What follows belongs to an exercise in optimizing a design on an open flow for a short achievable clock period and few clock cycles; a production flow would make more cautious choices. Function was checked by simulation only, so behaviour that the tests miss may differ from the original. Some runs may be left out. An edit can pass the tests and still lose a function that they never use. No activity file was given, so power comes from the tool's default toggle rates.

==> flow/design.v <==
module alu
(
  input                i_op_sel,
  input  [15:0]        i_op_a,
  input  [15:0]        i_op_b,
  output logic [15:0]  o_alu_out,
  output  o_n,
  output  o_z
);
  assign o_n = o_alu_out[15];
  assign o_z = ~|o_alu_out;
  always_comb begin
    case (i_op_sel)
      0: o_alu_out = i_op_a + i_op_b;
      1: o_alu_out = i_op_a - i_op_b;
      default: o_alu_out = 16'd0;
    endcase
  end
endmodule
module regfile 
(
  input clk,
  input reset,
  input i_write,
  input [2:0] i_addrw,
  input [2:0] i_addrx,
  input [2:0] i_addry,
  input [15:0] i_data_in,
  output logic [15:0] o_datax,
  output logic [15:0] o_datay,
  output logic [7:0][15:0] tb_regs
);
  logic [7:0][15:0] regs;
  assign o_datax = regs[i_addrx];
  assign o_datay = regs[i_addry];
  always_ff @ (posedge clk, posedge reset) begin
    if (reset) regs <= '0;
    else if (i_write) regs[i_addrw] <= i_data_in;
  end
  assign tb_regs = regs;
endmodule
module cpu_fetch
(
input [15:0] instr_x,
input [15:0] instr_w,
input n,
input z,
output logic pc_ld,
output logic decode_pc_ld,
output logic decode_ir_ld,
output logic pc_rd,
output logic [1:0] pc_addr_sel,
output logic flush_f,
output logic fwd_pc
);
logic rx_write;
logic branch;
logic cond_b_n;
logic cond_b_z;
assign branch = ((!instr_x[0] && instr_x[3] && !instr_x[1]) || (instr_x[3:2] == 2'b11));
assign cond_b_z = (instr_x[3] && instr_x[0] && z);
assign cond_b_n = (instr_x[3] && instr_x[1] && n);
logic [2:0] w_dest;
assign rx_write = (instr_w[3:0] == 4'd0 || instr_w[3:0] == 4'd1 || instr_w[3:0] == 4'd2 ||
                   instr_w[3:0] == 4'd4 || instr_w[3:0] == 4'd6 || instr_w[3:0] == 4'd12);
assign w_dest = (instr_w[3:0] == 4'd12) ? 3'd7 : instr_w[7:5];
assign fwd_pc = (rx_write) && (instr_x[7:5] == w_dest);
always_comb begin
	pc_ld = 1'b0;
	decode_pc_ld = 1'b1;
	decode_ir_ld = 1'b1;
	pc_rd = 1'b1;
	flush_f = 1'b0;
	if(instr_x[3] == 1'b1)begin
		if(branch || cond_b_z || cond_b_n) begin
			case(instr_x[4])
				1'b0: pc_addr_sel = 2'd1;
				1'b1: pc_addr_sel = 2'd2;
			endcase
			pc_ld = 1'b1;
			flush_f = 1'b1;
		end
		else begin
			pc_addr_sel = 2'd0;
			pc_ld = 1'b1;
		end
	end
	else begin
		pc_addr_sel = 2'd0;
		pc_ld = 1'b1;
	end
end
endmodule
module cpu_decode(
input [15:0] instr_d,
input [15:0] instr_x,
input [15:0] instr_w,
output logic execute_pc_ld,
output logic execute_ir_ld,
output logic rf_rx_rd,
output logic rf_ry_rd,
output logic ry_sel,
output logic rx_sel
);
logic [2:0] rx_d,ry_d;
logic [2:0] rx_x,ry_x;
logic [2:0] rx_w,ry_w;
assign rx_d = instr_d [7:5];
assign ry_d = instr_d [10:8];
assign rx_x = instr_x [7:5];
assign ry_x = instr_x [10:8];
assign rx_w = instr_w [7:5];
assign ry_w = instr_w [10:8];
logic w_wr;
logic [2:0] w_dest;
assign w_wr = (instr_w[3:0] == 4'd0 || instr_w[3:0] == 4'd1 || instr_w[3:0] == 4'd2 ||
               instr_w[3:0] == 4'd4 || instr_w[3:0] == 4'd6 || instr_w[3:0] == 4'd12);
assign w_dest = (instr_w[3:0] == 4'd12) ? 3'd7 : rx_w;
always_comb begin
	execute_pc_ld = 1'b1;
	execute_ir_ld = 1'b1;
	rf_rx_rd = 1'b1;
	rf_ry_rd = 1'b1;
	ry_sel = 1'b0;
	rx_sel = 1'b0;
	if(w_wr && rx_d == w_dest)begin
		rx_sel = 1'b1;
	end
	if(w_wr && ry_d == w_dest)begin
		ry_sel = 1'b1;
	end
end
endmodule
module cpu_execute
(
input [15:0] instr_x,
input [15:0] instr_rfw,
input n,
input z,
output logic rfwrite_pc_ld,
output logic rfwrite_ir_ld,
output logic alu_a_sel,
output logic [1:0]alu_b_sel, 
output logic alu_ld_n,
output logic alu_ld_z,
output logic alu_op,
output logic alu_A_ld,
output logic rfx_wr_ld,
output logic rfy_wr_ld,
output logic rfx_wr_sel,
output logic rfy_wr_sel,
output logic ldst_rd,
output logic ldst_wr,
output logic ldst_addr_sel,
output logic ldst_wrdata_sel
);
logic [2:0] rx_w,ry_w;
logic [2:0] rx_x,ry_x;
assign rx_w = instr_rfw [7:5];
assign ry_w = instr_rfw [10:8];
assign rx_x = instr_x [7:5];
assign ry_x = instr_x [10:8];
logic w_wr;
logic [2:0] w_dest;
logic fwd_rx, fwd_ry;
assign w_wr = (instr_rfw[3:0] == 4'd0 || instr_rfw[3:0] == 4'd1 || instr_rfw[3:0] == 4'd2 ||
               instr_rfw[3:0] == 4'd4 || instr_rfw[3:0] == 4'd6 || instr_rfw[3:0] == 4'd12);
assign w_dest = (instr_rfw[3:0] == 4'd12) ? 3'd7 : rx_w;
assign fwd_rx = w_wr && (w_dest == rx_x);
assign fwd_ry = w_wr && (w_dest == ry_x);
always_comb begin
	rfwrite_pc_ld = 1'b1;
	rfwrite_ir_ld = 1'b1;
	alu_op = 1'b0;
	alu_a_sel = 1'b0;
	alu_b_sel = 2'd0;
	alu_ld_n = 1'b0;
	alu_ld_z = 1'b0;
	alu_A_ld = 1'b0;
	rfx_wr_ld = 1'b1;
	rfy_wr_ld = 1'b1;
	rfx_wr_sel = 1'b0;
	rfy_wr_sel = 1'b0;
	ldst_rd = 1'b0;
	ldst_wr = 1'b0;
	ldst_wrdata_sel = 1'b0;
	ldst_addr_sel = 1'b0;
	if(instr_x[3:0] == 4'd0 || instr_x[3:0] == 4'd6)begin
		if(fwd_rx)begin
			rfx_wr_sel = 1'b1;
		end
		if(fwd_ry)begin
			rfy_wr_sel = 1'b1;
		end
	end
	else if(instr_x[3:0] >= 4'd1 && instr_x[3:0] <= 4'd3)begin
		alu_ld_n = 1'b1;
		alu_ld_z = 1'b1;
		alu_A_ld = 1'b1;
		alu_op = instr_x[1];
		if(fwd_rx) begin
			alu_a_sel = 1'b1;
		end
		if(fwd_ry && !instr_x[4]) begin
			alu_b_sel = 2'd2;
		end
			else alu_b_sel = instr_x[4] ? 2'd1 : 2'd0;  
		end
	else if(instr_x[3:1] == 3'd2)begin
		ldst_rd = !instr_x[0];
		ldst_wr = instr_x[0];
		if(fwd_ry)begin
			ldst_addr_sel = 1'd1;
			rfy_wr_sel = 1'b1;
		end
		if(fwd_rx)begin
			rfx_wr_sel = 1'b1;
			ldst_wrdata_sel = 1'd1;
		end
	end
end
endmodule
module cpu_rfwrite(
input [15:0] instr,
input n,
input z,
output logic rf_wr,
output logic rf_seven,
output logic [2:0] rf_sel,
output logic flush_w
);
always_comb begin
rf_wr = 1'b0;
rf_seven = 1'b0;
rf_sel = 3'd0;
flush_w = 1'b0;
	case(instr[3:0])
		4'd0:begin
			rf_wr = 1'b1;
			rf_sel = (instr[4] == 1'b1) ? 3'd5:3'd0;  
		end
		4'd1:begin
			rf_wr = 1'b1;
			rf_sel = 3'd2;  
		end
		4'd2:begin
			rf_wr = 1'b1;
			rf_sel = 3'd2;  
		end
		4'd4:begin
			rf_wr = 1'b1;
			rf_sel = 3'd4;  
		end
		4'd6:begin
			rf_wr = 1'b1;
			rf_sel = 3'd1;  
		end
		4'd12:begin
			rf_wr = 1'b1;
			rf_seven = 1'b1;
			rf_sel = 3'd3;  
		end
	endcase
end
endmodule
module cpu_control
(
input clk,
input reset,
output logic o_decode_pc_ld,
output logic o_decode_ir_ld,
output logic o_pc_ld,
output logic o_pc_rd,
output logic [1:0]o_pc_addr_sel,
output logic o_flush_f,
output logic o_fwd_pc,
input [15:0] i_ir_decode,
output logic o_execute_pc_ld,
output logic o_execute_ir_ld,
output logic o_rf_rx_rd,
output logic o_rf_ry_rd,
output logic o_rx_d_sel,
output logic o_ry_d_sel,
input [15:0] i_ir_execute,
input [15:0] i_ir_rf_write,
input i_n,
input i_z,
output logic o_rfwrite_pc_ld,
output logic o_rfwrite_ir_ld,
output logic o_alu_a_sel,
output logic [1:0]o_alu_b_sel, 
output logic o_alu_ld_n,
output logic o_alu_ld_z,
output logic o_alu_op,
output logic o_alu_A_ld,
output logic o_rfx_wr_ld,
output logic o_rfy_wr_ld,
output logic o_rfx_wr_sel,
output logic o_rfy_wr_sel,
output o_ldst_rd,
output o_ldst_wr,
output logic o_ldst_addr_sel,
output logic o_ldst_wrdata_sel,
output logic o_rf_wr,
output logic o_rf_seven,
output logic [2:0] o_rf_sel,
output logic o_flush_w
);
cpu_fetch cpu_fetch0
(
	.instr_x(i_ir_execute),
	.instr_w(i_ir_rf_write),
	.n(i_n),
	.z(i_z),
	.pc_ld(o_pc_ld),
	.decode_pc_ld(o_decode_pc_ld),
	.decode_ir_ld(o_decode_ir_ld),
	.pc_rd(o_pc_rd),
	.pc_addr_sel(o_pc_addr_sel),
	.flush_f(o_flush_f),
	.fwd_pc(o_fwd_pc)
);
cpu_decode cpu_decode0
(
	.instr_d(i_ir_decode),
	.instr_x(i_ir_execute),
	.instr_w(i_ir_rf_write),
	.execute_pc_ld(o_execute_pc_ld),
	.execute_ir_ld(o_execute_ir_ld),
	.rf_rx_rd(o_rf_rx_rd),
	.rf_ry_rd(o_rf_ry_rd),
	.rx_sel(o_rx_d_sel),
	.ry_sel(o_ry_d_sel)
);
cpu_execute cpu_execute0
(
	.instr_x(i_ir_execute),
	.instr_rfw(i_ir_rf_write),
	.n(i_n),
	.z(i_z),
	.rfwrite_pc_ld(o_rfwrite_pc_ld),
	.rfwrite_ir_ld(o_rfwrite_ir_ld),
	.alu_a_sel(o_alu_a_sel),
	.alu_b_sel(o_alu_b_sel),
	.alu_ld_n(o_alu_ld_n),
	.alu_ld_z(o_alu_ld_z),
	.alu_op(o_alu_op),
	.alu_A_ld(o_alu_A_ld),
	.rfx_wr_ld(o_rfx_wr_ld),
	.rfy_wr_ld(o_rfy_wr_ld),
	.rfx_wr_sel(o_rfx_wr_sel),
	.rfy_wr_sel(o_rfy_wr_sel),
	.ldst_rd(o_ldst_rd),
	.ldst_wr(o_ldst_wr),
	.ldst_addr_sel(o_ldst_addr_sel),
	.ldst_wrdata_sel(o_ldst_wrdata_sel)
);
cpu_rfwrite cpu_rfwrite0
(
	.instr(i_ir_rf_write),
	.n(i_n),
	.z(i_z),
	.rf_wr(o_rf_wr),
	.rf_seven(o_rf_seven),
	.rf_sel(o_rf_sel),
	.flush_w(o_flush_w)
);
endmodule
module cpu_datapath
(
input clk,
input reset,
input [15:0] i_pc_rddata,
output logic [15:0] o_pc_addr,
input [15:0] i_ldst_rddata,
output logic [15:0] o_ldst_wrdata,
output logic [15:0] o_ldst_addr,
input i_pc_ld,
input i_decode_pc_ld,
input i_decode_ir_ld,
input [1:0]i_pc_addr_sel,
input i_flush_w,
input i_flush_f,
input i_fwd_pc,
output [15:0] o_ir_decode,
input i_execute_pc_ld,
input i_execute_ir_ld,
input i_rf_rx_rd,
input i_rf_ry_rd,
input i_rx_d_sel,
input i_ry_d_sel,
output [15:0] o_ir_execute,
output [15:0] o_ir_rf_write,
output logic o_n,
output logic o_z,
input i_rfwrite_pc_ld,
input i_rfwrite_ir_ld,
input i_alu_a_sel,
input [1:0]i_alu_b_sel, 
input i_alu_ld_n,
input i_alu_ld_z,
input i_alu_op,
input i_alu_A_ld,
input i_rfx_wr_ld,
input i_rfy_wr_ld,
input i_rfx_wr_sel,
input i_rfy_wr_sel,
input i_ldst_addr_sel,
input i_ldst_wrdata_sel,
input i_rf_wr,
input i_rf_seven,
input [2:0] i_rf_sel,
output logic [7:0][15:0] o_tb_regs
);
logic [15:0] pc, pc_in, pc_register;
logic [15:0] pc_next;
logic [15:0] pc_jmp;
logic [15:0] pc_decode;
logic [15:0] pc_execute;
logic [15:0] pc_writeback;
logic [15:0] ir;
logic [15:0] ir_decode;
logic [15:0] ir_execute;
logic [15:0] ir_writeback;
logic [15:0] rx_execute, ry_execute;
logic [15:0] rx_writeback, ry_writeback;
logic [15:0] rX,rY,rXin,rYin,rx_writebackIn,ry_writebackIn;
logic [15:0] rf_data_in;
logic [2:0] rf_addr;  
logic [2:0] rX_Addr;
logic [2:0] rY_Addr;
logic [15:0] decode_imm8, execute_imm8, writeback_imm8;
logic [15:0] decode_imm11, execute_imm11, writeback_imm11;
logic [15:0] alu_op_a;
logic [15:0] alu_op_b;
logic [15:0] alu_out;
logic [15:0] alu_A;
logic alu_n;
logic alu_z;
alu a0(
	.i_op_sel(i_alu_op),
	.i_op_a(alu_op_a),
	.i_op_b(alu_op_b),
	.o_alu_out(alu_out),
	.o_n(alu_n),
	.o_z(alu_z)
);
regfile r0(
	 .clk(clk),
    .reset(reset),
    .i_write(i_rf_wr),
    .i_addrw(rf_addr),
    .i_addrx(rX_Addr),
    .i_addry(rY_Addr),
    .i_data_in(rf_data_in),
    .o_datax(rX),
    .o_datay(rY),
	 .tb_regs(o_tb_regs)
);
assign o_ir_decode = ir_decode;
assign o_ir_execute = ir_execute;
assign o_ir_rf_write = ir_writeback;
assign pc_next = pc + 2;
assign pc_jmp = pc_execute + (execute_imm11 << 1);
assign pc_register = (i_fwd_pc) ? rf_data_in : rx_execute;
always_comb begin
	case(i_pc_addr_sel)
		2'd0: begin
			pc_in = pc_next;
			o_pc_addr = pc;
		end
		2'd1: begin
			pc_in = pc_register + 2; 
			o_pc_addr = pc_register;
		end
		2'd2: begin
			pc_in = pc_jmp + 2;
			o_pc_addr = pc_jmp;
		end
		default: begin
			pc_in = 16'd0;
			o_pc_addr = 16'd0;
		end
	endcase
end
assign ir_decode = (i_flush_f || i_flush_w) ? 16'h0007 : i_pc_rddata;
assign ir = (i_flush_f || i_flush_w) ? 16'h0007 : i_pc_rddata;
assign rX_Addr = ir_decode[7:5];
assign rY_Addr = ir_decode[10:8];
assign decode_imm11 = {{5{ir_decode[15]}},{ir_decode[15:5]}};
assign rXin = (i_rx_d_sel) ? rf_data_in : rX;
assign rYin = (i_ry_d_sel) ? rf_data_in : rY;
assign execute_imm8 = {{8{ir_execute[15]}},{ir_execute[15:8]}};
assign execute_imm11 = {{5{ir_execute[15]}},{ir_execute[15:5]}};
assign alu_op_a = (i_alu_a_sel) ? rf_data_in : rx_execute;
always_comb begin
	case(i_alu_b_sel)
		2'd0: alu_op_b = ry_execute;
		2'd1: alu_op_b = execute_imm8;
		2'd2: alu_op_b = rf_data_in;
		default: alu_op_b = 16'd0;
	endcase
end
assign o_ldst_wrdata = (i_ldst_wrdata_sel) ? rf_data_in : rx_writebackIn;
assign o_ldst_addr = (i_ldst_addr_sel) ? rf_data_in : ry_writebackIn;
assign writeback_imm8 = {{8{ir_writeback[15]}},{ir_writeback[15:8]}};
assign writeback_imm11 = {{5{ir_writeback[15]}},{ir_writeback[15:5]}};
assign rx_writebackIn = (i_rfx_wr_sel) ? rf_data_in : rx_execute;
assign ry_writebackIn = (i_rfy_wr_sel) ? rf_data_in : ry_execute;
always_comb begin
	rf_addr = (i_rf_seven) ? 3'd7 : ir_writeback[7:5];
	case (i_rf_sel)
		3'd0:rf_data_in = ry_writeback;  
		3'd1:rf_data_in = {writeback_imm8[7:0],rx_writeback[7:0]};  
		3'd2:rf_data_in = alu_A;  
		3'd3:rf_data_in = pc_writeback;  
		3'd4:rf_data_in = i_ldst_rddata;  
		3'd5:rf_data_in = writeback_imm8;  
		default: rf_data_in = 16'd0;
    endcase
end
always_ff @ (posedge clk) begin
	if(i_alu_A_ld) alu_A <= alu_out;
end
always_ff @ (posedge clk, posedge reset) begin
	if (reset) begin
		pc <= 0;
		pc_decode <= 0;
		pc_execute <= 0;
		pc_writeback <= 0;
		ir_execute <= 0;
		ir_writeback <= 0;
		o_n <= 0;
		o_z <= 0;
		rx_execute <= 0;
		ry_execute <= 0;
		rx_writeback <= 0;
		ry_writeback <= 0;
	end
	else if(i_flush_f)begin
		if(i_pc_ld) pc <= pc_in;
		if(i_decode_pc_ld) pc_decode <= pc_in;
		ry_execute <= 0;
		rx_execute <= 0;
		pc_execute <= 16'h0007;  
		ir_execute <= 16'h0007;  
		if(i_rfwrite_pc_ld) pc_writeback <= pc_execute;
		if(i_rfwrite_ir_ld) ir_writeback <= ir_execute;
		if(i_rfx_wr_ld) rx_writeback <= rx_writebackIn;
		if(i_rfy_wr_ld) ry_writeback <= ry_writebackIn;
	end
	else begin
		if(i_pc_ld) pc <= pc_in;
		if(i_decode_pc_ld) pc_decode <= pc_in;
		if(i_rf_rx_rd) rx_execute <= rXin;
		if(i_rf_ry_rd) ry_execute <= rYin;
		if(i_execute_pc_ld)pc_execute <= pc_decode;
		if(i_execute_ir_ld)ir_execute <= ir_decode;
		if(i_alu_ld_n) o_n <= alu_n;
		if(i_alu_ld_z) o_z <= alu_z;
		if(i_rfwrite_pc_ld) pc_writeback <= pc_execute;
		if(i_rfwrite_ir_ld) ir_writeback <= ir_execute;
		if(i_rfx_wr_ld) rx_writeback <= rx_writebackIn;
		if(i_rfy_wr_ld) ry_writeback <= ry_writebackIn;
	end
end
endmodule
module cpu
(
input clk,
input reset,
output [15:0] o_pc_addr,
output o_pc_rd,
input [15:0] i_pc_rddata,
input [15:0] i_ldst_rddata,
output [15:0] o_ldst_wrdata,
output [15:0] o_ldst_addr,
output o_ldst_rd,
output o_ldst_wr,
output [127:0] o_tb_regs
);
logic decode_pc_ld;
logic decode_ir_ld;
logic pc_ld;
logic [1:0] pc_addr_sel;
logic flush_w;
logic flush_f;
logic fwd_pc;
logic [15:0] ir_decode;
logic execute_pc_ld;
logic execute_ir_ld;
logic rf_rx_rd;
logic rf_ry_rd;
logic ry_d_sel;
logic rx_d_sel;
logic [15:0] ir_execute;
logic [15:0] ir_rf_write;
logic n;
logic z;
logic rfwrite_pc_ld;
logic rfwrite_ir_ld;
logic alu_a_sel;
logic [1:0] alu_b_sel; 
logic alu_ld_n;
logic alu_ld_z;
logic alu_op;
logic alu_A_ld;
logic rfx_wr_ld;
logic rfy_wr_ld;
logic rfx_wr_sel;
logic rfy_wr_sel;
logic ldst_addr_sel;
logic ldst_wrdata_sel;
logic rf_wr;
logic rf_seven;
logic [2:0] rf_sel;
cpu_control cpu_control0
(
	.clk(clk),
	.reset(reset),
	.o_decode_pc_ld(decode_pc_ld),
	.o_decode_ir_ld(decode_ir_ld),
	.o_pc_ld(pc_ld),
	.o_pc_rd(o_pc_rd),
	.o_pc_addr_sel(pc_addr_sel),
	.o_flush_f(flush_f),
	.o_fwd_pc(fwd_pc),
	.i_ir_decode(ir_decode),
	.o_execute_pc_ld(execute_pc_ld),
	.o_execute_ir_ld(execute_ir_ld),
	.o_rf_rx_rd(rf_rx_rd),
	.o_rf_ry_rd(rf_ry_rd),
	.o_rx_d_sel(rx_d_sel),
	.o_ry_d_sel(ry_d_sel),
	.i_ir_execute(ir_execute),
	.i_ir_rf_write(ir_rf_write),
	.i_n(n),
	.i_z(z),
	.o_rfwrite_pc_ld(rfwrite_pc_ld),
	.o_rfwrite_ir_ld(rfwrite_ir_ld),
	.o_alu_a_sel(alu_a_sel),
	.o_alu_b_sel(alu_b_sel), 
	.o_alu_ld_n(alu_ld_n),
	.o_alu_ld_z(alu_ld_z),
	.o_alu_op(alu_op),
	.o_alu_A_ld(alu_A_ld),
	.o_rfx_wr_ld(rfx_wr_ld),
	.o_rfy_wr_ld(rfy_wr_ld),
	.o_rfx_wr_sel(rfx_wr_sel),
	.o_rfy_wr_sel(rfy_wr_sel),
	.o_ldst_rd(o_ldst_rd),
	.o_ldst_wr(o_ldst_wr),
	.o_ldst_addr_sel(ldst_addr_sel),
	.o_ldst_wrdata_sel(ldst_wrdata_sel),
	.o_rf_wr(rf_wr),
	.o_rf_seven(rf_seven),
	.o_rf_sel(rf_sel),
	.o_flush_w(flush_w)
);
cpu_datapath cpu_datapath0
(
	.clk(clk),
	.reset(reset),
	.i_pc_rddata(i_pc_rddata),
	.o_pc_addr(o_pc_addr),
	.i_ldst_rddata(i_ldst_rddata),
	.o_ldst_wrdata(o_ldst_wrdata),
	.o_ldst_addr(o_ldst_addr),
	.i_pc_ld(pc_ld),
	.i_decode_pc_ld(decode_pc_ld),
	.i_decode_ir_ld(decode_ir_ld),
	.i_pc_addr_sel(pc_addr_sel),
	.i_flush_f(flush_f),
	.i_flush_w(flush_w),
	.i_fwd_pc(fwd_pc),
	.o_ir_decode(ir_decode),
	.i_execute_pc_ld(execute_pc_ld),
	.i_execute_ir_ld(execute_ir_ld),
	.i_rf_rx_rd(rf_rx_rd),
	.i_rf_ry_rd(rf_ry_rd),
	.i_rx_d_sel(rx_d_sel),
	.i_ry_d_sel(ry_d_sel),
	.o_ir_execute(ir_execute),
	.o_ir_rf_write(ir_rf_write),
	.o_n(n),
	.o_z(z),
	.i_rfwrite_pc_ld(rfwrite_pc_ld),
	.i_rfwrite_ir_ld(rfwrite_ir_ld),
	.i_alu_a_sel(alu_a_sel),
	.i_alu_b_sel(alu_b_sel), 
	.i_alu_ld_n(alu_ld_n),
	.i_alu_ld_z(alu_ld_z),
	.i_alu_op(alu_op),
	.i_alu_A_ld(alu_A_ld),
	.i_rfx_wr_ld(rfx_wr_ld),
	.i_rfy_wr_ld(rfy_wr_ld),
	.i_rfx_wr_sel(rfx_wr_sel),
	.i_rfy_wr_sel(rfy_wr_sel),
	.i_ldst_addr_sel(ldst_addr_sel),
	.i_ldst_wrdata_sel(ldst_wrdata_sel),
	.i_rf_wr(rf_wr),
	.i_rf_seven(rf_seven),
	.i_rf_sel(rf_sel),
	.o_tb_regs(o_tb_regs)
);
endmodule
==> flow/run.sh <==
#!/bin/bash
# synth_recipe.tcl (not shown) runs the flow's synth.tcl, then flattens the netlist and writes it again
# the make line also repeats each setting of config.mk as NAME=value (left out here)
make -C /OpenROAD-flow-scripts/flow DESIGN_CONFIG=/design/flow/config.mk WORK_HOME=/design/flow/orfs CLKGATE_MAP_FILE= SYNTH_SCRIPT=/design/flow/synth_recipe.tcl finish
==> flow/config.mk <==
export PLATFORM = sky130hd
export DESIGN_NAME = cpu
export DESIGN_NICKNAME = cpu
export VERILOG_FILES = /design/flow/design.v
export SDC_FILE = /design/flow/constraint.sdc
export NUM_CORES = 4
export LEC_CHECK = 0
export CAP_MARGIN = 20
export CORE_MARGIN = 2
export CORE_UTILIZATION = 40
export PLACE_DENSITY = 0.6
export SETUP_SLACK_MARGIN = 2.5
export SLEW_MARGIN = 20
==> flow/constraint.sdc <==
create_clock -name core_clock -period 5.5 [get_ports {clk}]
set_input_delay 1.1000 -clock core_clock [delete_from_list [all_inputs] [get_ports {clk}]]
set_output_delay 1.1000 -clock core_clock [all_outputs]
set_load 0.01 [all_outputs]
==> results.txt, run 1 <==
Setup path:
- The element type at the critical path end is a register.
- The reg-to-reg setup timing slack is 600 ps.
- The critical path goes through nor4bb_4 > buf_6 > and3_4 > a211o_4 > buf_12 > a21oi_2 > nor3b_4 > nand4_1 > nor3b_4 > nor2b_4 > a21oi_2 > xor2_1 > ha_2 > buf_4 > a41oi_4 > a21oi_2 > buf_4 > buf_4 > a21o_1 > a21oi_2 > xnor2_1 > or3_1 > o31ai_1.
- The worst register-to-register path ends at cpu_datapath0.o_z.
- The cell with the most instances on the worst path is sky130_fd_sc_hd__a21oi_2.
- At the worst endpoint, the arrival time is 5360 ps.
- The worst register-to-register path begins at cpu_datapath0.ir_writeback[1].
- In this design, the largest share of critical-path delay is due to simple AND/OR/NAND/NOR gates.
- On the worst path, the slowest cell contributes a delay of 570 ps.
- The most critical setup path has its startpoint at cpu_datapath0.ir_writeback[1].

Detailed routing:
- The routed design uses 35700 um of met2 wire.
- The detail route stage leaves a number of antenna-violating nets equal to 0.
- The highest layer touched by signal routing is met4.
- The routed wire length is 79600 um.
- The detailed-route DRC error count is 0.

Synth:
- The simple-gate share of the synthesized area is 12.4%.
- The share of Yosys cell area claimed by the top area cell type is 39.2%.
- The fraction of synthesized cell area in xor and xnor cells is 2.83%.
- The part of the Yosys area used for sequential elements is 42.0%.
- By area, the combinational part of the netlist is dominated by compound AO/OA/AOI/OAI gates.
- Ranked by total cell area, the synthesized netlist is headed by sky130_fd_sc_hd__dfrtp_1, sky130_fd_sc_hd__a22o_1, sky130_fd_sc_hd__mux2i_1, sky130_fd_sc_hd__mux2_2, sky130_fd_sc_hd__ha_1.
- Yosys instantiated no cell more often than sky130_fd_sc_hd__dfrtp_1.
- Summing every instance area after synthesis gives 17000 um2.
- The post-synthesis mux area share is 12.4%.
- The number of enable-type register cells in the synthesized netlist is 16.

Clock tree:
- The number of hold buffers added after CTS is 0.
- After clock tree synthesis, the clock-pin slew on the worst setup and hold paths is 60 ps.
- The TritonCTS clock tree is yes.
- Buffers inserted during clock tree synthesis total 34.
- The CTS H-tree depth is 2.

Pwr:
- Per report_power, the top consumer among the power groups is combinational cells.
- The switching share of power is 42.2%.
- In this run the static leakage power is 0.0113 uW.
- Summed over the clock group, the power is 2300 uW.

Floorplan:
- The die span in y is 210 um.
- The area of the core region is 41900 um2.
- The die is 210 um wide.

Cells and area:
- More flip-flops sit in one register than any other, and that register is cpu_datapath0.r0.regs.
- The register with the most flip-flops in the layout has 128 of them.
- Of the cells placed in the final design, the portion with a size suffix greater than 1 is 39.0%.
- Multi-input gates account for 44.3% of the area.
- The non-clock buffer instance count of the final layout is roughly 520.
- The clock-cell share of area is 4.31%.

GRT:
- The largest net degree at the start of global routing is 94.
- For met2 alone, demand over resource in global routing was about 53%.
- The number of antenna violations at the first check in global routing is 1.
- For this run the aggregate overflow at the end of global routing stands at 0.
- The fraction of met1 tracks used by global routing is 47.3%.
- Global routing consumed, on the met3 layer, 6.62% of the routing resources.

Timing:
- Setup violations remaining at the end of the flow were counted as 0.
- For the final database, setup skew stands at 30.1 ps.
- Timing would allow up to ~200 MHz.

Placement:
- The count of buffers inserted at the top-level ports is ~210.
- Once detailed placement completed, the half-perimeter wirelength came to 50100 um.

Status:
- The flow ran to the end and the layout has no timing, DRC or antenna violations.

Hold path:
- The startpoint identified for the worst hold timing path is cpu_datapath0.pc_execute[10].

Job:
- The number of maximum-capacitance violations is 0.
Testbench counts for the RTL of run 1, summed over its fixed seeds: cycles 116,508.
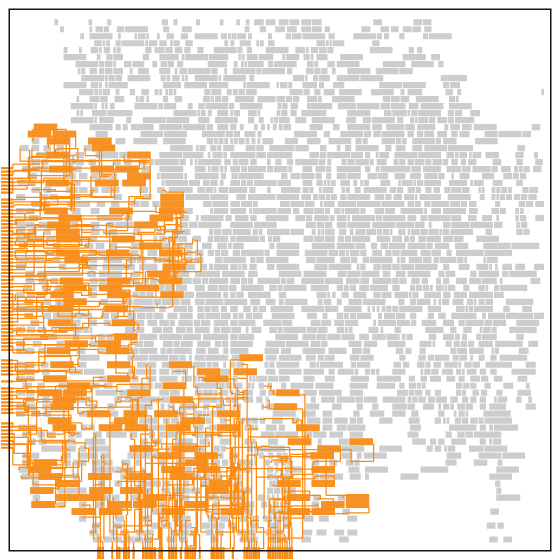
run_1/port_trees.png
o_tb_regs: shown in orange, bits 128, direction output, end cells 128, buffers 128, wire 8790 um.

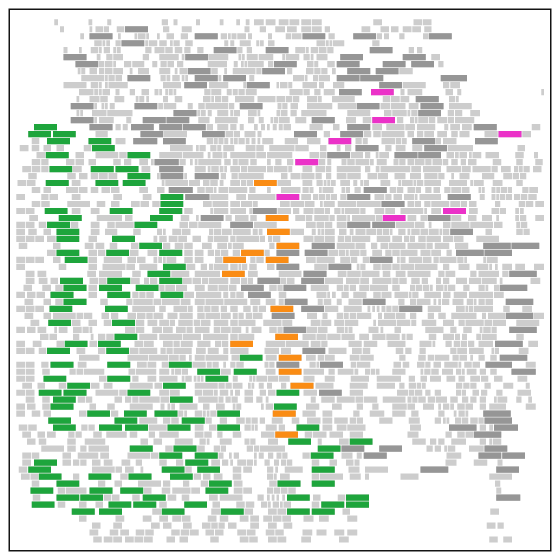
run_1/ff_map.png
Other sequential cells in the stronger gray, the rest of the logic in the fainter gray.
cpu_datapath0.rx_execute: shown in orange, sequential cells 16, where middle. cpu_datapath0.r0.regs: shown in green, sequential cells 128. cpu_datapath0.rx_writeback: shown in magenta, sequential cells 8.
Another 130 sequential cells are not colored.
sequential cell power: 3930 uW
share of cell area taken by flip-flops and latches: 27.6%
flip-flop and latch area: 7160 um2

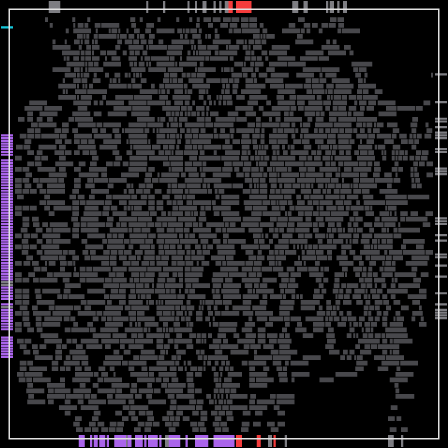
run_1/pinout.png
Pins as bars across the die edge, other pins in gray.
o_tb_regs: shown in purple, pins 128, direction output, edge 74 left, 54 bottom. clk: shown in cyan, pins 1, direction input, edge left. o_ldst_wrdata: shown in red, pins 16, direction output, edge 10 top, 6 bottom.
All pins by edge: 78 left, 70 bottom, 37 top, 28 right.

run_1/placed.png
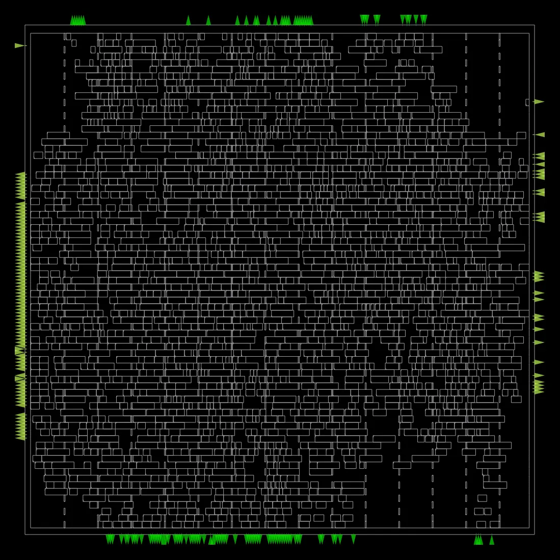

--- run 2 (changed files replaced; the others as in run 1) ---
==> flow/design.v <==
module alu
(
  input                i_op_sel,
  input  [15:0]        i_op_a,
  input  [15:0]        i_op_b,
  output logic [15:0]  o_alu_out
);
  assign o_alu_out = i_op_a + (i_op_sel ? ~i_op_b : i_op_b) + {15'd0, i_op_sel};
endmodule
module regfile
(
  input clk,
  input reset,
  input i_write,
  input [2:0] i_addrw,
  input [15:0] i_data_in,
  output logic [7:0][15:0] o_regs
);
  always_ff @ (posedge clk, posedge reset) begin
    if (reset) o_regs <= '0;
    else if (i_write) o_regs[i_addrw] <= i_data_in;
  end
endmodule
module cpu
(
input clk,
input reset,
output [15:0] o_pc_addr,
output o_pc_rd,
input [15:0] i_pc_rddata,
input [15:0] i_ldst_rddata,
output [15:0] o_ldst_wrdata,
output [15:0] o_ldst_addr,
output o_ldst_rd,
output o_ldst_wr,
output [127:0] o_tb_regs
);
logic [7:0][15:0] rf;
logic [15:0] pc_f;        
logic [15:0] pc_d;        
logic        d_valid;
logic        x_valid;
logic        x_wait;      
logic        x_wa, x_wb;  
logic [15:0] x_a, x_b;    
logic [15:0] x_tgt;       
logic [7:0]  x_hi;        
logic        x_alu, x_sub, x_flags, x_mvhi, x_ld, x_st;
logic        x_br, x_breg, x_jz, x_jn, x_jmp;
logic        x_wr;
logic [2:0]  x_rd;
logic        w_wr, w_ld;
logic [2:0]  w_rd;
logic [15:0] w_res;
logic        f_n, f_z;
logic [15:0] x_sum, x_res;
logic        x_go, x_take;
logic [15:0] x_target;
alu alu0 (.i_op_sel(x_sub), .i_op_a(x_a), .i_op_b(x_b), .o_alu_out(x_sum));
assign x_res  = x_alu ? x_sum : (x_mvhi ? {x_hi, x_a[7:0]} : x_b);
assign x_go   = x_valid && !x_wait;
assign x_take = x_go && x_br && (x_jmp || (x_jz && f_z) || (x_jn && f_n));
assign x_target = x_breg ? x_a : x_tgt;
assign o_ldst_addr   = x_b;
assign o_ldst_wrdata = x_a;
assign o_ldst_rd     = x_valid && x_ld;
assign o_ldst_wr     = x_go && x_st;
logic [15:0] fetch;
assign fetch     = x_wait ? pc_d : (x_take ? x_target : pc_f);
assign o_pc_addr = fetch;
assign o_pc_rd   = 1'b1;
logic [15:0] w_val;
assign w_val = w_ld ? i_ldst_rddata : w_res;
regfile rf0 (.clk(clk), .reset(reset), .i_write(w_wr), .i_addrw(w_rd),
             .i_data_in(w_val), .o_regs(rf));
assign o_tb_regs = rf;
logic [15:0] ir;
logic [3:0]  op;
logic        im;
logic [2:0]  rx, ry;
logic [15:0] imm8, tgt_imm;
logic [15:0] va, vb;
logic        use_a, use_b;
logic        d_wr;
logic        xfw;       
logic        d_ok;
assign ir = i_pc_rddata;
assign op = ir[3:0];
assign im = ir[4];
assign rx = ir[7:5];
assign ry = ir[10:8];
assign imm8 = {{8{ir[15]}}, ir[15:8]};
assign tgt_imm = pc_f + {{4{ir[15]}}, ir[15:5], 1'b0};
assign xfw = x_valid && x_wr && !x_ld;
always_comb begin
  if (xfw && x_rd == rx) va = x_res;
  else if (w_wr && w_rd == rx) va = w_val;
  else va = rf[rx];
  if (xfw && x_rd == ry) vb = x_res;
  else if (w_wr && w_rd == ry) vb = w_val;
  else vb = rf[ry];
end
assign use_a = (op == 4'd1) || (op == 4'd2) || (op == 4'd3) || (op == 4'd5) || (op == 4'd6) ||
               (op[3] && !im);
assign use_b = (!im && (op == 4'd0 || op == 4'd1 || op == 4'd2 || op == 4'd3)) ||
               (op == 4'd4) || (op == 4'd5);
assign d_wr  = (op == 4'd0) || (op == 4'd1) || (op == 4'd2) || (op == 4'd4) ||
               (op == 4'd6) || (op == 4'd12);
logic ld_a, ld_b;    
assign ld_a = x_valid && x_ld && use_a && (x_rd == rx);
assign ld_b = x_valid && x_ld && use_b && (x_rd == ry);
assign d_ok = d_valid && !x_take;
always_ff @ (posedge clk, posedge reset) begin
  if (reset) begin
    pc_f <= 16'd2;    
    pc_d <= 16'd0;
    d_valid <= 1'b0;
    x_valid <= 1'b0;
    x_wait <= 1'b0;
    x_wa <= 1'b0; x_wb <= 1'b0;
    x_a <= 16'd0; x_b <= 16'd0; x_tgt <= 16'd0; x_hi <= 8'd0;
    x_alu <= 1'b0; x_sub <= 1'b0; x_flags <= 1'b0; x_mvhi <= 1'b0;
    x_ld <= 1'b0; x_st <= 1'b0;
    x_br <= 1'b0; x_breg <= 1'b0; x_jz <= 1'b0; x_jn <= 1'b0; x_jmp <= 1'b0;
    x_wr <= 1'b0; x_rd <= 3'd0;
    w_wr <= 1'b0; w_ld <= 1'b0; w_rd <= 3'd0; w_res <= 16'd0;
    f_n <= 1'b0; f_z <= 1'b0;
  end else begin
    d_valid <= 1'b1;
    pc_d <= fetch;
    if (!x_wait) pc_f <= fetch + 16'd2;
    if (x_go && x_flags) begin
      f_n <= x_sum[15];
      f_z <= (x_sum == 16'd0);
    end
    w_wr  <= x_go && x_wr;
    w_ld  <= x_ld;
    w_rd  <= x_rd;
    w_res <= x_res;
    if (x_wait) begin
      x_wait <= 1'b0;
      if (x_wa) x_a <= i_ldst_rddata;
      if (x_wb) x_b <= i_ldst_rddata;
    end else begin
      x_valid <= d_ok;
      x_wait  <= d_ok && (ld_a || ld_b);
      x_wa    <= ld_a;
      x_wb    <= ld_b;
      x_a     <= va;
      x_b     <= (op == 4'd12) ? pc_f : (im ? imm8 : vb);
      x_tgt   <= tgt_imm;
      x_hi    <= ir[15:8];
      x_alu   <= (op == 4'd1) || (op == 4'd2) || (op == 4'd3);
      x_sub   <= (op == 4'd2) || (op == 4'd3);
      x_flags <= (op == 4'd1) || (op == 4'd2) || (op == 4'd3);
      x_mvhi  <= (op == 4'd6);
      x_ld    <= (op == 4'd4);
      x_st    <= (op == 4'd5);
      x_br    <= op[3];
      x_breg  <= !im;
      x_jz    <= (op == 4'd9);
      x_jn    <= (op == 4'd10);
      x_jmp   <= (op == 4'd8) || (op == 4'd12);
      x_wr    <= d_wr;
      x_rd    <= (op == 4'd12) ? 3'd7 : rx;
    end
  end
end
endmodule
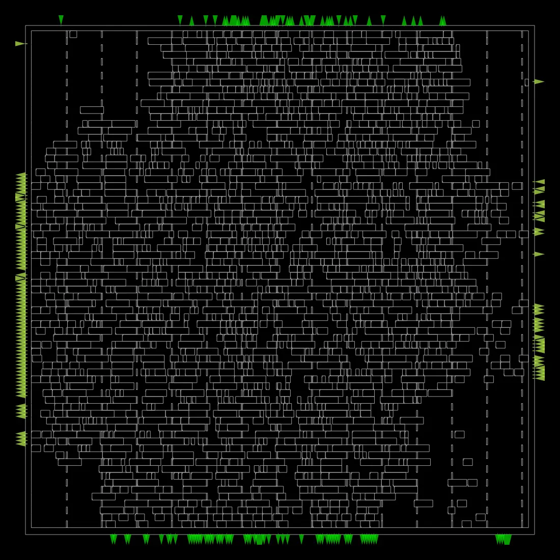
run_2/placed.png
flip-flop and latch count: 258
final core utilization: 53.3%
total of fill cells in the finished design: 3421
final standard cell count with taps included and fillers excluded: 2300

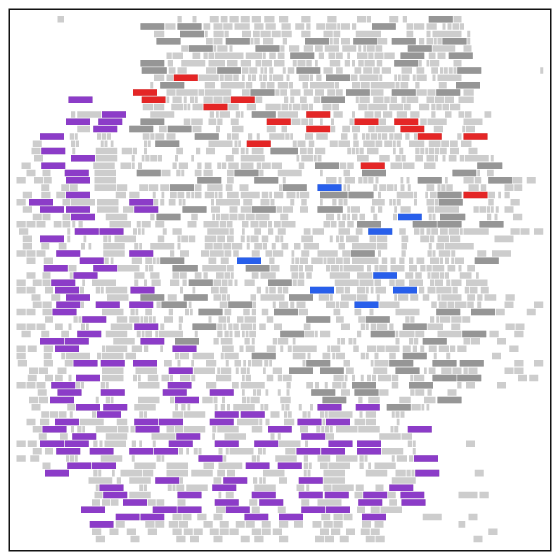
run_2/ff_map.png
Other sequential cells in the stronger gray, the rest of the logic in the fainter gray.
rf0.o_regs: shown in purple, sequential cells 128. x_hi: shown in blue, sequential cells 8. x_tgt: shown in red, sequential cells 16.
Another 106 sequential cells are not colored.
flip-flop and latch area: 6470 um2
share of cell area taken by flip-flops and latches: 31.6%
sequential cell power: 3400 uW

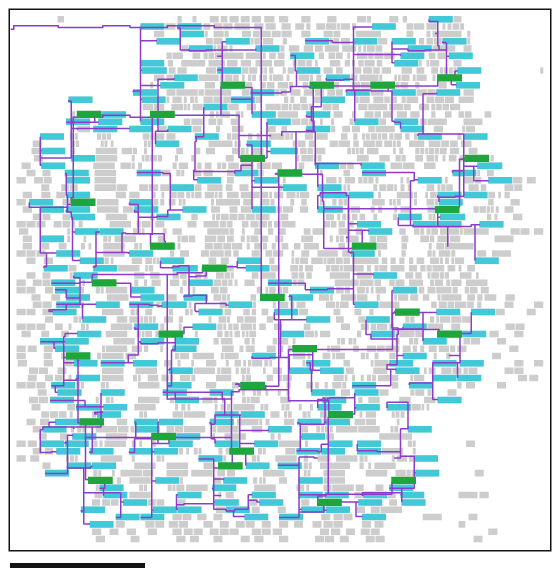
run_2/clock_wires.png
Bar = 50 um.
clock wires: shown in purple, length 3710 um. clock-net drivers: shown in green, count 30. flip-flops: shown in cyan, count 258.
There are 31 routed clock nets.
clock insertion delay at the later pin of the skew report: 590 ps
setup clock skew after layout: 31.6 ps
power in the clock group: 2050 uW
clock share of power: 19.9%

==> run 2 against run 1 <==
Still clean on timing, DRC and antenna. Combinational power down 41%. Synthesized cell count shrank 9.0%. Register-to-register slack better by 1800 ps. Clock-buffer cell count rose by 1. Global-route usage fell by 7.0 points. Critical endpoint is now o_pc_addr[0]. Sequential share of layout area rose by 4.0 points. Non-clock buffer count down 207. Maximum frequency grew 45%.
==> results.txt, run 2 <==
Status:
- The run finished with no timing, DRC or antenna violations.

Floorplan:
- The die extent in x is 201 um (-4.5%).
- The die span in y came to 201 um (-4.5%).
- The area of the core region is 38400 um2 (-8.5%).

GRT:
- The largest net degree at the start of global routing was 138 (+47%).
- The met3 usage in global routing was 6.23% (-0.38 points).
- The fraction of met1 tracks used by global routing is 37.6% (-9.8 points).
- The number of antenna violations at the first check in global routing was 0 (-1).
- The remaining global-route overflow came to 0 (unchanged).
- The met2 global-route usage came to 42.9% (-10 points).

Pwr:
- The group drawing the most power is combinational cells.
- The switching share of power came to 38.4% (-3.7 points).

Setup path:
- The critical path starts at x_jz.
- The delay contributed by the slowest stage of the critical path is 510 ps (-60 ps).
- The endpoint identified for the worst register-to-register timing path is f_z.
- The element type at the critical path end is an output pin.
- The critical path arrival came to 2270 ps (-3090 ps).
- On the critical path the largest part of the delay comes from compound AO/OA/AOI/OAI gates.
- Walking the worst path, the cells encountered are a221o_2 > nand2_8 > buf_4 > o21ai_2 > mux2_2 > buf_6.

Clock tree:
- The post-CTS clock slew at the launch and capture registers of the worst setup and hold paths is 60 ps (about the same).
- The number of buffers added by the clock tree synthesis step is 30 (-12%).
- The number of hold buffers added after CTS is 0 (unchanged).
- The CTS H-tree depth is 1 (-1).

Synth:
- Ranked by total cell area, the synthesized netlist is headed by sky130_fd_sc_hd__dfrtp_1, sky130_fd_sc_hd__mux4_2, sky130_fd_sc_hd__mux2i_1, sky130_fd_sc_hd__o21ai_0, sky130_fd_sc_hd__nand2_1.
- The netlist area before placement is 15500 um2 (-9.0%).
- The post-synthesis mux area share came to 18.2% (+5.8 points).
- The most numerous cell in the Yosys netlist is sky130_fd_sc_hd__dfrtp_1.
- The fraction of synthesized cell area in xor and xnor cells is 3.49% (+0.65 points).
- The simple-gate share of the synthesized area is 12.7% (+0.31 points).
- The share of Yosys cell area claimed by the top area cell type is 41.6% (+2.4 points).
- The part of the Yosys area used for sequential elements is 41.7% (-0.24 points).
- The combinational family with the most area after synthesis is multiplexers.

Cells and area:
- The fraction of final layout cells with drive strength greater than 1 is 24.0% (-15 points).
- The share of the final layout cell area in multi-input gates is 44.9% (+0.62 points).
- The clock-cell share of area is 4.91% (+0.59 points).
- The number of flip-flops under the largest register name is 128 (unchanged).
- The non-clock buffer instance count of the final layout is 316 (-40%).

Job:
- The number of maximum-capacitance violations is 0 (unchanged).

Detailed routing:
- The total length of routed met2 wires is 26500 um (-26%).
- Signal routing reaches up to met4.
- The routed wire length is 56900 um (-29%).
- The final antenna-violating net count was 0 (unchanged).
- The detailed-route DRC error count is 0 (unchanged).

Timing:
- The total setup violations reported at the end of the flow is 0 (unchanged).
- The maximum clock rate is 297 MHz (+45%).

Placement:
- The half-perimeter wire length after placement came to 38600 um (-23%).
Testbench counts for the RTL of run 2, summed over its fixed seeds: cycles 116,982.
run_2/port_trees.png
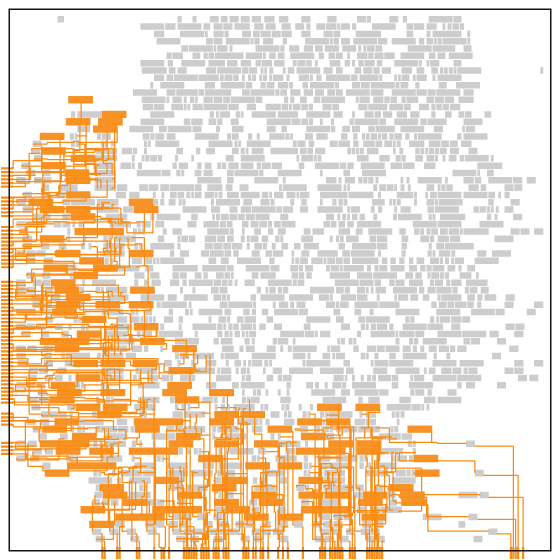

==> run 3: changes to the inputs <==
--- a/flow/config.mk
+++ b/flow/config.mk
@@ -9,5 +9,5 @@
 export CORE_MARGIN = 2
 export CORE_UTILIZATION = 40
 export PLACE_DENSITY = 0.6
-export SETUP_SLACK_MARGIN = 2.5
+export SETUP_SLACK_MARGIN = 4
 export SLEW_MARGIN = 20
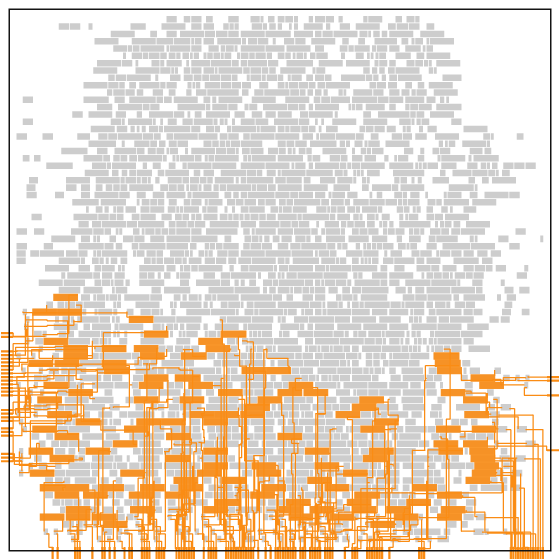
run_3/port_trees.png
o_tb_regs: shown in orange, bits 128, direction output, end cells 128, buffers 128, wire 6460 um.

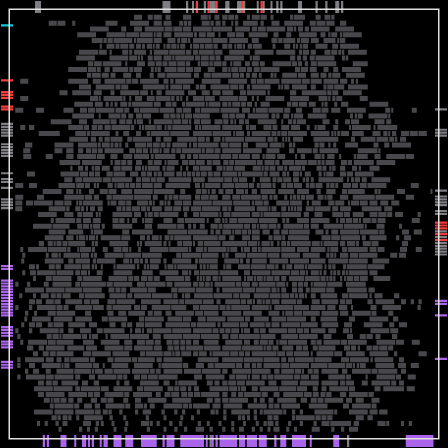
run_3/pinout.png
Pins as bars across the die edge, other pins in gray.
clk: shown in cyan, pins 1, direction input, edge left. o_ldst_wrdata: shown in red, pins 16, direction output, edge 6 left, 5 top, 5 right. o_tb_regs: shown in purple, pins 128, direction output, edge 99 bottom, 25 left, 4 right.

==> run 3 against run 2 <==
Utilization grew 14 points. Critical path depth grew 2. Power up 20%. Hold slack gained 8.6 ps. Maximum frequency shrank 1.7%. Cell area rose by 27%. Non-clock buffer count rose by 359. Sequential cell count did not move. Via count increased by 22%.
==> results.txt, run 3 <==
GRT:
- The largest net degree at the start of global routing is 46 (-67%).
- The number of antenna violations at the first check in global routing is 1 (+1).
- The met3 usage in global routing was 7.05% (+0.81 points).
- The met2 global-route usage was 53.7% (+11 points).
- The remaining global-route overflow is 0 (unchanged).

Status:
- The flow ran to the end and the layout has no timing, DRC or antenna violations.

Floorplan:
- The die extent in x was 201 um (unchanged).
- The die span in y is 201 um (unchanged).

Cells and area:
- The share of the final layout cell area in multi-input gates is 42.9% (-2.0 points).
- The number of inserted filler cells in the final layout is 2711 (-21%).
- The fraction of final layout cells with drive strength greater than 1 is 57.6% (+34 points).
- The number of standard cells in the layout, taps in and fillers out is 2664 (+16%).
- The utilization after layout is 67.6% (+14 points).

Setup path:
- STA classifies the critical path endpoint as an output pin.
- The reg-to-reg endpoint is f_z.
- The delay contributed by the slowest stage of the critical path is 510 ps (about the same).
- The critical path arrival is 2330 ps (+60 ps).

Detailed routing:
- The total length of routed met2 wires is 33800 um (+28%).
- The routed wire length is 74600 um (+31%).
- The top metal layer carrying routed signals is met4.
- The detailed-route DRC error count is 0 (unchanged).

Pwr:
- The clock share of power is 16.1% (-3.8 points).
- The group that draws the most power in this run is combinational cells.

Timing:
- The total setup violations reported at the end of the flow is 0 (unchanged).
- The setup clock skew after layout is 20.2 ps (-11.4 ps).

Synth:
- The simple-gate share of the synthesized area came to 12.7% (unchanged).
- The netlist area before placement is 15500 um2 (unchanged).
- The post-synthesis mux area share is 18.2% (unchanged).
- The fraction of synthesized cell area in xor and xnor cells is 3.49% (unchanged).
- The part of the Yosys area used for sequential elements is 41.7% (unchanged).
- By area, the combinational part of the netlist is dominated by multiplexers.
- The share of Yosys cell area claimed by the top area cell type came to 41.6% (unchanged).

Clock tree:
- The number of hold buffers added after CTS is 0 (unchanged).
- The number of buffers added by the clock tree synthesis step is 29 (-3.3%).
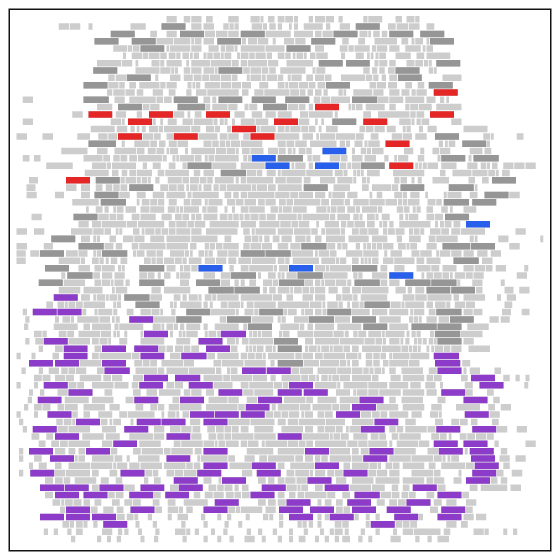
run_3/ff_map.png
Other sequential cells in the stronger gray, the rest of the logic in the fainter gray.
x_hi: shown in blue, sequential cells 8. rf0.o_regs: shown in purple, sequential cells 128. x_tgt: shown in red, sequential cells 16.
sequential cell power: 3270 uW
share of cell area taken by flip-flops and latches: 25.1%
flip-flop and latch area: 6520 um2

run_3/clock_wires.png
Bar = 50 um.
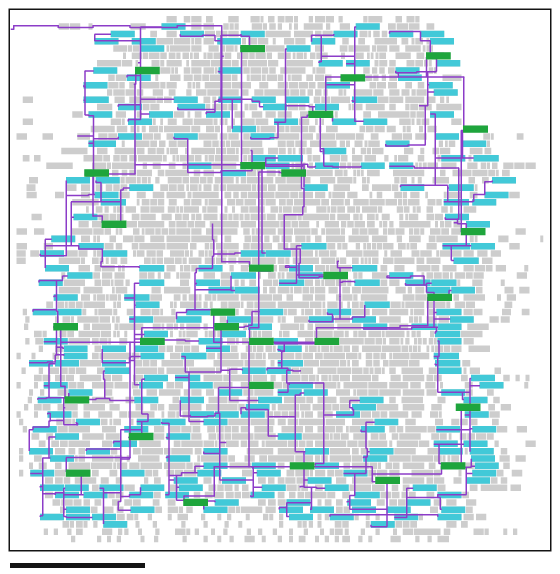

==> run 4: a larger rewrite; changed files in full <==
==> flow/design.v <==
module alu
(
  input                i_cin,
  input  [15:0]        i_op_a,
  input  [15:0]        i_op_b,
  output logic [15:0]  o_sum,
  output logic         o_z
);
  logic [16:0] s;
  assign s = {i_op_a, 1'b1} + {i_op_b, i_cin};
  assign o_sum = s[16:1];
  assign o_z = ((i_op_a ^ i_op_b) == {i_op_a[14:0] | i_op_b[14:0], i_cin});
endmodule
module regfile
(
  input clk,
  input reset,
  input i_write,
  input [2:0] i_addrw,
  input [15:0] i_data_in,
  output logic [7:0][15:0] o_regs
);
  always_ff @ (posedge clk, posedge reset) begin
    if (reset) o_regs <= '0;
    else if (i_write) o_regs[i_addrw] <= i_data_in;
  end
endmodule
module cpu
(
input clk,
input reset,
output [15:0] o_pc_addr,
output o_pc_rd,
input [15:0] i_pc_rddata,
input [15:0] i_ldst_rddata,
output [15:0] o_ldst_wrdata,
output [15:0] o_ldst_addr,
output o_ldst_rd,
output o_ldst_wr,
output [127:0] o_tb_regs
);
localparam int NB = 8;    
logic [7:0][15:0] rf;
logic [14:0] fa;          
logic        d_valid;
logic [14:0] d_pc, d_pc2;    
logic        d_pt;           
logic [14:0] d_ptgt;         
logic        x_valid;
logic        x_wait;      
logic        x_wa, x_wb;  
logic [15:0] x_a, x_b;    
logic        x_cin;
logic [14:0] x_tgt;       
logic [14:0] x_pc, x_pc2;
logic        x_pt;
logic [14:0] x_ptgt;
logic [7:0]  x_hi;        
logic        x_mvhi, x_flags, x_ld, x_st, x_ldrd, x_stw;
logic        x_br, x_breg, x_jz, x_jn, x_jmp, x_call;
logic        x_wr;
logic [2:0]  x_rd;
logic        w_wr, w_ld;
logic [2:0]  w_rd;
logic [15:0] w_res;
logic        f_n, f_z;
logic [NB-1:0]       b_v;
logic [NB-1:0][14:0] b_tag, b_tgt;
logic [2:0]          b_ptr;     
logic [NB-1:0]       b_hitx;    
logic [15:0] x_sum;
logic        x_z;
logic        x_go, x_take, x_mis;
logic [14:0] x_target, x_redir;
alu alu0 (.i_cin(x_cin), .i_op_a(x_a), .i_op_b(x_b), .o_sum(x_sum), .o_z(x_z));
assign x_go     = x_valid && !x_wait;
assign x_take   = x_br && (x_jmp || (x_jz && f_z) || (x_jn && f_n));
assign x_target = x_breg ? x_a[15:1] : x_tgt;
assign x_mis    = x_go && (x_take ? (!x_pt || (x_breg && x_a[15:1] != x_ptgt)) : x_pt);
assign x_redir  = x_take ? x_target : x_pc2;
assign o_ldst_addr   = x_b;
assign o_ldst_wrdata = x_a;
assign o_ldst_rd     = x_ldrd;
assign o_ldst_wr     = x_stw;
logic [15:0] w_val;
assign w_val = w_ld ? i_ldst_rddata : w_res;
regfile rf0 (.clk(clk), .reset(reset), .i_write(w_wr), .i_addrw(w_rd),
             .i_data_in(w_val), .o_regs(rf));
assign o_tb_regs = rf;
assign o_pc_addr = {fa, 1'b0};
assign o_pc_rd   = 1'b1;
logic          b_hit;
logic [14:0]   b_pred;
always_comb begin
  b_hit = 1'b0;
  b_pred = 15'd0;
  for (int k = 0; k < NB; k++) begin
    if (b_v[k] && b_tag[k] == fa) begin
      b_hit = 1'b1;
      b_pred = b_pred | b_tgt[k];
    end
  end
end
always_comb begin
  for (int k = 0; k < NB; k++) b_hitx[k] = b_v[k] && (b_tag[k] == x_pc);
end
logic [15:0] ir;
logic [3:0]  op;
logic        im;
logic [2:0]  rx, ry, rb;
logic [15:0] imm8;
logic [14:0] tgt_imm;
logic [15:0] va, vb, b_sel;
logic        use_a, use_b;
logic        d_wr, d_sub, d_zero_a, d_mvhi;
logic        ld_a, ld_b, d_live, d_stall, d_redir;
assign ir = i_pc_rddata;
assign op = ir[3:0];
assign im = ir[4];
assign rx = ir[7:5];
assign ry = ir[10:8];
assign d_mvhi = (op == 4'd6);
assign rb = d_mvhi ? rx : ry;          
assign imm8 = {{8{ir[15]}}, ir[15:8]};
assign tgt_imm = d_pc2 + {{4{ir[15]}}, ir[15:5]};
logic        xf_alu, xf_call;
assign xf_alu  = x_valid && x_wr && !x_ld && !x_call;
assign xf_call = x_valid && x_call;
always_comb begin
  if (xf_alu && x_rd == rx) va = x_sum;
  else if (xf_call && rx == 3'd7) va = {x_pc2, 1'b0};
  else if (w_wr && w_rd == rx) va = w_val;
  else va = rf[rx];
  if (xf_alu && x_rd == rb) vb = x_sum;
  else if (xf_call && rb == 3'd7) vb = {x_pc2, 1'b0};
  else if (w_wr && w_rd == rb) vb = w_val;
  else vb = rf[rb];
end
assign d_sub    = (op == 4'd2) || (op == 4'd3);
assign d_zero_a = (op == 4'd0) || d_mvhi;
assign b_sel    = d_mvhi ? {ir[15:8], vb[7:0]} : (im ? imm8 : vb);
assign use_a = (op == 4'd1) || (op == 4'd2) || (op == 4'd3) || (op == 4'd5) ||
               (op[3] && !im);
assign use_b = (!im && (op == 4'd0 || op == 4'd1 || op == 4'd2 || op == 4'd3)) ||
               (op == 4'd4) || (op == 4'd5) || d_mvhi;
assign d_wr  = (op == 4'd0) || (op == 4'd1) || (op == 4'd2) || (op == 4'd4) ||
               d_mvhi || (op == 4'd12);
assign ld_a = x_valid && x_ld && use_a && (x_rd == rx);
assign ld_b = x_valid && x_ld && use_b && (x_rd == rb);
assign d_live  = d_valid && !x_mis;
assign d_stall = d_live && (ld_a || ld_b);
assign d_redir = d_live && !d_pt && im &&
                 ((op == 4'd8) || (op == 4'd12) || (((op == 4'd9) || (op == 4'd10)) && ir[15]));
logic [14:0] fa_next;
always_comb begin
  if (x_mis) fa_next = x_redir;
  else if (d_stall) fa_next = fa;
  else if (d_redir) fa_next = tgt_imm;
  else if (b_hit) fa_next = b_pred;
  else fa_next = fa + 15'd1;
end
always_ff @ (posedge clk, posedge reset) begin
  if (reset) begin
    fa <= 15'd1;      
    d_valid <= 1'b0;
    d_pc <= 15'd0; d_pc2 <= 15'd0; d_pt <= 1'b0; d_ptgt <= 15'd0;
    x_valid <= 1'b0;
    x_wait <= 1'b0;
    x_wa <= 1'b0; x_wb <= 1'b0;
    x_a <= 16'd0; x_b <= 16'd0; x_cin <= 1'b0;
    x_tgt <= 15'd0; x_pc <= 15'd0; x_pc2 <= 15'd0; x_pt <= 1'b0; x_ptgt <= 15'd0;
    x_hi <= 8'd0;
    x_mvhi <= 1'b0; x_flags <= 1'b0; x_ld <= 1'b0; x_st <= 1'b0; x_ldrd <= 1'b0; x_stw <= 1'b0;
    x_br <= 1'b0; x_breg <= 1'b0; x_jz <= 1'b0; x_jn <= 1'b0; x_jmp <= 1'b0; x_call <= 1'b0;
    x_wr <= 1'b0; x_rd <= 3'd0;
    w_wr <= 1'b0; w_ld <= 1'b0; w_rd <= 3'd0; w_res <= 16'd0;
    f_n <= 1'b0; f_z <= 1'b0;
    b_v <= '0; b_ptr <= '0;
  end else begin
    fa      <= fa_next;
    d_valid <= !(x_mis || d_stall || d_redir);
    d_pc    <= fa;
    d_pc2   <= fa + 15'd1;
    d_pt    <= b_hit;
    d_ptgt  <= b_pred;
    if (x_go && x_flags) begin
      f_n <= x_sum[15];
      f_z <= x_z;
    end
    if (x_go && x_take && !(|b_hitx)) begin
      b_v[b_ptr] <= 1'b1;
      b_ptr <= b_ptr + 1'b1;
    end
    w_wr  <= x_go && x_wr;
    w_ld  <= x_ld;
    w_rd  <= x_rd;
    w_res <= x_call ? {x_pc2, 1'b0} : x_sum;
    if (x_wait) begin
      x_wait <= 1'b0;
      x_stw  <= x_st;
      if (x_wa) x_a <= i_ldst_rddata;
      if (x_wb) x_b <= {x_mvhi ? x_hi : i_ldst_rddata[15:8], i_ldst_rddata[7:0]} ^ {16{x_cin}};
    end else begin
      x_valid <= d_live;
      x_wait  <= d_stall;
      x_wa    <= ld_a;
      x_wb    <= ld_b;
      x_a     <= d_zero_a ? 16'd0 : va;
      x_b     <= ((op == 4'd12) ? {d_pc2, 1'b0} : b_sel) ^ {16{d_sub}};
      x_cin   <= d_sub;
      x_tgt   <= tgt_imm;
      x_pc    <= d_pc;
      x_pc2   <= d_pc2;
      x_pt    <= d_pt || d_redir;
      x_ptgt  <= d_pt ? d_ptgt : tgt_imm;
      x_hi    <= ir[15:8];
      x_mvhi  <= d_mvhi;
      x_flags <= (op == 4'd1) || d_sub;
      x_ld    <= (op == 4'd4);
      x_st    <= (op == 4'd5);
      x_ldrd  <= d_live && (op == 4'd4);
      x_stw   <= d_live && (op == 4'd5) && !d_stall;
      x_br    <= op[3];
      x_breg  <= !im;
      x_jz    <= (op == 4'd9);
      x_jn    <= (op == 4'd10);
      x_jmp   <= (op == 4'd8) || (op == 4'd12);
      x_call  <= (op == 4'd12);
      x_wr    <= d_wr;
      x_rd    <= (op == 4'd12) ? 3'd7 : rx;
    end
  end
end
always_ff @ (posedge clk) begin
  if (x_go && x_take) begin
    for (int k = 0; k < NB; k++) begin
      if (b_hitx[k] || (!(|b_hitx) && b_ptr == k)) begin
        b_tag[k] <= x_pc;
        b_tgt[k] <= x_target;
      end
    end
  end
end
endmodule
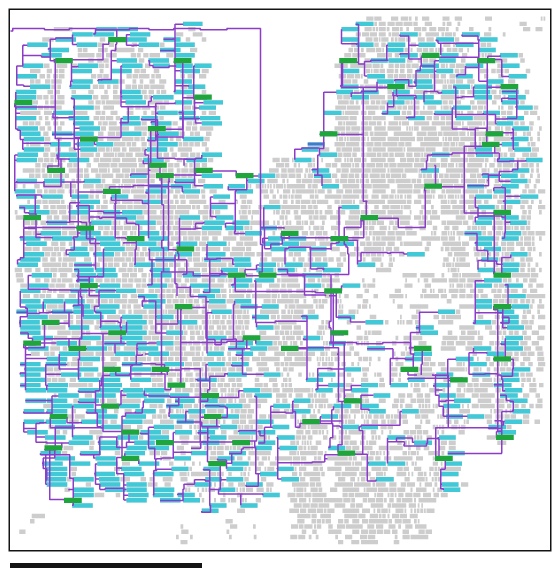
run_4/clock_wires.png
Bar = 100 um.
clock wires: shown in purple, length 8030 um. flip-flops: shown in cyan, count 586. clock-net drivers: shown in green, count 67.
There are 68 routed clock nets.

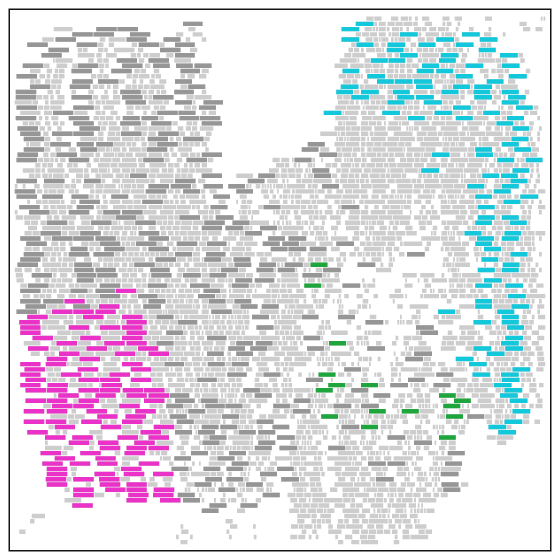
run_4/ff_map.png
Other sequential cells in the stronger gray, the rest of the logic in the fainter gray.
b_tgt: shown in magenta, sequential cells 120. rf0.o_regs: shown in cyan, sequential cells 128. w_res: shown in green, sequential cells 16.

==> run 4 against run 3 <==
Register-to-register slack gained 170 ps. Wire length is 100% higher. Maximum frequency up 8.1%. Power grew 110%. Clock-buffer cell count up 45. Die area grew 96%. Utilization down 4.2 points. Non-clock buffer count rose by 272. Combinational power is 100% higher. First-iteration DRC count is 110% higher. Sequential share of layout area rose by 8.4 points. Clock skew grew 10 ps.
==> results.txt, run 4 <==
Synth:
- The netlist area before placement came to 30600 um2 (+98%).
- The number of storage elements in the synthesis netlist is roughly 590.
- After synthesis, the most frequently instantiated cells are sky130_fd_sc_hd__dfrtp_1, sky130_fd_sc_hd__nand2_1, sky130_fd_sc_hd__xnor2_1.
- The part of the Yosys area used for sequential elements is 51.9% (+10 points).
- After synthesis, the largest family of logic cells by area is compound AO/OA/AOI/OAI gates.
- The post-synthesis mux area share is 9.25% (-9.0 points).
- The simple-gate share of the synthesized area is 10.1% (-2.7 points).
- The fraction of synthesized cell area in xor and xnor cells is 9.76% (+6.3 points).
- The share of Yosys cell area claimed by the top area cell type is 28.2% (-13 points).
- After synthesis, the share of flip-flops with an asynchronous set or reset is 59.0%.

Pwr:
- The clock share of power came to 18.1% (+2.0 points).
- The sequential power is 7440 uW (+130%).

Timing:
- The setup clock skew after layout is 30.7 ps (+10.5 ps).
- The total setup violations reported at the end of the flow is 0 (unchanged).

Detailed routing:
- The total length of routed met2 wires is 68100 um (+100%).
- The detailed-route DRC error count was 0 (unchanged).
- Dividing the detail-routed wire length by the instance count gives 32.6 um.
- The count of routing violations after the opening detailed-route iteration is 4014.

Cells and area:
- Counting the inverters off the clock network in the layout gives 57.
- The utilization after layout came to 63.3% (-4.2 points).
- The share of the final layout cell area in multi-input gates was 37.7% (-5.3 points).
- The number of inserted filler cells in the final layout is 5396 (+99%).
- The share of cell area taken by flip-flops and latches is 33.5% (+8.4 points).
- By area, multi-input combinational cells come first.
- The fraction of final layout cells with drive strength greater than 1 is 52.1% (-5.5 points).
- The flip-flop and latch area was 16100 um2 (+150%).
- The largest register by flop count is rf0.o_regs.
- The diode insertion count for antenna repair is 4.
- The number of standard cells in the layout, taps in and fillers out is 4611 (+73%).

Setup path:
- The critical path arrival is 3680 ps (+1350 ps).
- Of all nets on the critical path, the largest fanout is 9.
- The element type at the critical path end is a register.

GRT:
- The global-route usage over all layers is 35.7%.
- The remaining global-route overflow came to 0 (unchanged).
- The number of antenna violations at the first check in global routing came to 6 (+5).
- The met3 usage in global routing is 8.04% (+1.0 points).
- The met2 global-route usage is 57.1% (+3.3 points).

Clock tree:
- TritonCTS built the clock tree.
- The clock reaches the later pin of the worst-skew pair after 640 ps.
- The number of buffers added by the clock tree synthesis step is 67 (+130%).
- The number of hold buffers added after CTS is 0 (unchanged).

Hold path:
- The worst hold path terminates at x_pc[13].

Floorplan:
- The die extent in x came to 281 um (+40%).
- The die span in y is 281 um (+40%).
- The area of the core region is 75800 um2.

Status:
- The run finished with no timing, DRC or antenna violations.

Placement:
- At the end of routability-driven placement, the weighted congestion stood at between 0.9 and 1.
Testbench counts for the RTL of run 4, summed over its fixed seeds: cycles 119,392.
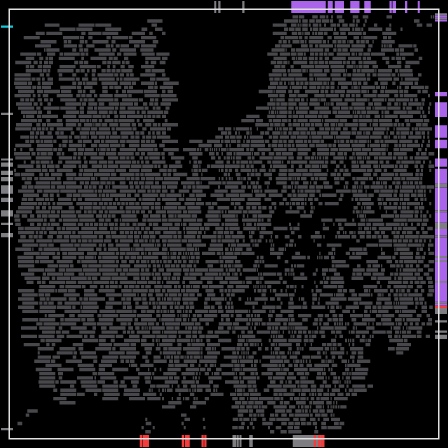
run_4/pinout.png
Pins as bars across the die edge, other pins in gray.
o_tb_regs: shown in purple, pins 128, direction output, edge 80 right, 48 top. clk: shown in cyan, pins 1, direction input, edge left. o_ldst_wrdata: shown in red, pins 16, direction output, edge 15 bottom, 1 right.

run_4/port_trees.png
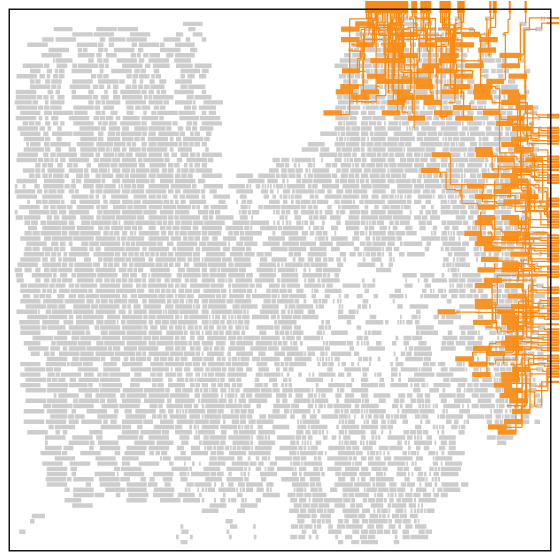

--- run 5 (changed files replaced; the others as in run 4) ---
==> flow/design.v <==
module alu
(
  input                i_sub,
  input  [15:0]        i_op_a,
  input  [15:0]        i_op_b,
  output logic [15:0]  o_sum,
  output logic         o_z
);
  logic [15:0] b;
  logic [16:0] s;
  assign b = i_op_b ^ {16{i_sub}};
  assign s = {i_op_a, 1'b1} + {b, i_sub};
  assign o_sum = s[16:1];
  assign o_z = ((i_op_a ^ b) == {i_op_a[14:0] | b[14:0], i_sub});
endmodule
module regfile
(
  input clk,
  input reset,
  input i_write,
  input [2:0] i_addrw,
  input [15:0] i_data_in,
  output logic [7:0][15:0] o_regs
);
  always_ff @ (posedge clk, posedge reset) begin
    if (reset) o_regs <= '0;
    else if (i_write) o_regs[i_addrw] <= i_data_in;
  end
endmodule
module cpu
(
input clk,
input reset,
output [15:0] o_pc_addr,
output o_pc_rd,
input [15:0] i_pc_rddata,
input [15:0] i_ldst_rddata,
output [15:0] o_ldst_wrdata,
output [15:0] o_ldst_addr,
output o_ldst_rd,
output o_ldst_wr,
output [127:0] o_tb_regs
);
localparam int NB = 8;    
logic [7:0][15:0] rf;
logic [14:0] fa;          
logic [14:0] ras;         
logic        d_valid;
logic [14:0] d_pc, d_pc2;    
logic        d_pt;           
logic [14:0] d_ptgt;         
logic        x_valid;
logic        x_wait;      
logic        x_wa, x_wb;  
logic [15:0] x_a, x_b;    
logic        x_sub;
logic [14:0] x_tgt;       
logic [14:0] x_pc, x_pc2;
logic        x_pt;
logic [14:0] x_ptgt;
logic        x_mvhi, x_flags, x_ld, x_st, x_ldrd, x_stw;
logic        x_br, x_breg, x_jz, x_jn, x_jmp, x_call, x_ret;
logic        x_wr;
logic [2:0]  x_rd;
logic        w_wr, w_ld;
logic [2:0]  w_rd;
logic [15:0] w_res;
logic        f_n, f_z;
logic [NB-1:0]       b_v, b_ret;
logic [NB-1:0][14:0] b_tag, b_tgt;
logic [2:0]          b_ptr;     
logic        u_v, u_ret;
logic [14:0] u_pc, u_tgt;
logic [15:0] x_sum;
logic        x_z;
logic        x_go, x_take, x_mis;
logic [14:0] x_target, x_redir;
alu alu0 (.i_sub(x_sub), .i_op_a(x_a), .i_op_b(x_b), .o_sum(x_sum), .o_z(x_z));
assign x_go     = x_valid && !x_wait;
assign x_take   = x_br && (x_jmp || (x_jz && f_z) || (x_jn && f_n));
assign x_target = x_breg ? x_a[15:1] : x_tgt;
assign x_mis    = x_go && (x_take ? (!x_pt || (x_breg && x_a[15:1] != x_ptgt)) : x_pt);
assign x_redir  = x_take ? x_target : x_pc2;
assign o_ldst_addr   = x_b;
assign o_ldst_wrdata = x_a;
assign o_ldst_rd     = x_ldrd;
assign o_ldst_wr     = x_stw;
logic [15:0] w_val;
assign w_val = w_ld ? i_ldst_rddata : w_res;
regfile rf0 (.clk(clk), .reset(reset), .i_write(w_wr), .i_addrw(w_rd),
             .i_data_in(w_val), .o_regs(rf));
assign o_tb_regs = rf;
assign o_pc_addr = {fa, 1'b0};
assign o_pc_rd   = 1'b1;
logic          b_hit;
logic [14:0]   b_pred;
always_comb begin
  b_hit = 1'b0;
  b_pred = 15'd0;
  for (int k = 0; k < NB; k++) begin
    if (b_v[k] && b_tag[k] == fa) begin
      b_hit = 1'b1;
      b_pred = b_pred | (b_ret[k] ? ras : b_tgt[k]);
    end
  end
end
logic [15:0] ir;
logic [3:0]  op;
logic        im;
logic [2:0]  rx, ry;
logic [14:0] tgt_imm;
logic        use_a, use_b;
logic        d_wr, d_sub, d_mvhi, d_call;
logic        ld_a, ld_b, d_live, d_stall, d_redir;
assign ir = i_pc_rddata;
assign op = ir[3:0];
assign im = ir[4];
assign rx = ir[7:5];
assign ry = ir[10:8];
assign d_mvhi = (op == 4'd6);
assign d_call = (op == 4'd12);
assign d_sub  = (op == 4'd2) || (op == 4'd3);
assign tgt_imm = d_pc2 + {{4{ir[15]}}, ir[15:5]};
logic        xf_alu, xf_call;
logic        hxa, hxb, hca, hcb, hwa, hwb;
logic [15:0] ra, rb;           
logic [15:0] ma, sa;           
logic [15:0] cb;               
logic        kb;               
logic [15:0] na, nb;           
assign xf_alu  = x_valid && x_wr && !x_ld && !x_call;
assign xf_call = x_valid && x_call;
assign hxa = xf_alu && (x_rd == rx);
assign hxb = xf_alu && (x_rd == ry);
assign hca = xf_call && (rx == 3'd7);
assign hcb = xf_call && (ry == 3'd7);
assign hwa = w_wr && (w_rd == rx);
assign hwb = w_wr && (w_rd == ry);
always_comb begin
  ra = 16'd0;
  rb = 16'd0;
  for (int k = 0; k < 8; k++) begin
    ra = ra | (rf[k] & {16{rx == k && !hca && !hwa}});
    rb = rb | (rf[k] & {16{ry == k && !hcb && !hwb}});
  end
  ra = ra | ({x_pc2, 1'b0} & {16{hca}}) | (w_val & {16{hwa && !hca}});
  rb = rb | ({x_pc2, 1'b0} & {16{hcb}}) | (w_val & {16{hwb && !hcb}});
end
assign ma = (op == 4'd0) ? 16'h0000 : (d_mvhi ? 16'h00ff : 16'hffff);
assign sa = ma & {16{hxa}};
assign na = (x_sum & sa) | (ra & ma & ~{16{hxa}});
assign kb = im || d_call;
assign cb = d_call ? {d_pc2, 1'b0} : (d_mvhi ? {ir[15:8], 8'h00} : {{8{ir[15]}}, ir[15:8]});
assign nb = (x_sum & {16{hxb && !kb}}) | (rb & {16{!hxb && !kb}}) | (cb & {16{kb}});
assign use_a = (op == 4'd1) || (op == 4'd2) || (op == 4'd3) || (op == 4'd5) || d_mvhi ||
               (op[3] && !im);
assign use_b = (!im && (op == 4'd0 || op == 4'd1 || op == 4'd2 || op == 4'd3)) ||
               (op == 4'd4) || (op == 4'd5);
assign d_wr  = (op == 4'd0) || (op == 4'd1) || (op == 4'd2) || (op == 4'd4) ||
               d_mvhi || d_call;
assign ld_a = x_valid && x_ld && use_a && (x_rd == rx);
assign ld_b = x_valid && x_ld && use_b && (x_rd == ry);
assign d_live  = d_valid && !x_mis;
assign d_stall = d_live && (ld_a || ld_b);
assign d_redir = d_live && !d_pt && im &&
                 ((op == 4'd8) || d_call || (((op == 4'd9) || (op == 4'd10)) && ir[15]));
logic [14:0] fa_next;
always_comb begin
  if (x_mis) fa_next = x_redir;
  else if (d_stall) fa_next = fa;
  else if (d_redir) fa_next = tgt_imm;
  else if (b_hit) fa_next = b_pred;
  else fa_next = fa + 15'd1;
end
logic [NB-1:0] u_hit;    
always_comb begin
  for (int k = 0; k < NB; k++) u_hit[k] = b_v[k] && (b_tag[k] == u_pc);
end
always_ff @ (posedge clk, posedge reset) begin
  if (reset) begin
    fa <= 15'd1;      
    ras <= 15'd0;
    d_valid <= 1'b0;
    d_pc <= 15'd0; d_pc2 <= 15'd0; d_pt <= 1'b0; d_ptgt <= 15'd0;
    x_valid <= 1'b0;
    x_wait <= 1'b0;
    x_wa <= 1'b0; x_wb <= 1'b0;
    x_a <= 16'd0; x_b <= 16'd0; x_sub <= 1'b0;
    x_tgt <= 15'd0; x_pc <= 15'd0; x_pc2 <= 15'd0; x_pt <= 1'b0; x_ptgt <= 15'd0;
    x_mvhi <= 1'b0; x_flags <= 1'b0; x_ld <= 1'b0; x_st <= 1'b0; x_ldrd <= 1'b0; x_stw <= 1'b0;
    x_br <= 1'b0; x_breg <= 1'b0; x_jz <= 1'b0; x_jn <= 1'b0; x_jmp <= 1'b0; x_call <= 1'b0;
    x_ret <= 1'b0;
    x_wr <= 1'b0; x_rd <= 3'd0;
    w_wr <= 1'b0; w_ld <= 1'b0; w_rd <= 3'd0; w_res <= 16'd0;
    f_n <= 1'b0; f_z <= 1'b0;
    b_v <= '0; b_ptr <= 3'd0;
    u_v <= 1'b0; u_ret <= 1'b0; u_pc <= 15'd0; u_tgt <= 15'd0;
  end else begin
    fa      <= fa_next;
    d_valid <= !(x_mis || d_stall || d_redir);
    d_pc    <= fa;
    d_pc2   <= fa + 15'd1;
    d_pt    <= b_hit;
    d_ptgt  <= b_pred;
    if (d_live && d_call) ras <= d_pc2;
    if (x_go && x_flags) begin
      f_n <= x_sum[15];
      f_z <= x_z;
    end
    u_v   <= x_go && x_take;
    u_ret <= x_ret;
    u_pc  <= x_pc;
    u_tgt <= x_target;
    if (u_v && !(|u_hit)) begin
      b_v[b_ptr] <= 1'b1;
      b_ptr <= b_ptr + 1'b1;
    end
    w_wr  <= x_go && x_wr;
    w_ld  <= x_ld;
    w_rd  <= x_rd;
    w_res <= x_call ? {x_pc2, 1'b0} : x_sum;
    if (x_wait) begin
      x_wait <= 1'b0;
      x_stw  <= x_st;
      if (x_wa) x_a <= x_mvhi ? {8'h00, i_ldst_rddata[7:0]} : i_ldst_rddata;
      if (x_wb) x_b <= i_ldst_rddata;
    end else begin
      x_valid <= d_live;
      x_wait  <= d_stall;
      x_wa    <= ld_a;
      x_wb    <= ld_b;
      x_a     <= na;
      x_b     <= nb;
      x_sub   <= d_sub;
      x_tgt   <= tgt_imm;
      x_pc    <= d_pc;
      x_pc2   <= d_pc2;
      x_pt    <= d_pt || d_redir;
      x_ptgt  <= d_pt ? d_ptgt : tgt_imm;
      x_mvhi  <= d_mvhi;
      x_flags <= (op == 4'd1) || d_sub;
      x_ld    <= (op == 4'd4);
      x_st    <= (op == 4'd5);
      x_ldrd  <= d_live && (op == 4'd4);
      x_stw   <= d_live && (op == 4'd5) && !d_stall;
      x_br    <= op[3];
      x_breg  <= !im;
      x_jz    <= (op == 4'd9);
      x_jn    <= (op == 4'd10);
      x_jmp   <= (op == 4'd8) || d_call;
      x_call  <= d_call;
      x_ret   <= (op == 4'd8) && !im && (rx == 3'd7);
      x_wr    <= d_wr;
      x_rd    <= d_call ? 3'd7 : rx;
    end
  end
end
always_ff @ (posedge clk) begin
  if (u_v) begin
    for (int k = 0; k < NB; k++) begin
      if (u_hit[k] || (!(|u_hit) && b_ptr == k)) begin
        b_tag[k] <= u_pc;
        b_tgt[k] <= u_tgt;
        b_ret[k] <= u_ret;
      end
    end
  end
end
endmodule
==> flow/config.mk <==
export PLATFORM = sky130hd
export DESIGN_NAME = cpu
export DESIGN_NICKNAME = cpu
export VERILOG_FILES = /design/flow/design.v
export SDC_FILE = /design/flow/constraint.sdc
export NUM_CORES = 4
export LEC_CHECK = 0
export CAP_MARGIN = 20
export CORE_MARGIN = 2
export CORE_UTILIZATION = 40
export PLACE_DENSITY = 0.6
export SETUP_SLACK_MARGIN = 2.5
export SLEW_MARGIN = 20
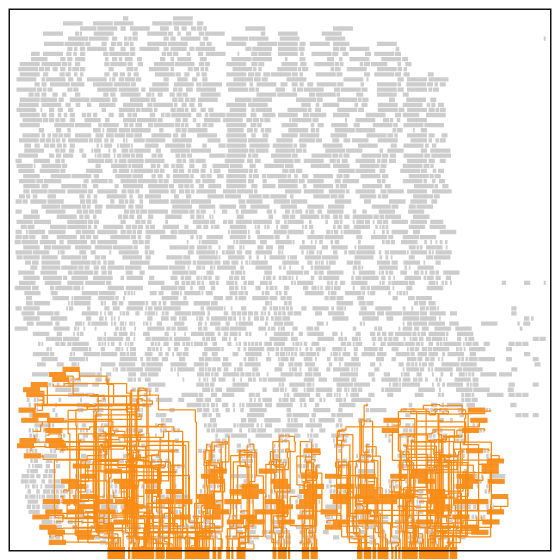
run_5/port_trees.png
o_tb_regs: shown in orange, bits 128, direction output, end cells 128, buffers 128, wire 13100 um.

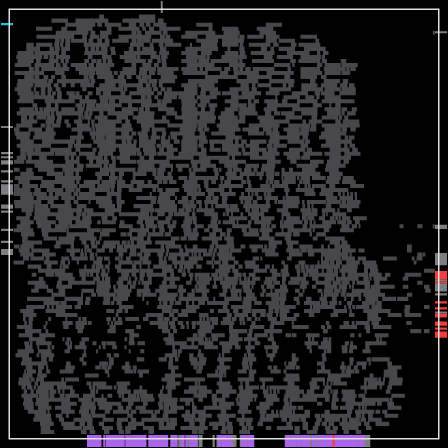
run_5/pinout.png
Pins as bars across the die edge, other pins in gray.
o_tb_regs: shown in purple, pins 128, direction output, edge bottom. clk: shown in cyan, pins 1, direction input, edge left. o_ldst_wrdata: shown in red, pins 16, direction output, edge 15 right, 1 bottom.
All pins by edge: 160 bottom, 31 right, 21 left, 1 top.

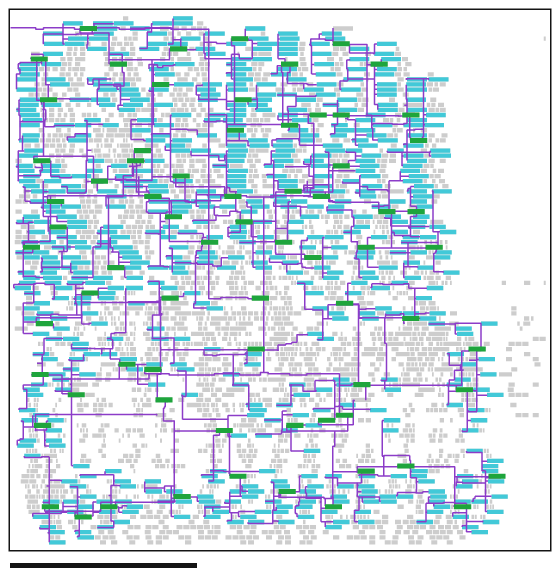
run_5/clock_wires.png
Bar = 100 um.
clock-net drivers: shown in green, count 71. flip-flops: shown in cyan, count 634. clock wires: shown in purple, length 8380 um.
Position of the flops: all over the die.

==> run 5 against run 4 <==
Still clean. Sequential power grew about 20%. Utilization down 13 points. Synthesized area grew 6.0%. Power fell by 17%. Sequential cell count is 48 higher. First-iteration DRC count down 24%. Combinational power is 42% lower. Largest cell class is now flip-flops and latches. Highest routed layer unchanged.
==> results.txt, run 5 <==
Synth:
- The number of storage elements in the synthesis netlist is 634 (+8.2%).
- The async set-or-reset flop fraction in the synthesized netlist is 60.9% (+1.8 points).
- The share of Yosys cell area claimed by the top area cell type was 29.7% (+1.5 points).
- The simple-gate share of the synthesized area is 10.2% (+0.17 points).
- Counting instances in the post-synthesis netlist gives the leading cell types as sky130_fd_sc_hd__dfrtp_1, sky130_fd_sc_hd__xnor2_1, sky130_fd_sc_hd__edfxtp_1, sky130_fd_sc_hd__nand2_1, sky130_fd_sc_hd__o21ai_0.
- The post-synthesis mux area share came to 8.60% (-0.65 points).
- The part of the Yosys area used for sequential elements is 52.8% (+0.91 points).
- The combinational family with the most area after synthesis is compound AO/OA/AOI/OAI gates.
- The fraction of synthesized cell area in xor and xnor cells is 9.12% (-0.64 points).

Cells and area:
- The utilization after layout is 50.2% (-13 points).
- The commonest non-fill, non-tap cell in the layout is sky130_fd_sc_hd__dfrtp_1.
- The share of the final layout cell area in multi-input gates came to 37.8% (+0.14 points).
- The number of inserted filler cells in the final layout is 7101 (+32%).
- The count of non-CTS inverters in the layout is 65 (+14%).
- The number of standard cells in the layout, taps in and fillers out came to 4276 (-7.3%).
- The share of cell area taken by flip-flops and latches is 42.6% (+9.1 points).
- In the final design, more cell area goes to flip-flops and latches than to any other class.
- The fraction of final layout cells with drive strength greater than 1 came to 18.7% (-33 points).
- The largest register by flop count is rf0.o_regs.
- The diode insertion count for antenna repair came to 8 (+4).
- The flip-flop and latch area is 17200 um2 (+7.0%).

Setup path:
- The critical path arrival is 3510 ps (-170 ps).
- The element type at the critical path end is a register.
- The data required time of the critical path is 5960 ps.
- The maximum fanout encountered on the critical timing path is 5 (-4).

Clock tree:
- The number of buffers added by the clock tree synthesis step was 71 (+6.0%).
- TritonCTS built the clock tree.
- The number of hold buffers added after CTS is 0 (unchanged).
- The clock network latency to the later pin of the worst-skew pair is 630 ps (about the same).

Detailed routing:
- The total length of routed met2 wires is 55400 um (-19%).
- The top metal layer carrying routed signals is met5.
- The routed length per instance was 29.6 um (-9.3%).
- The met3 wire length is 12700 um.
- The count of routing violations after the opening detailed-route iteration is 3046 (-24%).
- The total via count after detailed routing is approximately 27000.
- The detailed-route DRC error count was 0 (unchanged).

Floorplan:
- The die extent in x is 289 um (+2.9%).
- The area of the core region is 80400 um2 (+6.1%).
- The die span in y is 289 um (+2.9%).

Timing:
- The total setup violations reported at the end of the flow was 0 (unchanged).
- The setup clock skew after layout came to 27.0 ps (-3.75 ps).
- The final clock period utilization by the worst path is 55.3%.

GRT:
- The remaining global-route overflow is 0 (unchanged).
- The met2 global-route usage is 44.7% (-12 points).
- The global-route usage over all layers came to 29.7% (-5.9 points).
- The number of antenna violations at the first check in global routing is 17 (+11).
- The met3 usage in global routing is 5.83% (-2.2 points).

Placement:
- The final weighted congestion of routability-driven global placement came to 0.963 (-2.7%).

Hold path:
- The path with the worst hold slack has its endpoint at u_pc[1].
- The worst hold path begins at x_pc[1].

Status:
- The run finished with no timing, DRC or antenna violations.
Testbench counts for the RTL of run 5, summed over its fixed seeds: cycles 118,050.
run_5/ff_map.png
Other sequential cells in the stronger gray, the rest of the logic in the fainter gray.
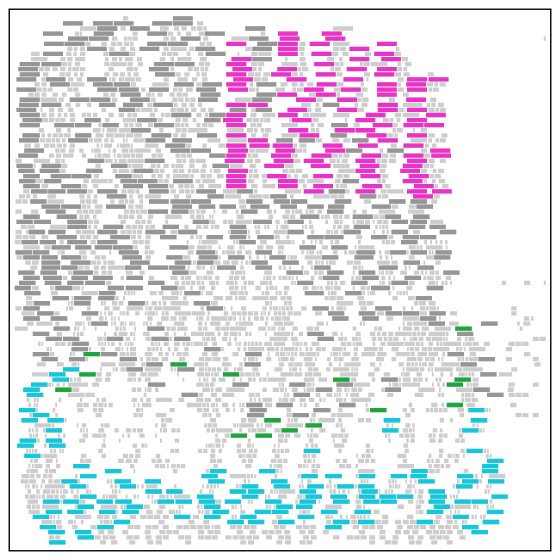

==> run 6: changes to the inputs <==
--- a/flow/design.v
+++ b/flow/design.v
@@ -1,17 +1,15 @@
 module alu
 (
-  input                i_sub,
+  input                i_cin,
   input  [15:0]        i_op_a,
   input  [15:0]        i_op_b,
   output logic [15:0]  o_sum,
   output logic         o_z
 );
-  logic [15:0] b;
   logic [16:0] s;
-  assign b = i_op_b ^ {16{i_sub}};
-  assign s = {i_op_a, 1'b1} + {b, i_sub};
+  assign s = {i_op_a, 1'b1} + {i_op_b, i_cin};
   assign o_sum = s[16:1];
-  assign o_z = ((i_op_a ^ b) == {i_op_a[14:0] | b[14:0], i_sub});
+  assign o_z = ((i_op_a ^ i_op_b) == {i_op_a[14:0] | i_op_b[14:0], i_cin});
 endmodule
 module regfile
 (
@@ -75,7 +73,7 @@
 logic        x_z;
 logic        x_go, x_take, x_mis;
 logic [14:0] x_target, x_redir;
-alu alu0 (.i_sub(x_sub), .i_op_a(x_a), .i_op_b(x_b), .o_sum(x_sum), .o_z(x_z));
+alu alu0 (.i_cin(x_sub), .i_op_a(x_a), .i_op_b(x_b), .o_sum(x_sum), .o_z(x_z));
 assign x_go     = x_valid && !x_wait;
 assign x_take   = x_br && (x_jmp || (x_jz && f_z) || (x_jn && f_n));
 assign x_target = x_breg ? x_a[15:1] : x_tgt;
@@ -120,7 +118,13 @@
 assign d_mvhi = (op == 4'd6);
 assign d_call = (op == 4'd12);
 assign d_sub  = (op == 4'd2) || (op == 4'd3);
-assign tgt_imm = d_pc2 + {{4{ir[15]}}, ir[15:5]};
+logic [11:0] tgt_lo;
+logic [3:0]  pc_hi_p, pc_hi_m;
+assign tgt_lo  = {1'b0, d_pc2[10:0]} + {1'b0, ir[15:5]};
+assign pc_hi_p = d_pc2[14:11] + 4'd1;
+assign pc_hi_m = d_pc2[14:11] - 4'd1;
+assign tgt_imm = {(tgt_lo[11] == ir[15]) ? d_pc2[14:11] : (tgt_lo[11] ? pc_hi_p : pc_hi_m),
+                  tgt_lo[10:0]};
 logic        xf_alu, xf_call;
 logic        hxa, hxb, hca, hcb, hwa, hwb;
 logic [15:0] ra, rb;           
@@ -151,7 +155,7 @@
 assign na = (x_sum & sa) | (ra & ma & ~{16{hxa}});
 assign kb = im || d_call;
 assign cb = d_call ? {d_pc2, 1'b0} : (d_mvhi ? {ir[15:8], 8'h00} : {{8{ir[15]}}, ir[15:8]});
-assign nb = (x_sum & {16{hxb && !kb}}) | (rb & {16{!hxb && !kb}}) | (cb & {16{kb}});
+assign nb = ((x_sum & {16{hxb && !kb}}) | (rb & {16{!hxb && !kb}}) | (cb & {16{kb}})) ^ {16{d_sub}};
 assign use_a = (op == 4'd1) || (op == 4'd2) || (op == 4'd3) || (op == 4'd5) || d_mvhi ||
                (op[3] && !im);
 assign use_b = (!im && (op == 4'd0 || op == 4'd1 || op == 4'd2 || op == 4'd3)) ||
@@ -223,7 +227,7 @@
       x_wait <= 1'b0;
       x_stw  <= x_st;
       if (x_wa) x_a <= x_mvhi ? {8'h00, i_ldst_rddata[7:0]} : i_ldst_rddata;
-      if (x_wb) x_b <= i_ldst_rddata;
+      if (x_wb) x_b <= i_ldst_rddata ^ {16{x_sub}};
     end else begin
       x_valid <= d_live;
       x_wait  <= d_stall;
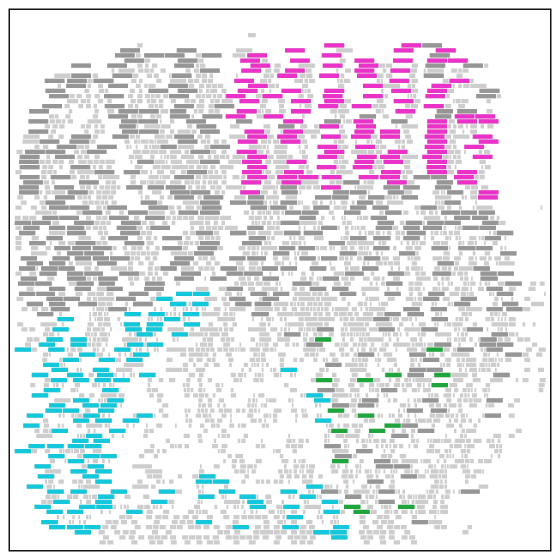
run_6/ff_map.png
Other sequential cells in the stronger gray, the rest of the logic in the fainter gray.
b_tgt: shown in magenta, sequential cells 120. w_res: shown in green, sequential cells 16. rf0.o_regs: shown in cyan, sequential cells 128.
Another 370 sequential cells are not colored.
share of cell area taken by flip-flops and latches: 42.7%
flip-flop and latch area: 17200 um2
final core utilization: 50.0%

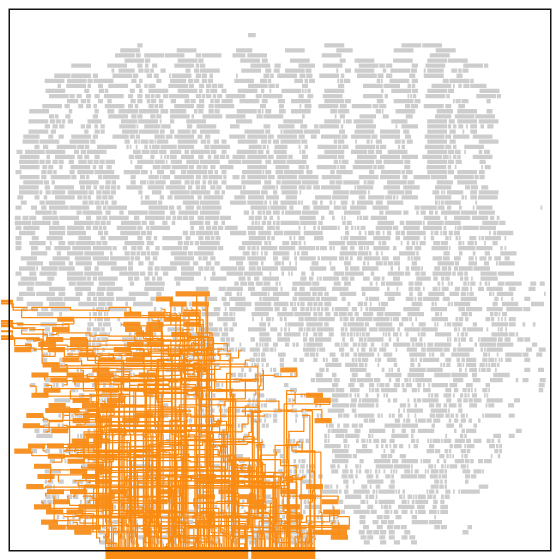
run_6/port_trees.png
o_tb_regs: shown in orange, bits 128, direction output, end cells 128, buffers 128, wire 18500 um.

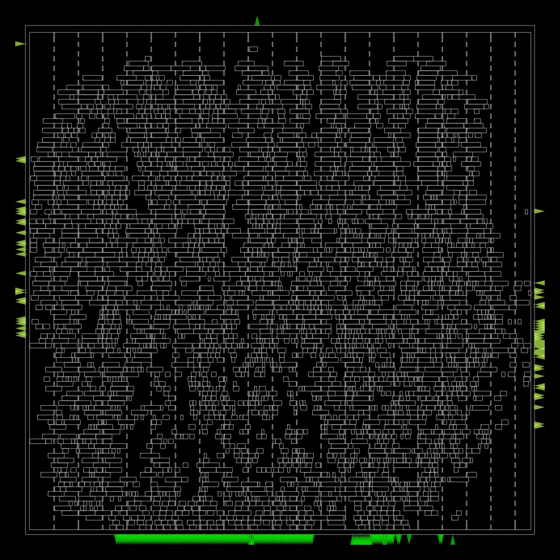
run_6/placed.png
placeable core area: 80700 um2
total of fill cells in the finished design: 7089
final standard cell count with taps included and fillers excluded: 4285
flip-flop and latch count: 634

==> run 6 against run 5 <==
Still clean on timing, DRC and antenna. Sequential share of layout area is essentially flat. Wire length grew 3.9%. Synthesized area is 0.62% higher. Sequential cell count did not move. Clock skew increased by 1.2 ps. Cell count rose by 0.21%. Setup slack got worse by 220 ps. Via count increased by 0.35%. Combinational power increased by 1%.
==> results.txt, run 6 <==
Setup path:
- The maximum fanout encountered on the critical timing path came to 4 (-1).
- The reg-to-reg endpoint is x_ptgt[14].
- The classification of the worst setup path is reg2reg.
- On the critical path the largest part of the delay comes from compound AO/OA/AOI/OAI gates.
- STA classifies the critical path endpoint as a register.
- The data required time of the critical path is 6010 ps (+50 ps).
- The critical path arrival was 3780 ps (+270 ps).
- The launching point of the worst reg2reg path is d_pc2[2].

Detailed routing:
- The total via count after detailed routing was 26600 (+0.35%).
- The detail route stage leaves a number of antenna-violating nets equal to 0.
- The met3 wire length is 14400 um (+14%).
- The routed length per instance was 30.7 um (+3.7%).
- The detailed-route DRC error count was 0 (unchanged).
- The total length of routed met2 wires is 55600 um (+0.48%).
- The count of routing violations after the opening detailed-route iteration is 3594 (+18%).
- After detailed routing, no signal wire sits above met5.

Status:
- The run finished with no timing, DRC or antenna violations.

Cells and area:
- The fraction of final layout cells with drive strength greater than 1 is 19.8% (+1.1 points).
- Ranked by total area, the top cell class in this layout is flip-flops and latches.
- Leaving out the clock tree, the finished layout contains a buffer count of ~420.
- The share of the final layout cell area in multi-input gates is 37.9% (+0.072 points).
- Leaving out fill and tap cells, the most frequent cell in the layout is sky130_fd_sc_hd__dfrtp_1.
- The count of non-CTS inverters in the layout was 62 (-4.6%).
- In the final layout, the multi-input gates occupy roughly 15000 um2.
- The largest register by flop count is rf0.o_regs.
- The diode insertion count for antenna repair came to 1 (-7).

Floorplan:
- For this floorplan the total number of well-tap instances is 1060.
- The die span in y was 290 um (+0.31%).
- The die extent in x came to 290 um (+0.31%).
- The number of I/O pins is 213.

GRT:
- The number of antenna violations at the first check in global routing is 4 (-13).
- The global-route wire length before repair is 186000 um.
- The remaining global-route overflow is 0 (unchanged).
- The met2 global-route usage is 44.7% (+0.073 points).
- The met3 usage in global routing is 7.65% (+1.8 points).
- The global-route usage over all layers is 30.8% (+1.1 points).

Placement:
- The final weighted congestion of routability-driven global placement is 1.05 (+8.9%).
- The HPWL after detailed placement is between 90000 and 100000 um.

Timing:
- Final hold analysis gives a worst-case slack of roughly 370 ps.
- The total setup violations reported at the end of the flow is 0 (unchanged).
- The final count of hold timing violations was 0.
- The setup clock skew after layout is 28.1 ps (+1.18 ps).
- The final clock period utilization by the worst path is 59.3% (+4.0 points).

Synth:
- The async set-or-reset flop fraction in the synthesized netlist is 60.9% (unchanged).
- The part of the Yosys area used for sequential elements is 52.4% (-0.33 points).
- The simple-gate share of the synthesized area came to 10.2% (+0.017 points).
- The number of storage elements in the synthesis netlist was 634 (unchanged).
- The share of Yosys cell area claimed by the top area cell type is 29.5% (-0.18 points).
- The post-synthesis mux area share is 8.55% (-0.053 points).
- The fraction of synthesized cell area in xor and xnor cells is 9.24% (+0.12 points).
- The netlist area before placement is roughly 33000 um2.
- Sorting the synthesized cells by how often they occur yields sky130_fd_sc_hd__dfrtp_1, sky130_fd_sc_hd__xnor2_1, sky130_fd_sc_hd__nand2_1.

Hold path:
- The critical hold path startpoint is x_pc[2].
- The path with the worst hold slack has its endpoint at u_pc[2].

Pwr:
- The clock network power is 4640 uW.
- Per report_power, the sequential group accounts for 40.7% of the total.

Clock tree:
- The clock network latency to the later pin of the worst-skew pair is 640 ps (about the same).
- The TritonCTS clock tree is yes.
- The number of hold buffers added after CTS is 0 (unchanged).
- The number of buffers added by the clock tree synthesis step was 71 (unchanged).
Testbench counts for the RTL of run 6, summed over its fixed seeds: cycles 118,050.
run_6/pinout.png
Pins as bars across the die edge, other pins in gray.
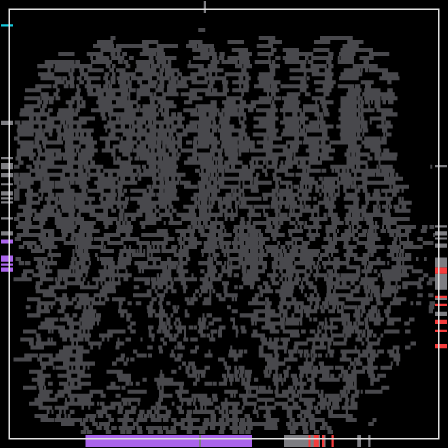

==> run 7: changes to the inputs <==
--- a/flow/design.v
+++ b/flow/design.v
@@ -56,6 +56,7 @@
 logic [14:0] x_pc, x_pc2;
 logic        x_pt;
 logic [14:0] x_ptgt;
+logic        x_mov;       
 logic        x_mvhi, x_flags, x_ld, x_st, x_ldrd, x_stw;
 logic        x_br, x_breg, x_jz, x_jn, x_jmp, x_call, x_ret;
 logic        x_wr;
@@ -109,7 +110,8 @@
 logic [14:0] tgt_imm;
 logic        use_a, use_b;
 logic        d_wr, d_sub, d_mvhi, d_call;
-logic        ld_a, ld_b, d_live, d_stall, d_redir;
+logic        ld_a, ld_b, d_live, d_stall, d_redir, d_rj;
+logic [15:0] va_fast;
 assign ir = i_pc_rddata;
 assign op = ir[3:0];
 assign im = ir[4];
@@ -164,15 +166,19 @@
                d_mvhi || d_call;
 assign ld_a = x_valid && x_ld && use_a && (x_rd == rx);
 assign ld_b = x_valid && x_ld && use_b && (x_rd == ry);
+assign va_fast = (xf_alu && x_mov && x_rd == rx) ? (x_a | x_b) : ra;
 assign d_live  = d_valid && !x_mis;
 assign d_stall = d_live && (ld_a || ld_b);
 assign d_redir = d_live && !d_pt && im &&
                  ((op == 4'd8) || d_call || (((op == 4'd9) || (op == 4'd10)) && ir[15]));
+assign d_rj    = d_live && !d_pt && !im && ((op == 4'd8) || d_call) && !ld_a &&
+                 !(xf_alu && !x_mov && x_rd == rx);
 logic [14:0] fa_next;
 always_comb begin
   if (x_mis) fa_next = x_redir;
   else if (d_stall) fa_next = fa;
   else if (d_redir) fa_next = tgt_imm;
+  else if (d_rj) fa_next = va_fast[15:1];
   else if (b_hit) fa_next = b_pred;
   else fa_next = fa + 15'd1;
 end
@@ -191,7 +197,7 @@
     x_wa <= 1'b0; x_wb <= 1'b0;
     x_a <= 16'd0; x_b <= 16'd0; x_sub <= 1'b0;
     x_tgt <= 15'd0; x_pc <= 15'd0; x_pc2 <= 15'd0; x_pt <= 1'b0; x_ptgt <= 15'd0;
-    x_mvhi <= 1'b0; x_flags <= 1'b0; x_ld <= 1'b0; x_st <= 1'b0; x_ldrd <= 1'b0; x_stw <= 1'b0;
+    x_mov <= 1'b0; x_mvhi <= 1'b0; x_flags <= 1'b0; x_ld <= 1'b0; x_st <= 1'b0; x_ldrd <= 1'b0; x_stw <= 1'b0;
     x_br <= 1'b0; x_breg <= 1'b0; x_jz <= 1'b0; x_jn <= 1'b0; x_jmp <= 1'b0; x_call <= 1'b0;
     x_ret <= 1'b0;
     x_wr <= 1'b0; x_rd <= 3'd0;
@@ -201,7 +207,7 @@
     u_v <= 1'b0; u_ret <= 1'b0; u_pc <= 15'd0; u_tgt <= 15'd0;
   end else begin
     fa      <= fa_next;
-    d_valid <= !(x_mis || d_stall || d_redir);
+    d_valid <= !(x_mis || d_stall || d_redir || d_rj);
     d_pc    <= fa;
     d_pc2   <= fa + 15'd1;
     d_pt    <= b_hit;
@@ -239,9 +245,10 @@
       x_tgt   <= tgt_imm;
       x_pc    <= d_pc;
       x_pc2   <= d_pc2;
-      x_pt    <= d_pt || d_redir;
-      x_ptgt  <= d_pt ? d_ptgt : tgt_imm;
+      x_pt    <= d_pt || d_redir || d_rj;
+      x_ptgt  <= d_pt ? d_ptgt : (d_rj ? va_fast[15:1] : tgt_imm);
       x_mvhi  <= d_mvhi;
+      x_mov   <= (op == 4'd0) || d_mvhi;
       x_flags <= (op == 4'd1) || d_sub;
       x_ld    <= (op == 4'd4);
       x_st    <= (op == 4'd5);
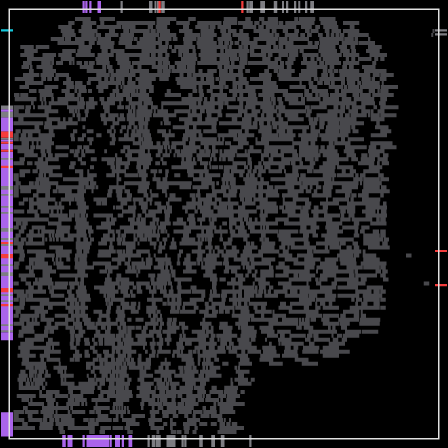
run_7/pinout.png
Pins as bars across the die edge, other pins in gray.
o_ldst_wrdata: shown in red, pins 16, direction output, edge 12 left, 2 top, 2 right. clk: shown in cyan, pins 1, direction input, edge left. o_tb_regs: shown in purple, pins 128, direction output, edge 94 left, 29 bottom, 5 top.

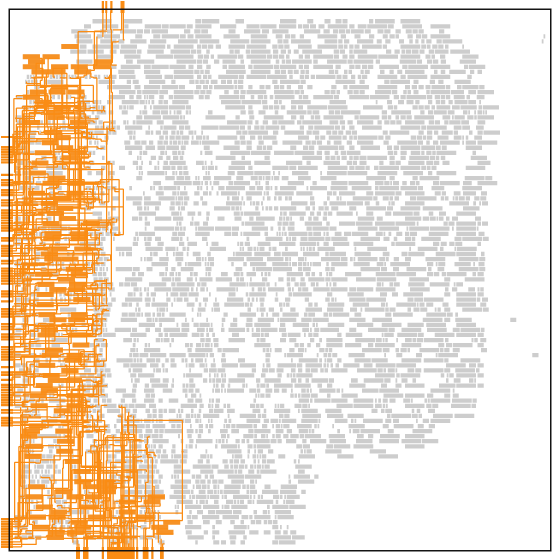
run_7/port_trees.png
o_tb_regs: shown in orange, bits 128, direction output, end cells 128, buffers 128, wire 13100 um.

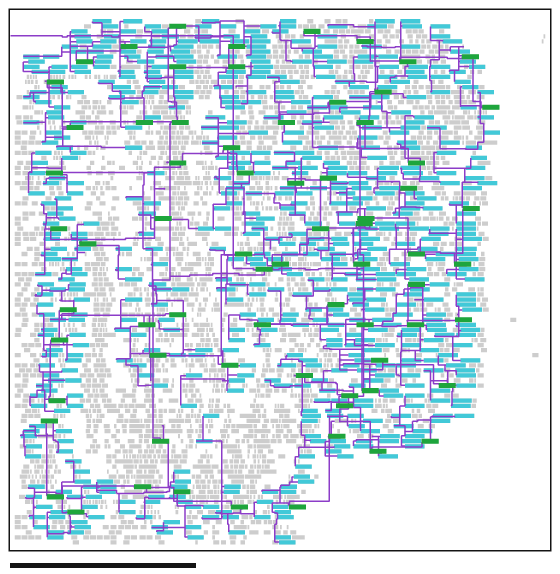
run_7/clock_wires.png
Bar = 100 um.
flip-flops: shown in cyan, count 635. clock wires: shown in purple, length 8240 um. clock-net drivers: shown in green, count 70.
Position of the flops: all over the die. There are 71 routed clock nets.
setup clock skew after layout: 32.2 ps
clock share of power: 22.2%
clock insertion delay at the later pin of the skew report: 640 ps
power in the clock group: 5060 uW

==> run 7 against run 6 <==
Cell count grew 4.2%. Combinational power up 6.7%. Highest routed layer is now met4. Still clean on timing, DRC and antenna. Critical path type is now in2reg. Largest cell class unchanged. First-iteration DRC count decreased by 9.7%.
==> results.txt, run 7 <==
Cells and area:
- The number of inserted filler cells in the final layout is 6877 (-3.0%).
- The commonest non-fill, non-tap cell in the layout is sky130_fd_sc_hd__dfrtp_1.
- The utilization after layout is 52.1% (+2.1 points).
- rf0.o_regs holds more flip-flops than any other register.
- Among all cell classes, the greatest summed area belongs to flip-flops and latches.
- The non-clock buffer instance count of the final layout is 518 (+25%).
- The count of sequential standard cells is 635 (+0.16%).
- The number of standard cells in the layout, taps in and fillers out is 4465 (+4.2%).
- The count of non-CTS inverters in the layout is 64 (+3.2%).

Detailed routing:
- The top metal layer carrying routed signals is met4.
- The detailed-route DRC error count was 0 (unchanged).
- The final antenna-violating net count is 0 (unchanged).
- The count of routing violations after the opening detailed-route iteration is 3246 (-9.7%).
- The routed length per instance is 29.6 um (-3.3%).
- The met3 wire length is 11700 um (-19%).
- The total length of routed met2 wires is 62100 um (+12%).
- The total via count after detailed routing was 27600 (+3.7%).

Status:
- The run finished with no timing, DRC or antenna violations.

Setup path:
- The reg-to-reg endpoint is fa[14].
- The maximum fanout encountered on the critical timing path is 3 (-1).
- On the critical path the largest part of the delay comes from compound AO/OA/AOI/OAI gates.
- The critical path arrival is 3740 ps (-40 ps).
- STA classifies the critical path endpoint as a register.
- In this run the critical register-to-register path is launched from d_pc2[8].
- The data required time of the critical path is 5970 ps (-40 ps).
- The classification of the worst setup path is in2reg.

GRT:
- The remaining global-route overflow is 0 (unchanged).
- The global-route usage over all layers is 30.1% (-0.68 points).
- The met3 usage in global routing is 5.11% (-2.5 points).
- The global-route wire length before repair was 189000 um (+1.4%).
- The met2 global-route usage came to 49.4% (+4.6 points).
- The number of antenna violations at the first check in global routing is 0 (-4).

Floorplan:
- The die extent in x is 290 um (+0.25%).
- The number of I/O pins was 213 (unchanged).
- The number of tap instances was 1060 (unchanged).
- The die span in y is 290 um (+0.25%).

Pwr:
- The part of the total power dissipated in sequential elements is 38.6% (-2.1 points).

Synth:
- The number of storage elements in the synthesis netlist is 635 (+0.16%).
- The part of the Yosys area used for sequential elements is 52.3% (-0.18 points).
- The async set-or-reset flop fraction in the synthesized netlist is 60.9% (+0.062 points).
- The simple-gate share of the synthesized area is 10.7% (+0.47 points).
- The netlist area before placement is 32800 um2 (+0.50%).
- By count the netlist is led by sky130_fd_sc_hd__dfrtp_1, sky130_fd_sc_hd__xnor2_1, sky130_fd_sc_hd__nand2_1.
- The fraction of synthesized cell area in xor and xnor cells is 9.08% (-0.16 points).

Clock tree:
- The TritonCTS clock tree is yes.
- The number of hold buffers added after CTS is 0 (unchanged).

Timing:
- The final clock period utilization by the worst path is 59.5% (+0.13 points).
- The final count of hold timing violations came to 0 (unchanged).
- The worst hold margin came to 366 ps (-2.53 ps).
- The total setup violations reported at the end of the flow is 0 (unchanged).

Hold path:
- The hold path endpoint is u_pc[4].
- The worst hold path begins at x_pc[4].

Placement:
- The half-perimeter wire length after placement is 91100 um (+0.43%).
Testbench counts for the RTL of run 7, summed over its fixed seeds: cycles 115,878.
run_7/placed.png
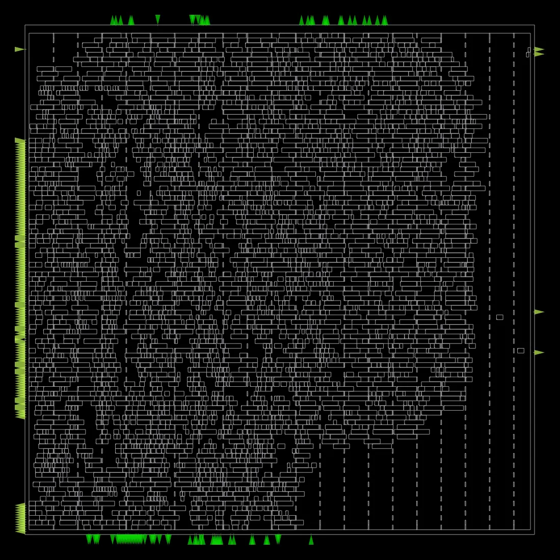

==> run 8: changes to the inputs <==
--- a/flow/design.v
+++ b/flow/design.v
@@ -120,13 +120,7 @@
 assign d_mvhi = (op == 4'd6);
 assign d_call = (op == 4'd12);
 assign d_sub  = (op == 4'd2) || (op == 4'd3);
-logic [11:0] tgt_lo;
-logic [3:0]  pc_hi_p, pc_hi_m;
-assign tgt_lo  = {1'b0, d_pc2[10:0]} + {1'b0, ir[15:5]};
-assign pc_hi_p = d_pc2[14:11] + 4'd1;
-assign pc_hi_m = d_pc2[14:11] - 4'd1;
-assign tgt_imm = {(tgt_lo[11] == ir[15]) ? d_pc2[14:11] : (tgt_lo[11] ? pc_hi_p : pc_hi_m),
-                  tgt_lo[10:0]};
+assign tgt_imm = d_pc2 + {{4{ir[15]}}, ir[15:5]};
 logic        xf_alu, xf_call;
 logic        hxa, hxb, hca, hcb, hwa, hwb;
 logic [15:0] ra, rb;           
@@ -174,13 +168,15 @@
 assign d_rj    = d_live && !d_pt && !im && ((op == 4'd8) || d_call) && !ld_a &&
                  !(xf_alu && !x_mov && x_rd == rx);
 logic [14:0] fa_next;
-always_comb begin
-  if (x_mis) fa_next = x_redir;
-  else if (d_stall) fa_next = fa;
-  else if (d_redir) fa_next = tgt_imm;
+logic [14:0] fa_early;
+always_comb begin
+  if (x_mis) fa_early = x_redir;
+  else if (d_stall) fa_early = fa;
+  else if (b_hit) fa_early = b_pred;
+  else fa_early = fa + 15'd1;
+  if (d_redir) fa_next = tgt_imm;
   else if (d_rj) fa_next = va_fast[15:1];
-  else if (b_hit) fa_next = b_pred;
-  else fa_next = fa + 15'd1;
+  else fa_next = fa_early;
 end
 logic [NB-1:0] u_hit;    
 always_comb begin
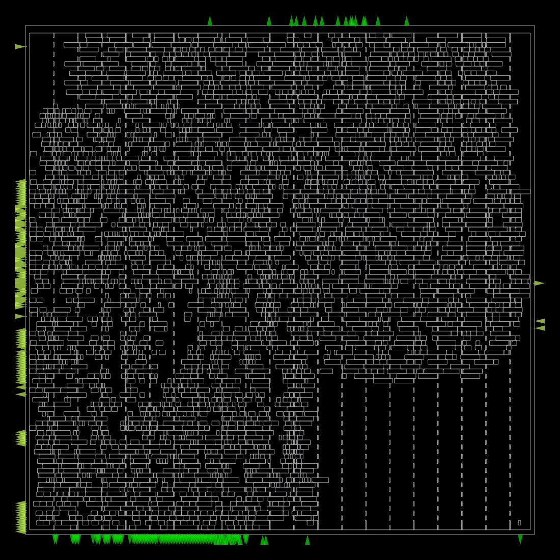
run_8/placed.png
final core utilization: 51.6%
share of cell area taken by flip-flops and latches: 40.6%
placeable core area: 82200 um2

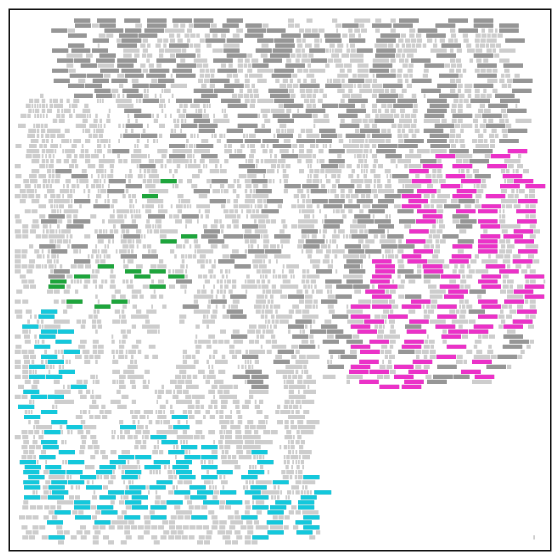
run_8/ff_map.png
Other sequential cells in the stronger gray, the rest of the logic in the fainter gray.
b_tgt: shown in magenta, sequential cells 120, where right middle. w_res: shown in green, sequential cells 16, where left middle. rf0.o_regs: shown in cyan, sequential cells 128.
Another 371 sequential cells are not colored.

==> run 8 against run 7 <==
Sequential share of layout area is 0.34 points lower. Non-clock buffer count decreased by 50. Wire length up 7.0%. Maximum frequency is 5.0% higher. Power increased by 1.9%. Global-route usage grew 2.0 points. Hold slack worse by 2.0 ps. Synthesized area rose by 1.7%. First-iteration DRC count rose by 16%. Setup slack better by 150 ps. Synthesized cell count up 0.84%. Highest routed layer is now met5.
==> results.txt, run 8 <==
Status:
- The flow ran to the end and the layout has no timing, DRC or antenna violations.

Setup path:
- The maximum fanout encountered on the critical timing path was 5 (+2).
- The worst setup path is captured at a register.
- The critical path arrival came to 3620 ps (-120 ps).
- The cell family contributing the most delay on the critical path is compound AO/OA/AOI/OAI gates.
- The worst setup path is of the in2reg kind.
- The worst register-to-register path begins at w_wr.
- The data required time of the critical path is 6000 ps (+30 ps).
- The worst register-to-register path ends at fa[13].

GRT:
- The met2 global-route usage is 48.7% (-0.67 points).
- The global-route wire length before repair is 201000 um (+6.2%).
- The remaining global-route overflow is 0 (unchanged).
- The met3 usage in global routing is 5.57% (+0.46 points).
- The number of antenna violations at the first check in global routing is 7 (+7).
- The global-route usage over all layers is 32.2% (+2.0 points).

Detailed routing:
- Dividing the detail-routed via count by the number of cells gives between 6 and 7.
- The count of routing violations after the opening detailed-route iteration is 3768 (+16%).
- The top metal layer carrying routed signals is met5.
- The total length of routed met2 wires came to 62600 um (+0.70%).
- The routed length per instance is 31.8 um (+7.4%).
- The detailed-route DRC error count is 0 (unchanged).
- The final antenna-violating net count was 0 (unchanged).
- The total via count after detailed routing is 28300 (+2.6%).

Floorplan:
- The die extent in x came to 293 um (+0.82%).
- The number of tap instances is 1070 (+0.94%).
- The number of I/O pins is 213 (unchanged).

Timing:
- The final count of hold timing violations is 0 (unchanged).
- The setup clock skew after layout was 35.8 ps (+3.62 ps).
- The worst hold margin was 364 ps (-1.99 ps).
- The total setup violations reported at the end of the flow came to 0 (unchanged).
- The final clock period utilization by the worst path is 56.6% (-2.8 points).

Cells and area:
- rf0.o_regs holds more flip-flops than any other register.
- The number of inserted filler cells in the final layout is 7187 (+4.5%).
- Leaving out fill and tap cells, the most frequent cell in the layout is sky130_fd_sc_hd__dfrtp_1.
- The non-clock buffer instance count of the final layout is 468 (-9.7%).
- The largest contributor to cell area by class is flip-flops and latches.
- The number of standard cells in the layout, taps in and fillers out was 4449 (-0.36%).

Placement:
- The half-perimeter wire length after placement is 96900 um (+6.4%).
- Counting tap cells, the placed design contains a total of 4143 instances.

Synth:
- The part of the Yosys area used for sequential elements is 51.4% (-0.86 points).
- The number of storage elements in the synthesis netlist is 635 (unchanged).
- The number of enable-type register cells in the synthesized netlist is between 200 and 250.
- The simple-gate share of the synthesized area was 10.2% (-0.56 points).
- The async set-or-reset flop fraction in the synthesized netlist is 60.9% (unchanged).
- The netlist area before placement came to 33300 um2 (+1.7%).
- Summing the areas of all fa, ha and maj instances in the mapped netlist gives between 2 and 2.5% of the synthesized area.
- In the synthesized netlist, the cells that appear most often are sky130_fd_sc_hd__dfrtp_1, sky130_fd_sc_hd__xnor2_1, sky130_fd_sc_hd__nand2_1.
- The fraction of synthesized cell area in xor and xnor cells is 8.96% (-0.12 points).

Hold path:
- In this run the most critical hold path is launched from x_pc[5].
- The hold path endpoint is u_pc[5].

Clock tree:
- The post-CTS repair timing setup buffer count is 80.
- TritonCTS built the clock tree.
- The number of hold buffers added after CTS is 0 (unchanged).

Pwr:
- The clock network power is 5130 uW (+1%).
- The part of the total power dissipated in sequential elements is 38.5% (about the same).
- The clock share of power was 22.1% (about the same).
Testbench counts for the RTL of run 8, summed over its fixed seeds: cycles 115,878.
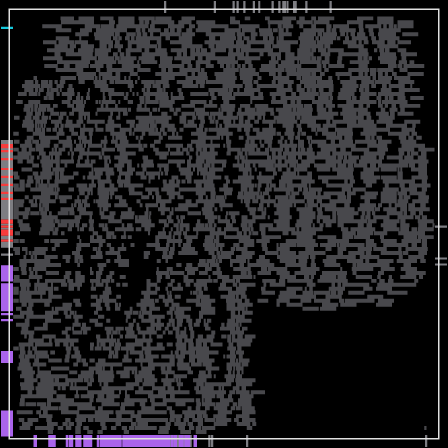
run_8/pinout.png
Pins as bars across the die edge, other pins in gray.
clk: shown in cyan, pins 1, direction input, edge left. o_ldst_wrdata: shown in red, pins 16, direction output, edge left. o_tb_regs: shown in purple, pins 128, direction output, edge 85 bottom, 43 left.

run_8/clock_wires.png
Bar = 100 um.
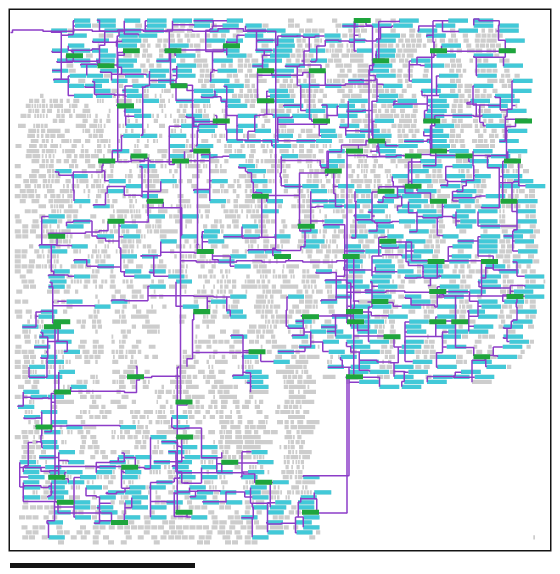

## Run 9: large edit since run 8, in outline
flow/design.v: 276 -> 301 lines; modules unchanged: 2
  cpu: edited, 249 -> 274 lines
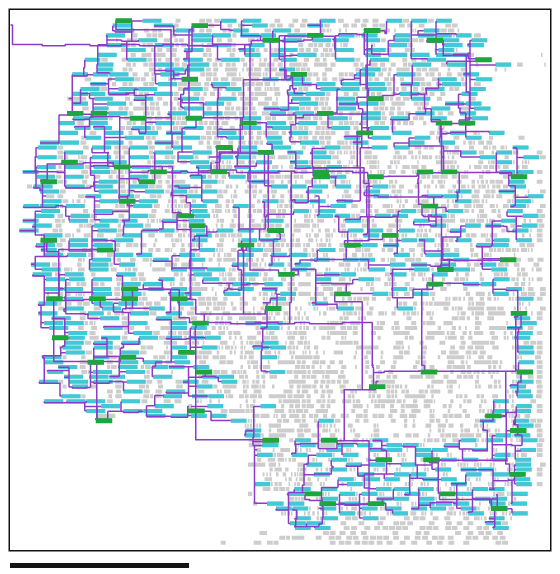
run_9/clock_wires.png
Bar = 100 um.
flip-flops: shown in cyan, count 684. clock-net drivers: shown in green, count 78. clock wires: shown in purple, length 9220 um.
Position of the flops: all over the die.

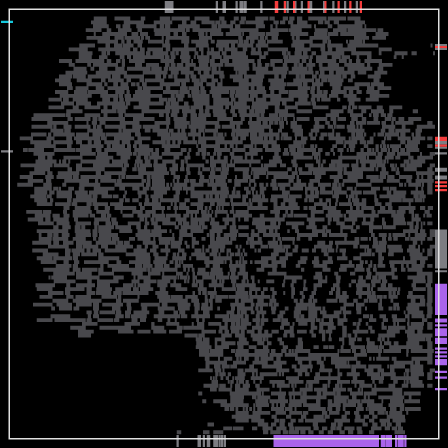
run_9/pinout.png
Pins as bars across the die edge, other pins in gray.
o_tb_regs: shown in purple, pins 128, direction output, edge 93 bottom, 35 right. o_ldst_wrdata: shown in red, pins 16, direction output, edge 9 top, 7 right. clk: shown in cyan, pins 1, direction input, edge left.
port bufs: 210
chip height: 301 um
Chip Width: 301 um

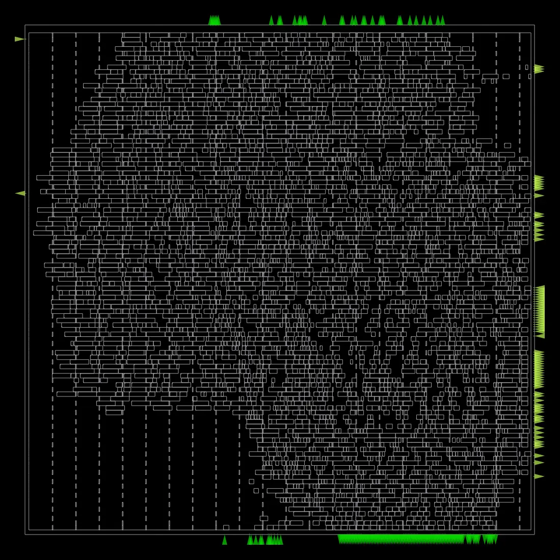
run_9/placed.png
total number of placement rows: 108
final core utilization: 51.0%

==> run 9 against run 8 <==
Register-to-register slack gained 70 ps. Critical path type is now reg2reg. Largest power group is now registers. Critical endpoint is now fa[3]. Largest cell class unchanged. Still clean. Die area is 5.8% higher. Power increased by 3.8%.
==> results.txt, run 9 <==
Status:
- The flow ran to the end and the layout has no timing, DRC or antenna violations.

Synth:
- The number of enable-type register cells in the synthesized netlist is 248 (unchanged).
- The post-synthesis adder-cell area fraction is 2.20% (-0.13 points).
- The netlist area before placement came to 35300 um2 (+5.9%).
- The part of the Yosys area used for sequential elements is 52.0% (+0.60 points).
- The async set-or-reset flop fraction in the synthesized netlist is 63.7% (+2.8 points).
- The number of storage elements in the synthesis netlist is 684 (+7.7%).
- The simple-gate share of the synthesized area is 11.6% (+1.4 points).
- The commonest cells after synthesis are sky130_fd_sc_hd__dfrtp_1, sky130_fd_sc_hd__nand2_1, sky130_fd_sc_hd__xnor2_1.
- The fraction of synthesized cell area in xor and xnor cells came to 8.92% (-0.039 points).

Hold path:
- The hold path endpoint is u_pc[8].
- The number of cells on the worst hold path is 0.

Cells and area:
- The non-clock buffer instance count of the final layout came to 484 (+3.4%).
- The largest register by flop count is rf0.o_regs.
- The number of inserted filler cells in the final layout is 7743 (+7.7%).
- Of all the cell area in the finished design, non-clock buffers hold roughly a tenth.
- The commonest non-fill, non-tap cell in the layout is sky130_fd_sc_hd__dfrtp_1.
- The share of cell area taken by flip-flops and latches is 41.5% (+0.93 points).
- The number of standard cells in the layout, taps in and fillers out is 4764 (+7.1%).

Setup path:
- The data required time of the critical path was 6010 ps (about the same).
- The maximum fanout encountered on the critical timing path was 5 (unchanged).
- The reg-to-reg endpoint is fa[3].
- The cell family contributing the most delay on the critical path is simple AND/OR/NAND/NOR gates.
- The critical path arrival is 3550 ps (-70 ps).
- STA classifies the critical path endpoint as a register.
- The classification of the worst setup path is reg2reg.

Timing:
- The minimum clock period is 3040 ps.
- The final count of hold timing violations is 0 (unchanged).
- The total setup violations reported at the end of the flow is 0 (unchanged).
- The worst hold margin came to 366 ps (+2.18 ps).
- The final clock period utilization by the worst path was 55.3% (-1.3 points).
- The setup clock skew after layout came to 32.9 ps (-2.91 ps).

Floorplan:
- The number of tap instances is 1155 (+7.9%).
- The area of the core region is 87200 um2 (+6.0%).
- The number of I/O pins is 213 (unchanged).

GRT:
- The met2 global-route usage is 47.7% (-0.98 points).
- The global-route usage over all layers is 31.2% (-0.94 points).
- The number of antenna violations at the first check in global routing was 9 (+2).

Clock tree:
- The TritonCTS clock tree is yes.
- The post-CTS repair timing setup buffer count is 68 (-15%).

Detailed routing:
- The total via count after detailed routing is 29500 (+4.0%).
- The detailed-route DRC error count was 0 (unchanged).
- The final antenna-violating net count is 0 (unchanged).
- The top metal layer carrying routed signals is met5.
- The routed length per instance is 30.7 um (-3.5%).
- The total length of routed met2 wires is 64900 um (+3.7%).

Placement:
- The half-perimeter wire length after placement is 101000 um (+4.1%).
- The number of placed instances, taps included is 4456 (+7.6%).

Pwr:
- The clock share of power is 22.2% (about the same).
- The clock network power is 5370 uW (+4.7%).
- The part of the total power dissipated in sequential elements is 39.6% (+1.1 points).
Testbench counts for the RTL of run 9, summed over its fixed seeds: cycles 117,831.

==> screenshots <==
Placement view.
Plate I
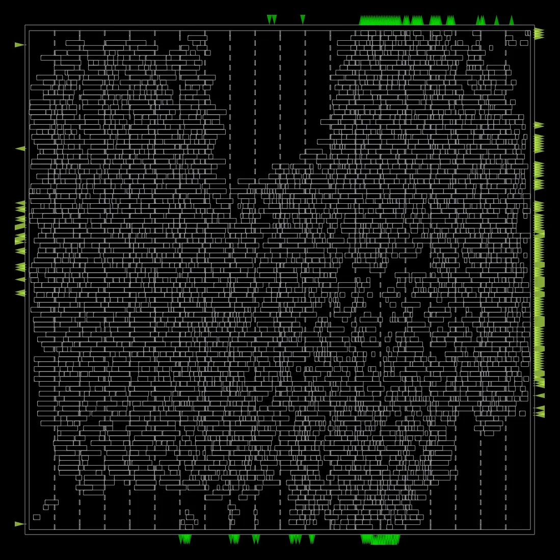
Plate II
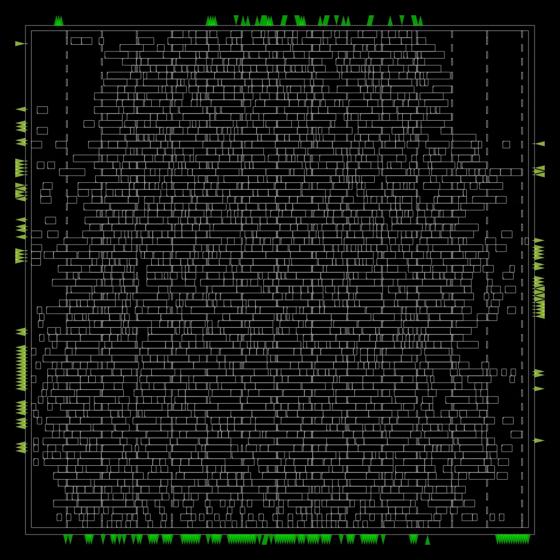
Plate III
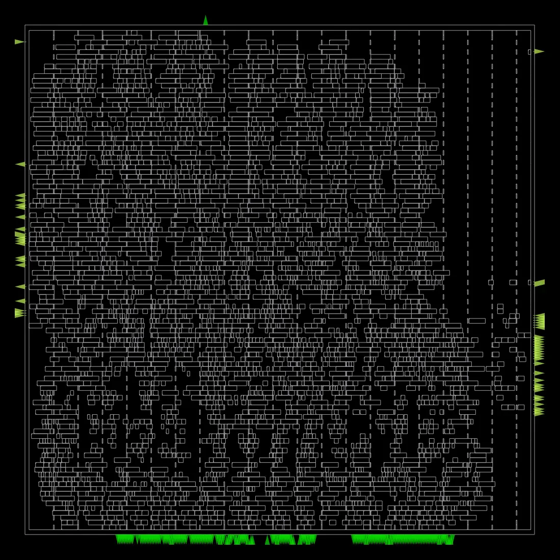
Run 3 is Plate II.
Run 4 is Plate I.
Run 5 is Plate III.
Of these, lowest utilization: Plate III

[static timing again, ports no longer ideal]
The results above use ideal ports. As a check the final layouts listed here were re-extracted and re-timed, cells and wires unchanged. Step 1 (the two cells are an assumption about what drives the block):
set clk [get_ports {clk}]
set_driving_cell -lib_cell sky130_fd_sc_hd__clkbuf_16 $clk
set_driving_cell -lib_cell sky130_fd_sc_hd__buf_2 [delete_from_list [all_inputs] $clk]
Step 2 adds t to the input delays and takes it off the output delays; t is the mean of the earliest and latest rising clock arrival at the registers after step 1. Input paths then give back, and output paths get back, about the clock's delay inside the block. a / b / c = no drivers / after step 1 / after step 2; a / b = the first two.
| run | shift t [ns] | slack for setup (ns) | latest minus earliest clock arrival (ns) |
|---|---|---|---|
| run 1 | 0.612 | 0.602 / 0.602 / 0.065 | 0.030 / 0.030 |
| run 2 | 0.628 | 2.131 / 2.077 / 1.949 | 0.032 / 0.032 |
| run 3 | 0.640 | 2.073 / 2.015 / 2.155 | 0.024 / 0.024 |
| run 4 | 0.685 | 2.330 / 2.289 / 1.603 | 0.033 / 0.033 |
| run 5 | 0.686 | 2.457 / 2.406 / 1.773 | 0.029 / 0.028 |
| run 6 | 0.686 | 2.237 / 2.192 / 1.506 | 0.028 / 0.028 |
| run 7 | 0.688 | 2.230 / 2.240 / 1.572 | 0.032 / 0.033 |
| run 8 | 0.704 | 2.385 / 2.388 / 1.700 | 0.036 / 0.036 |
| run 9 | 0.712 | 2.457 / 2.442 / 1.789 | 0.033 / 0.033 |
After both steps setup and hold are still met in every run listed. The setup slack of run 6, which loses most, moves by -0.045 ns with the drivers and by -0.731 ns with both steps.
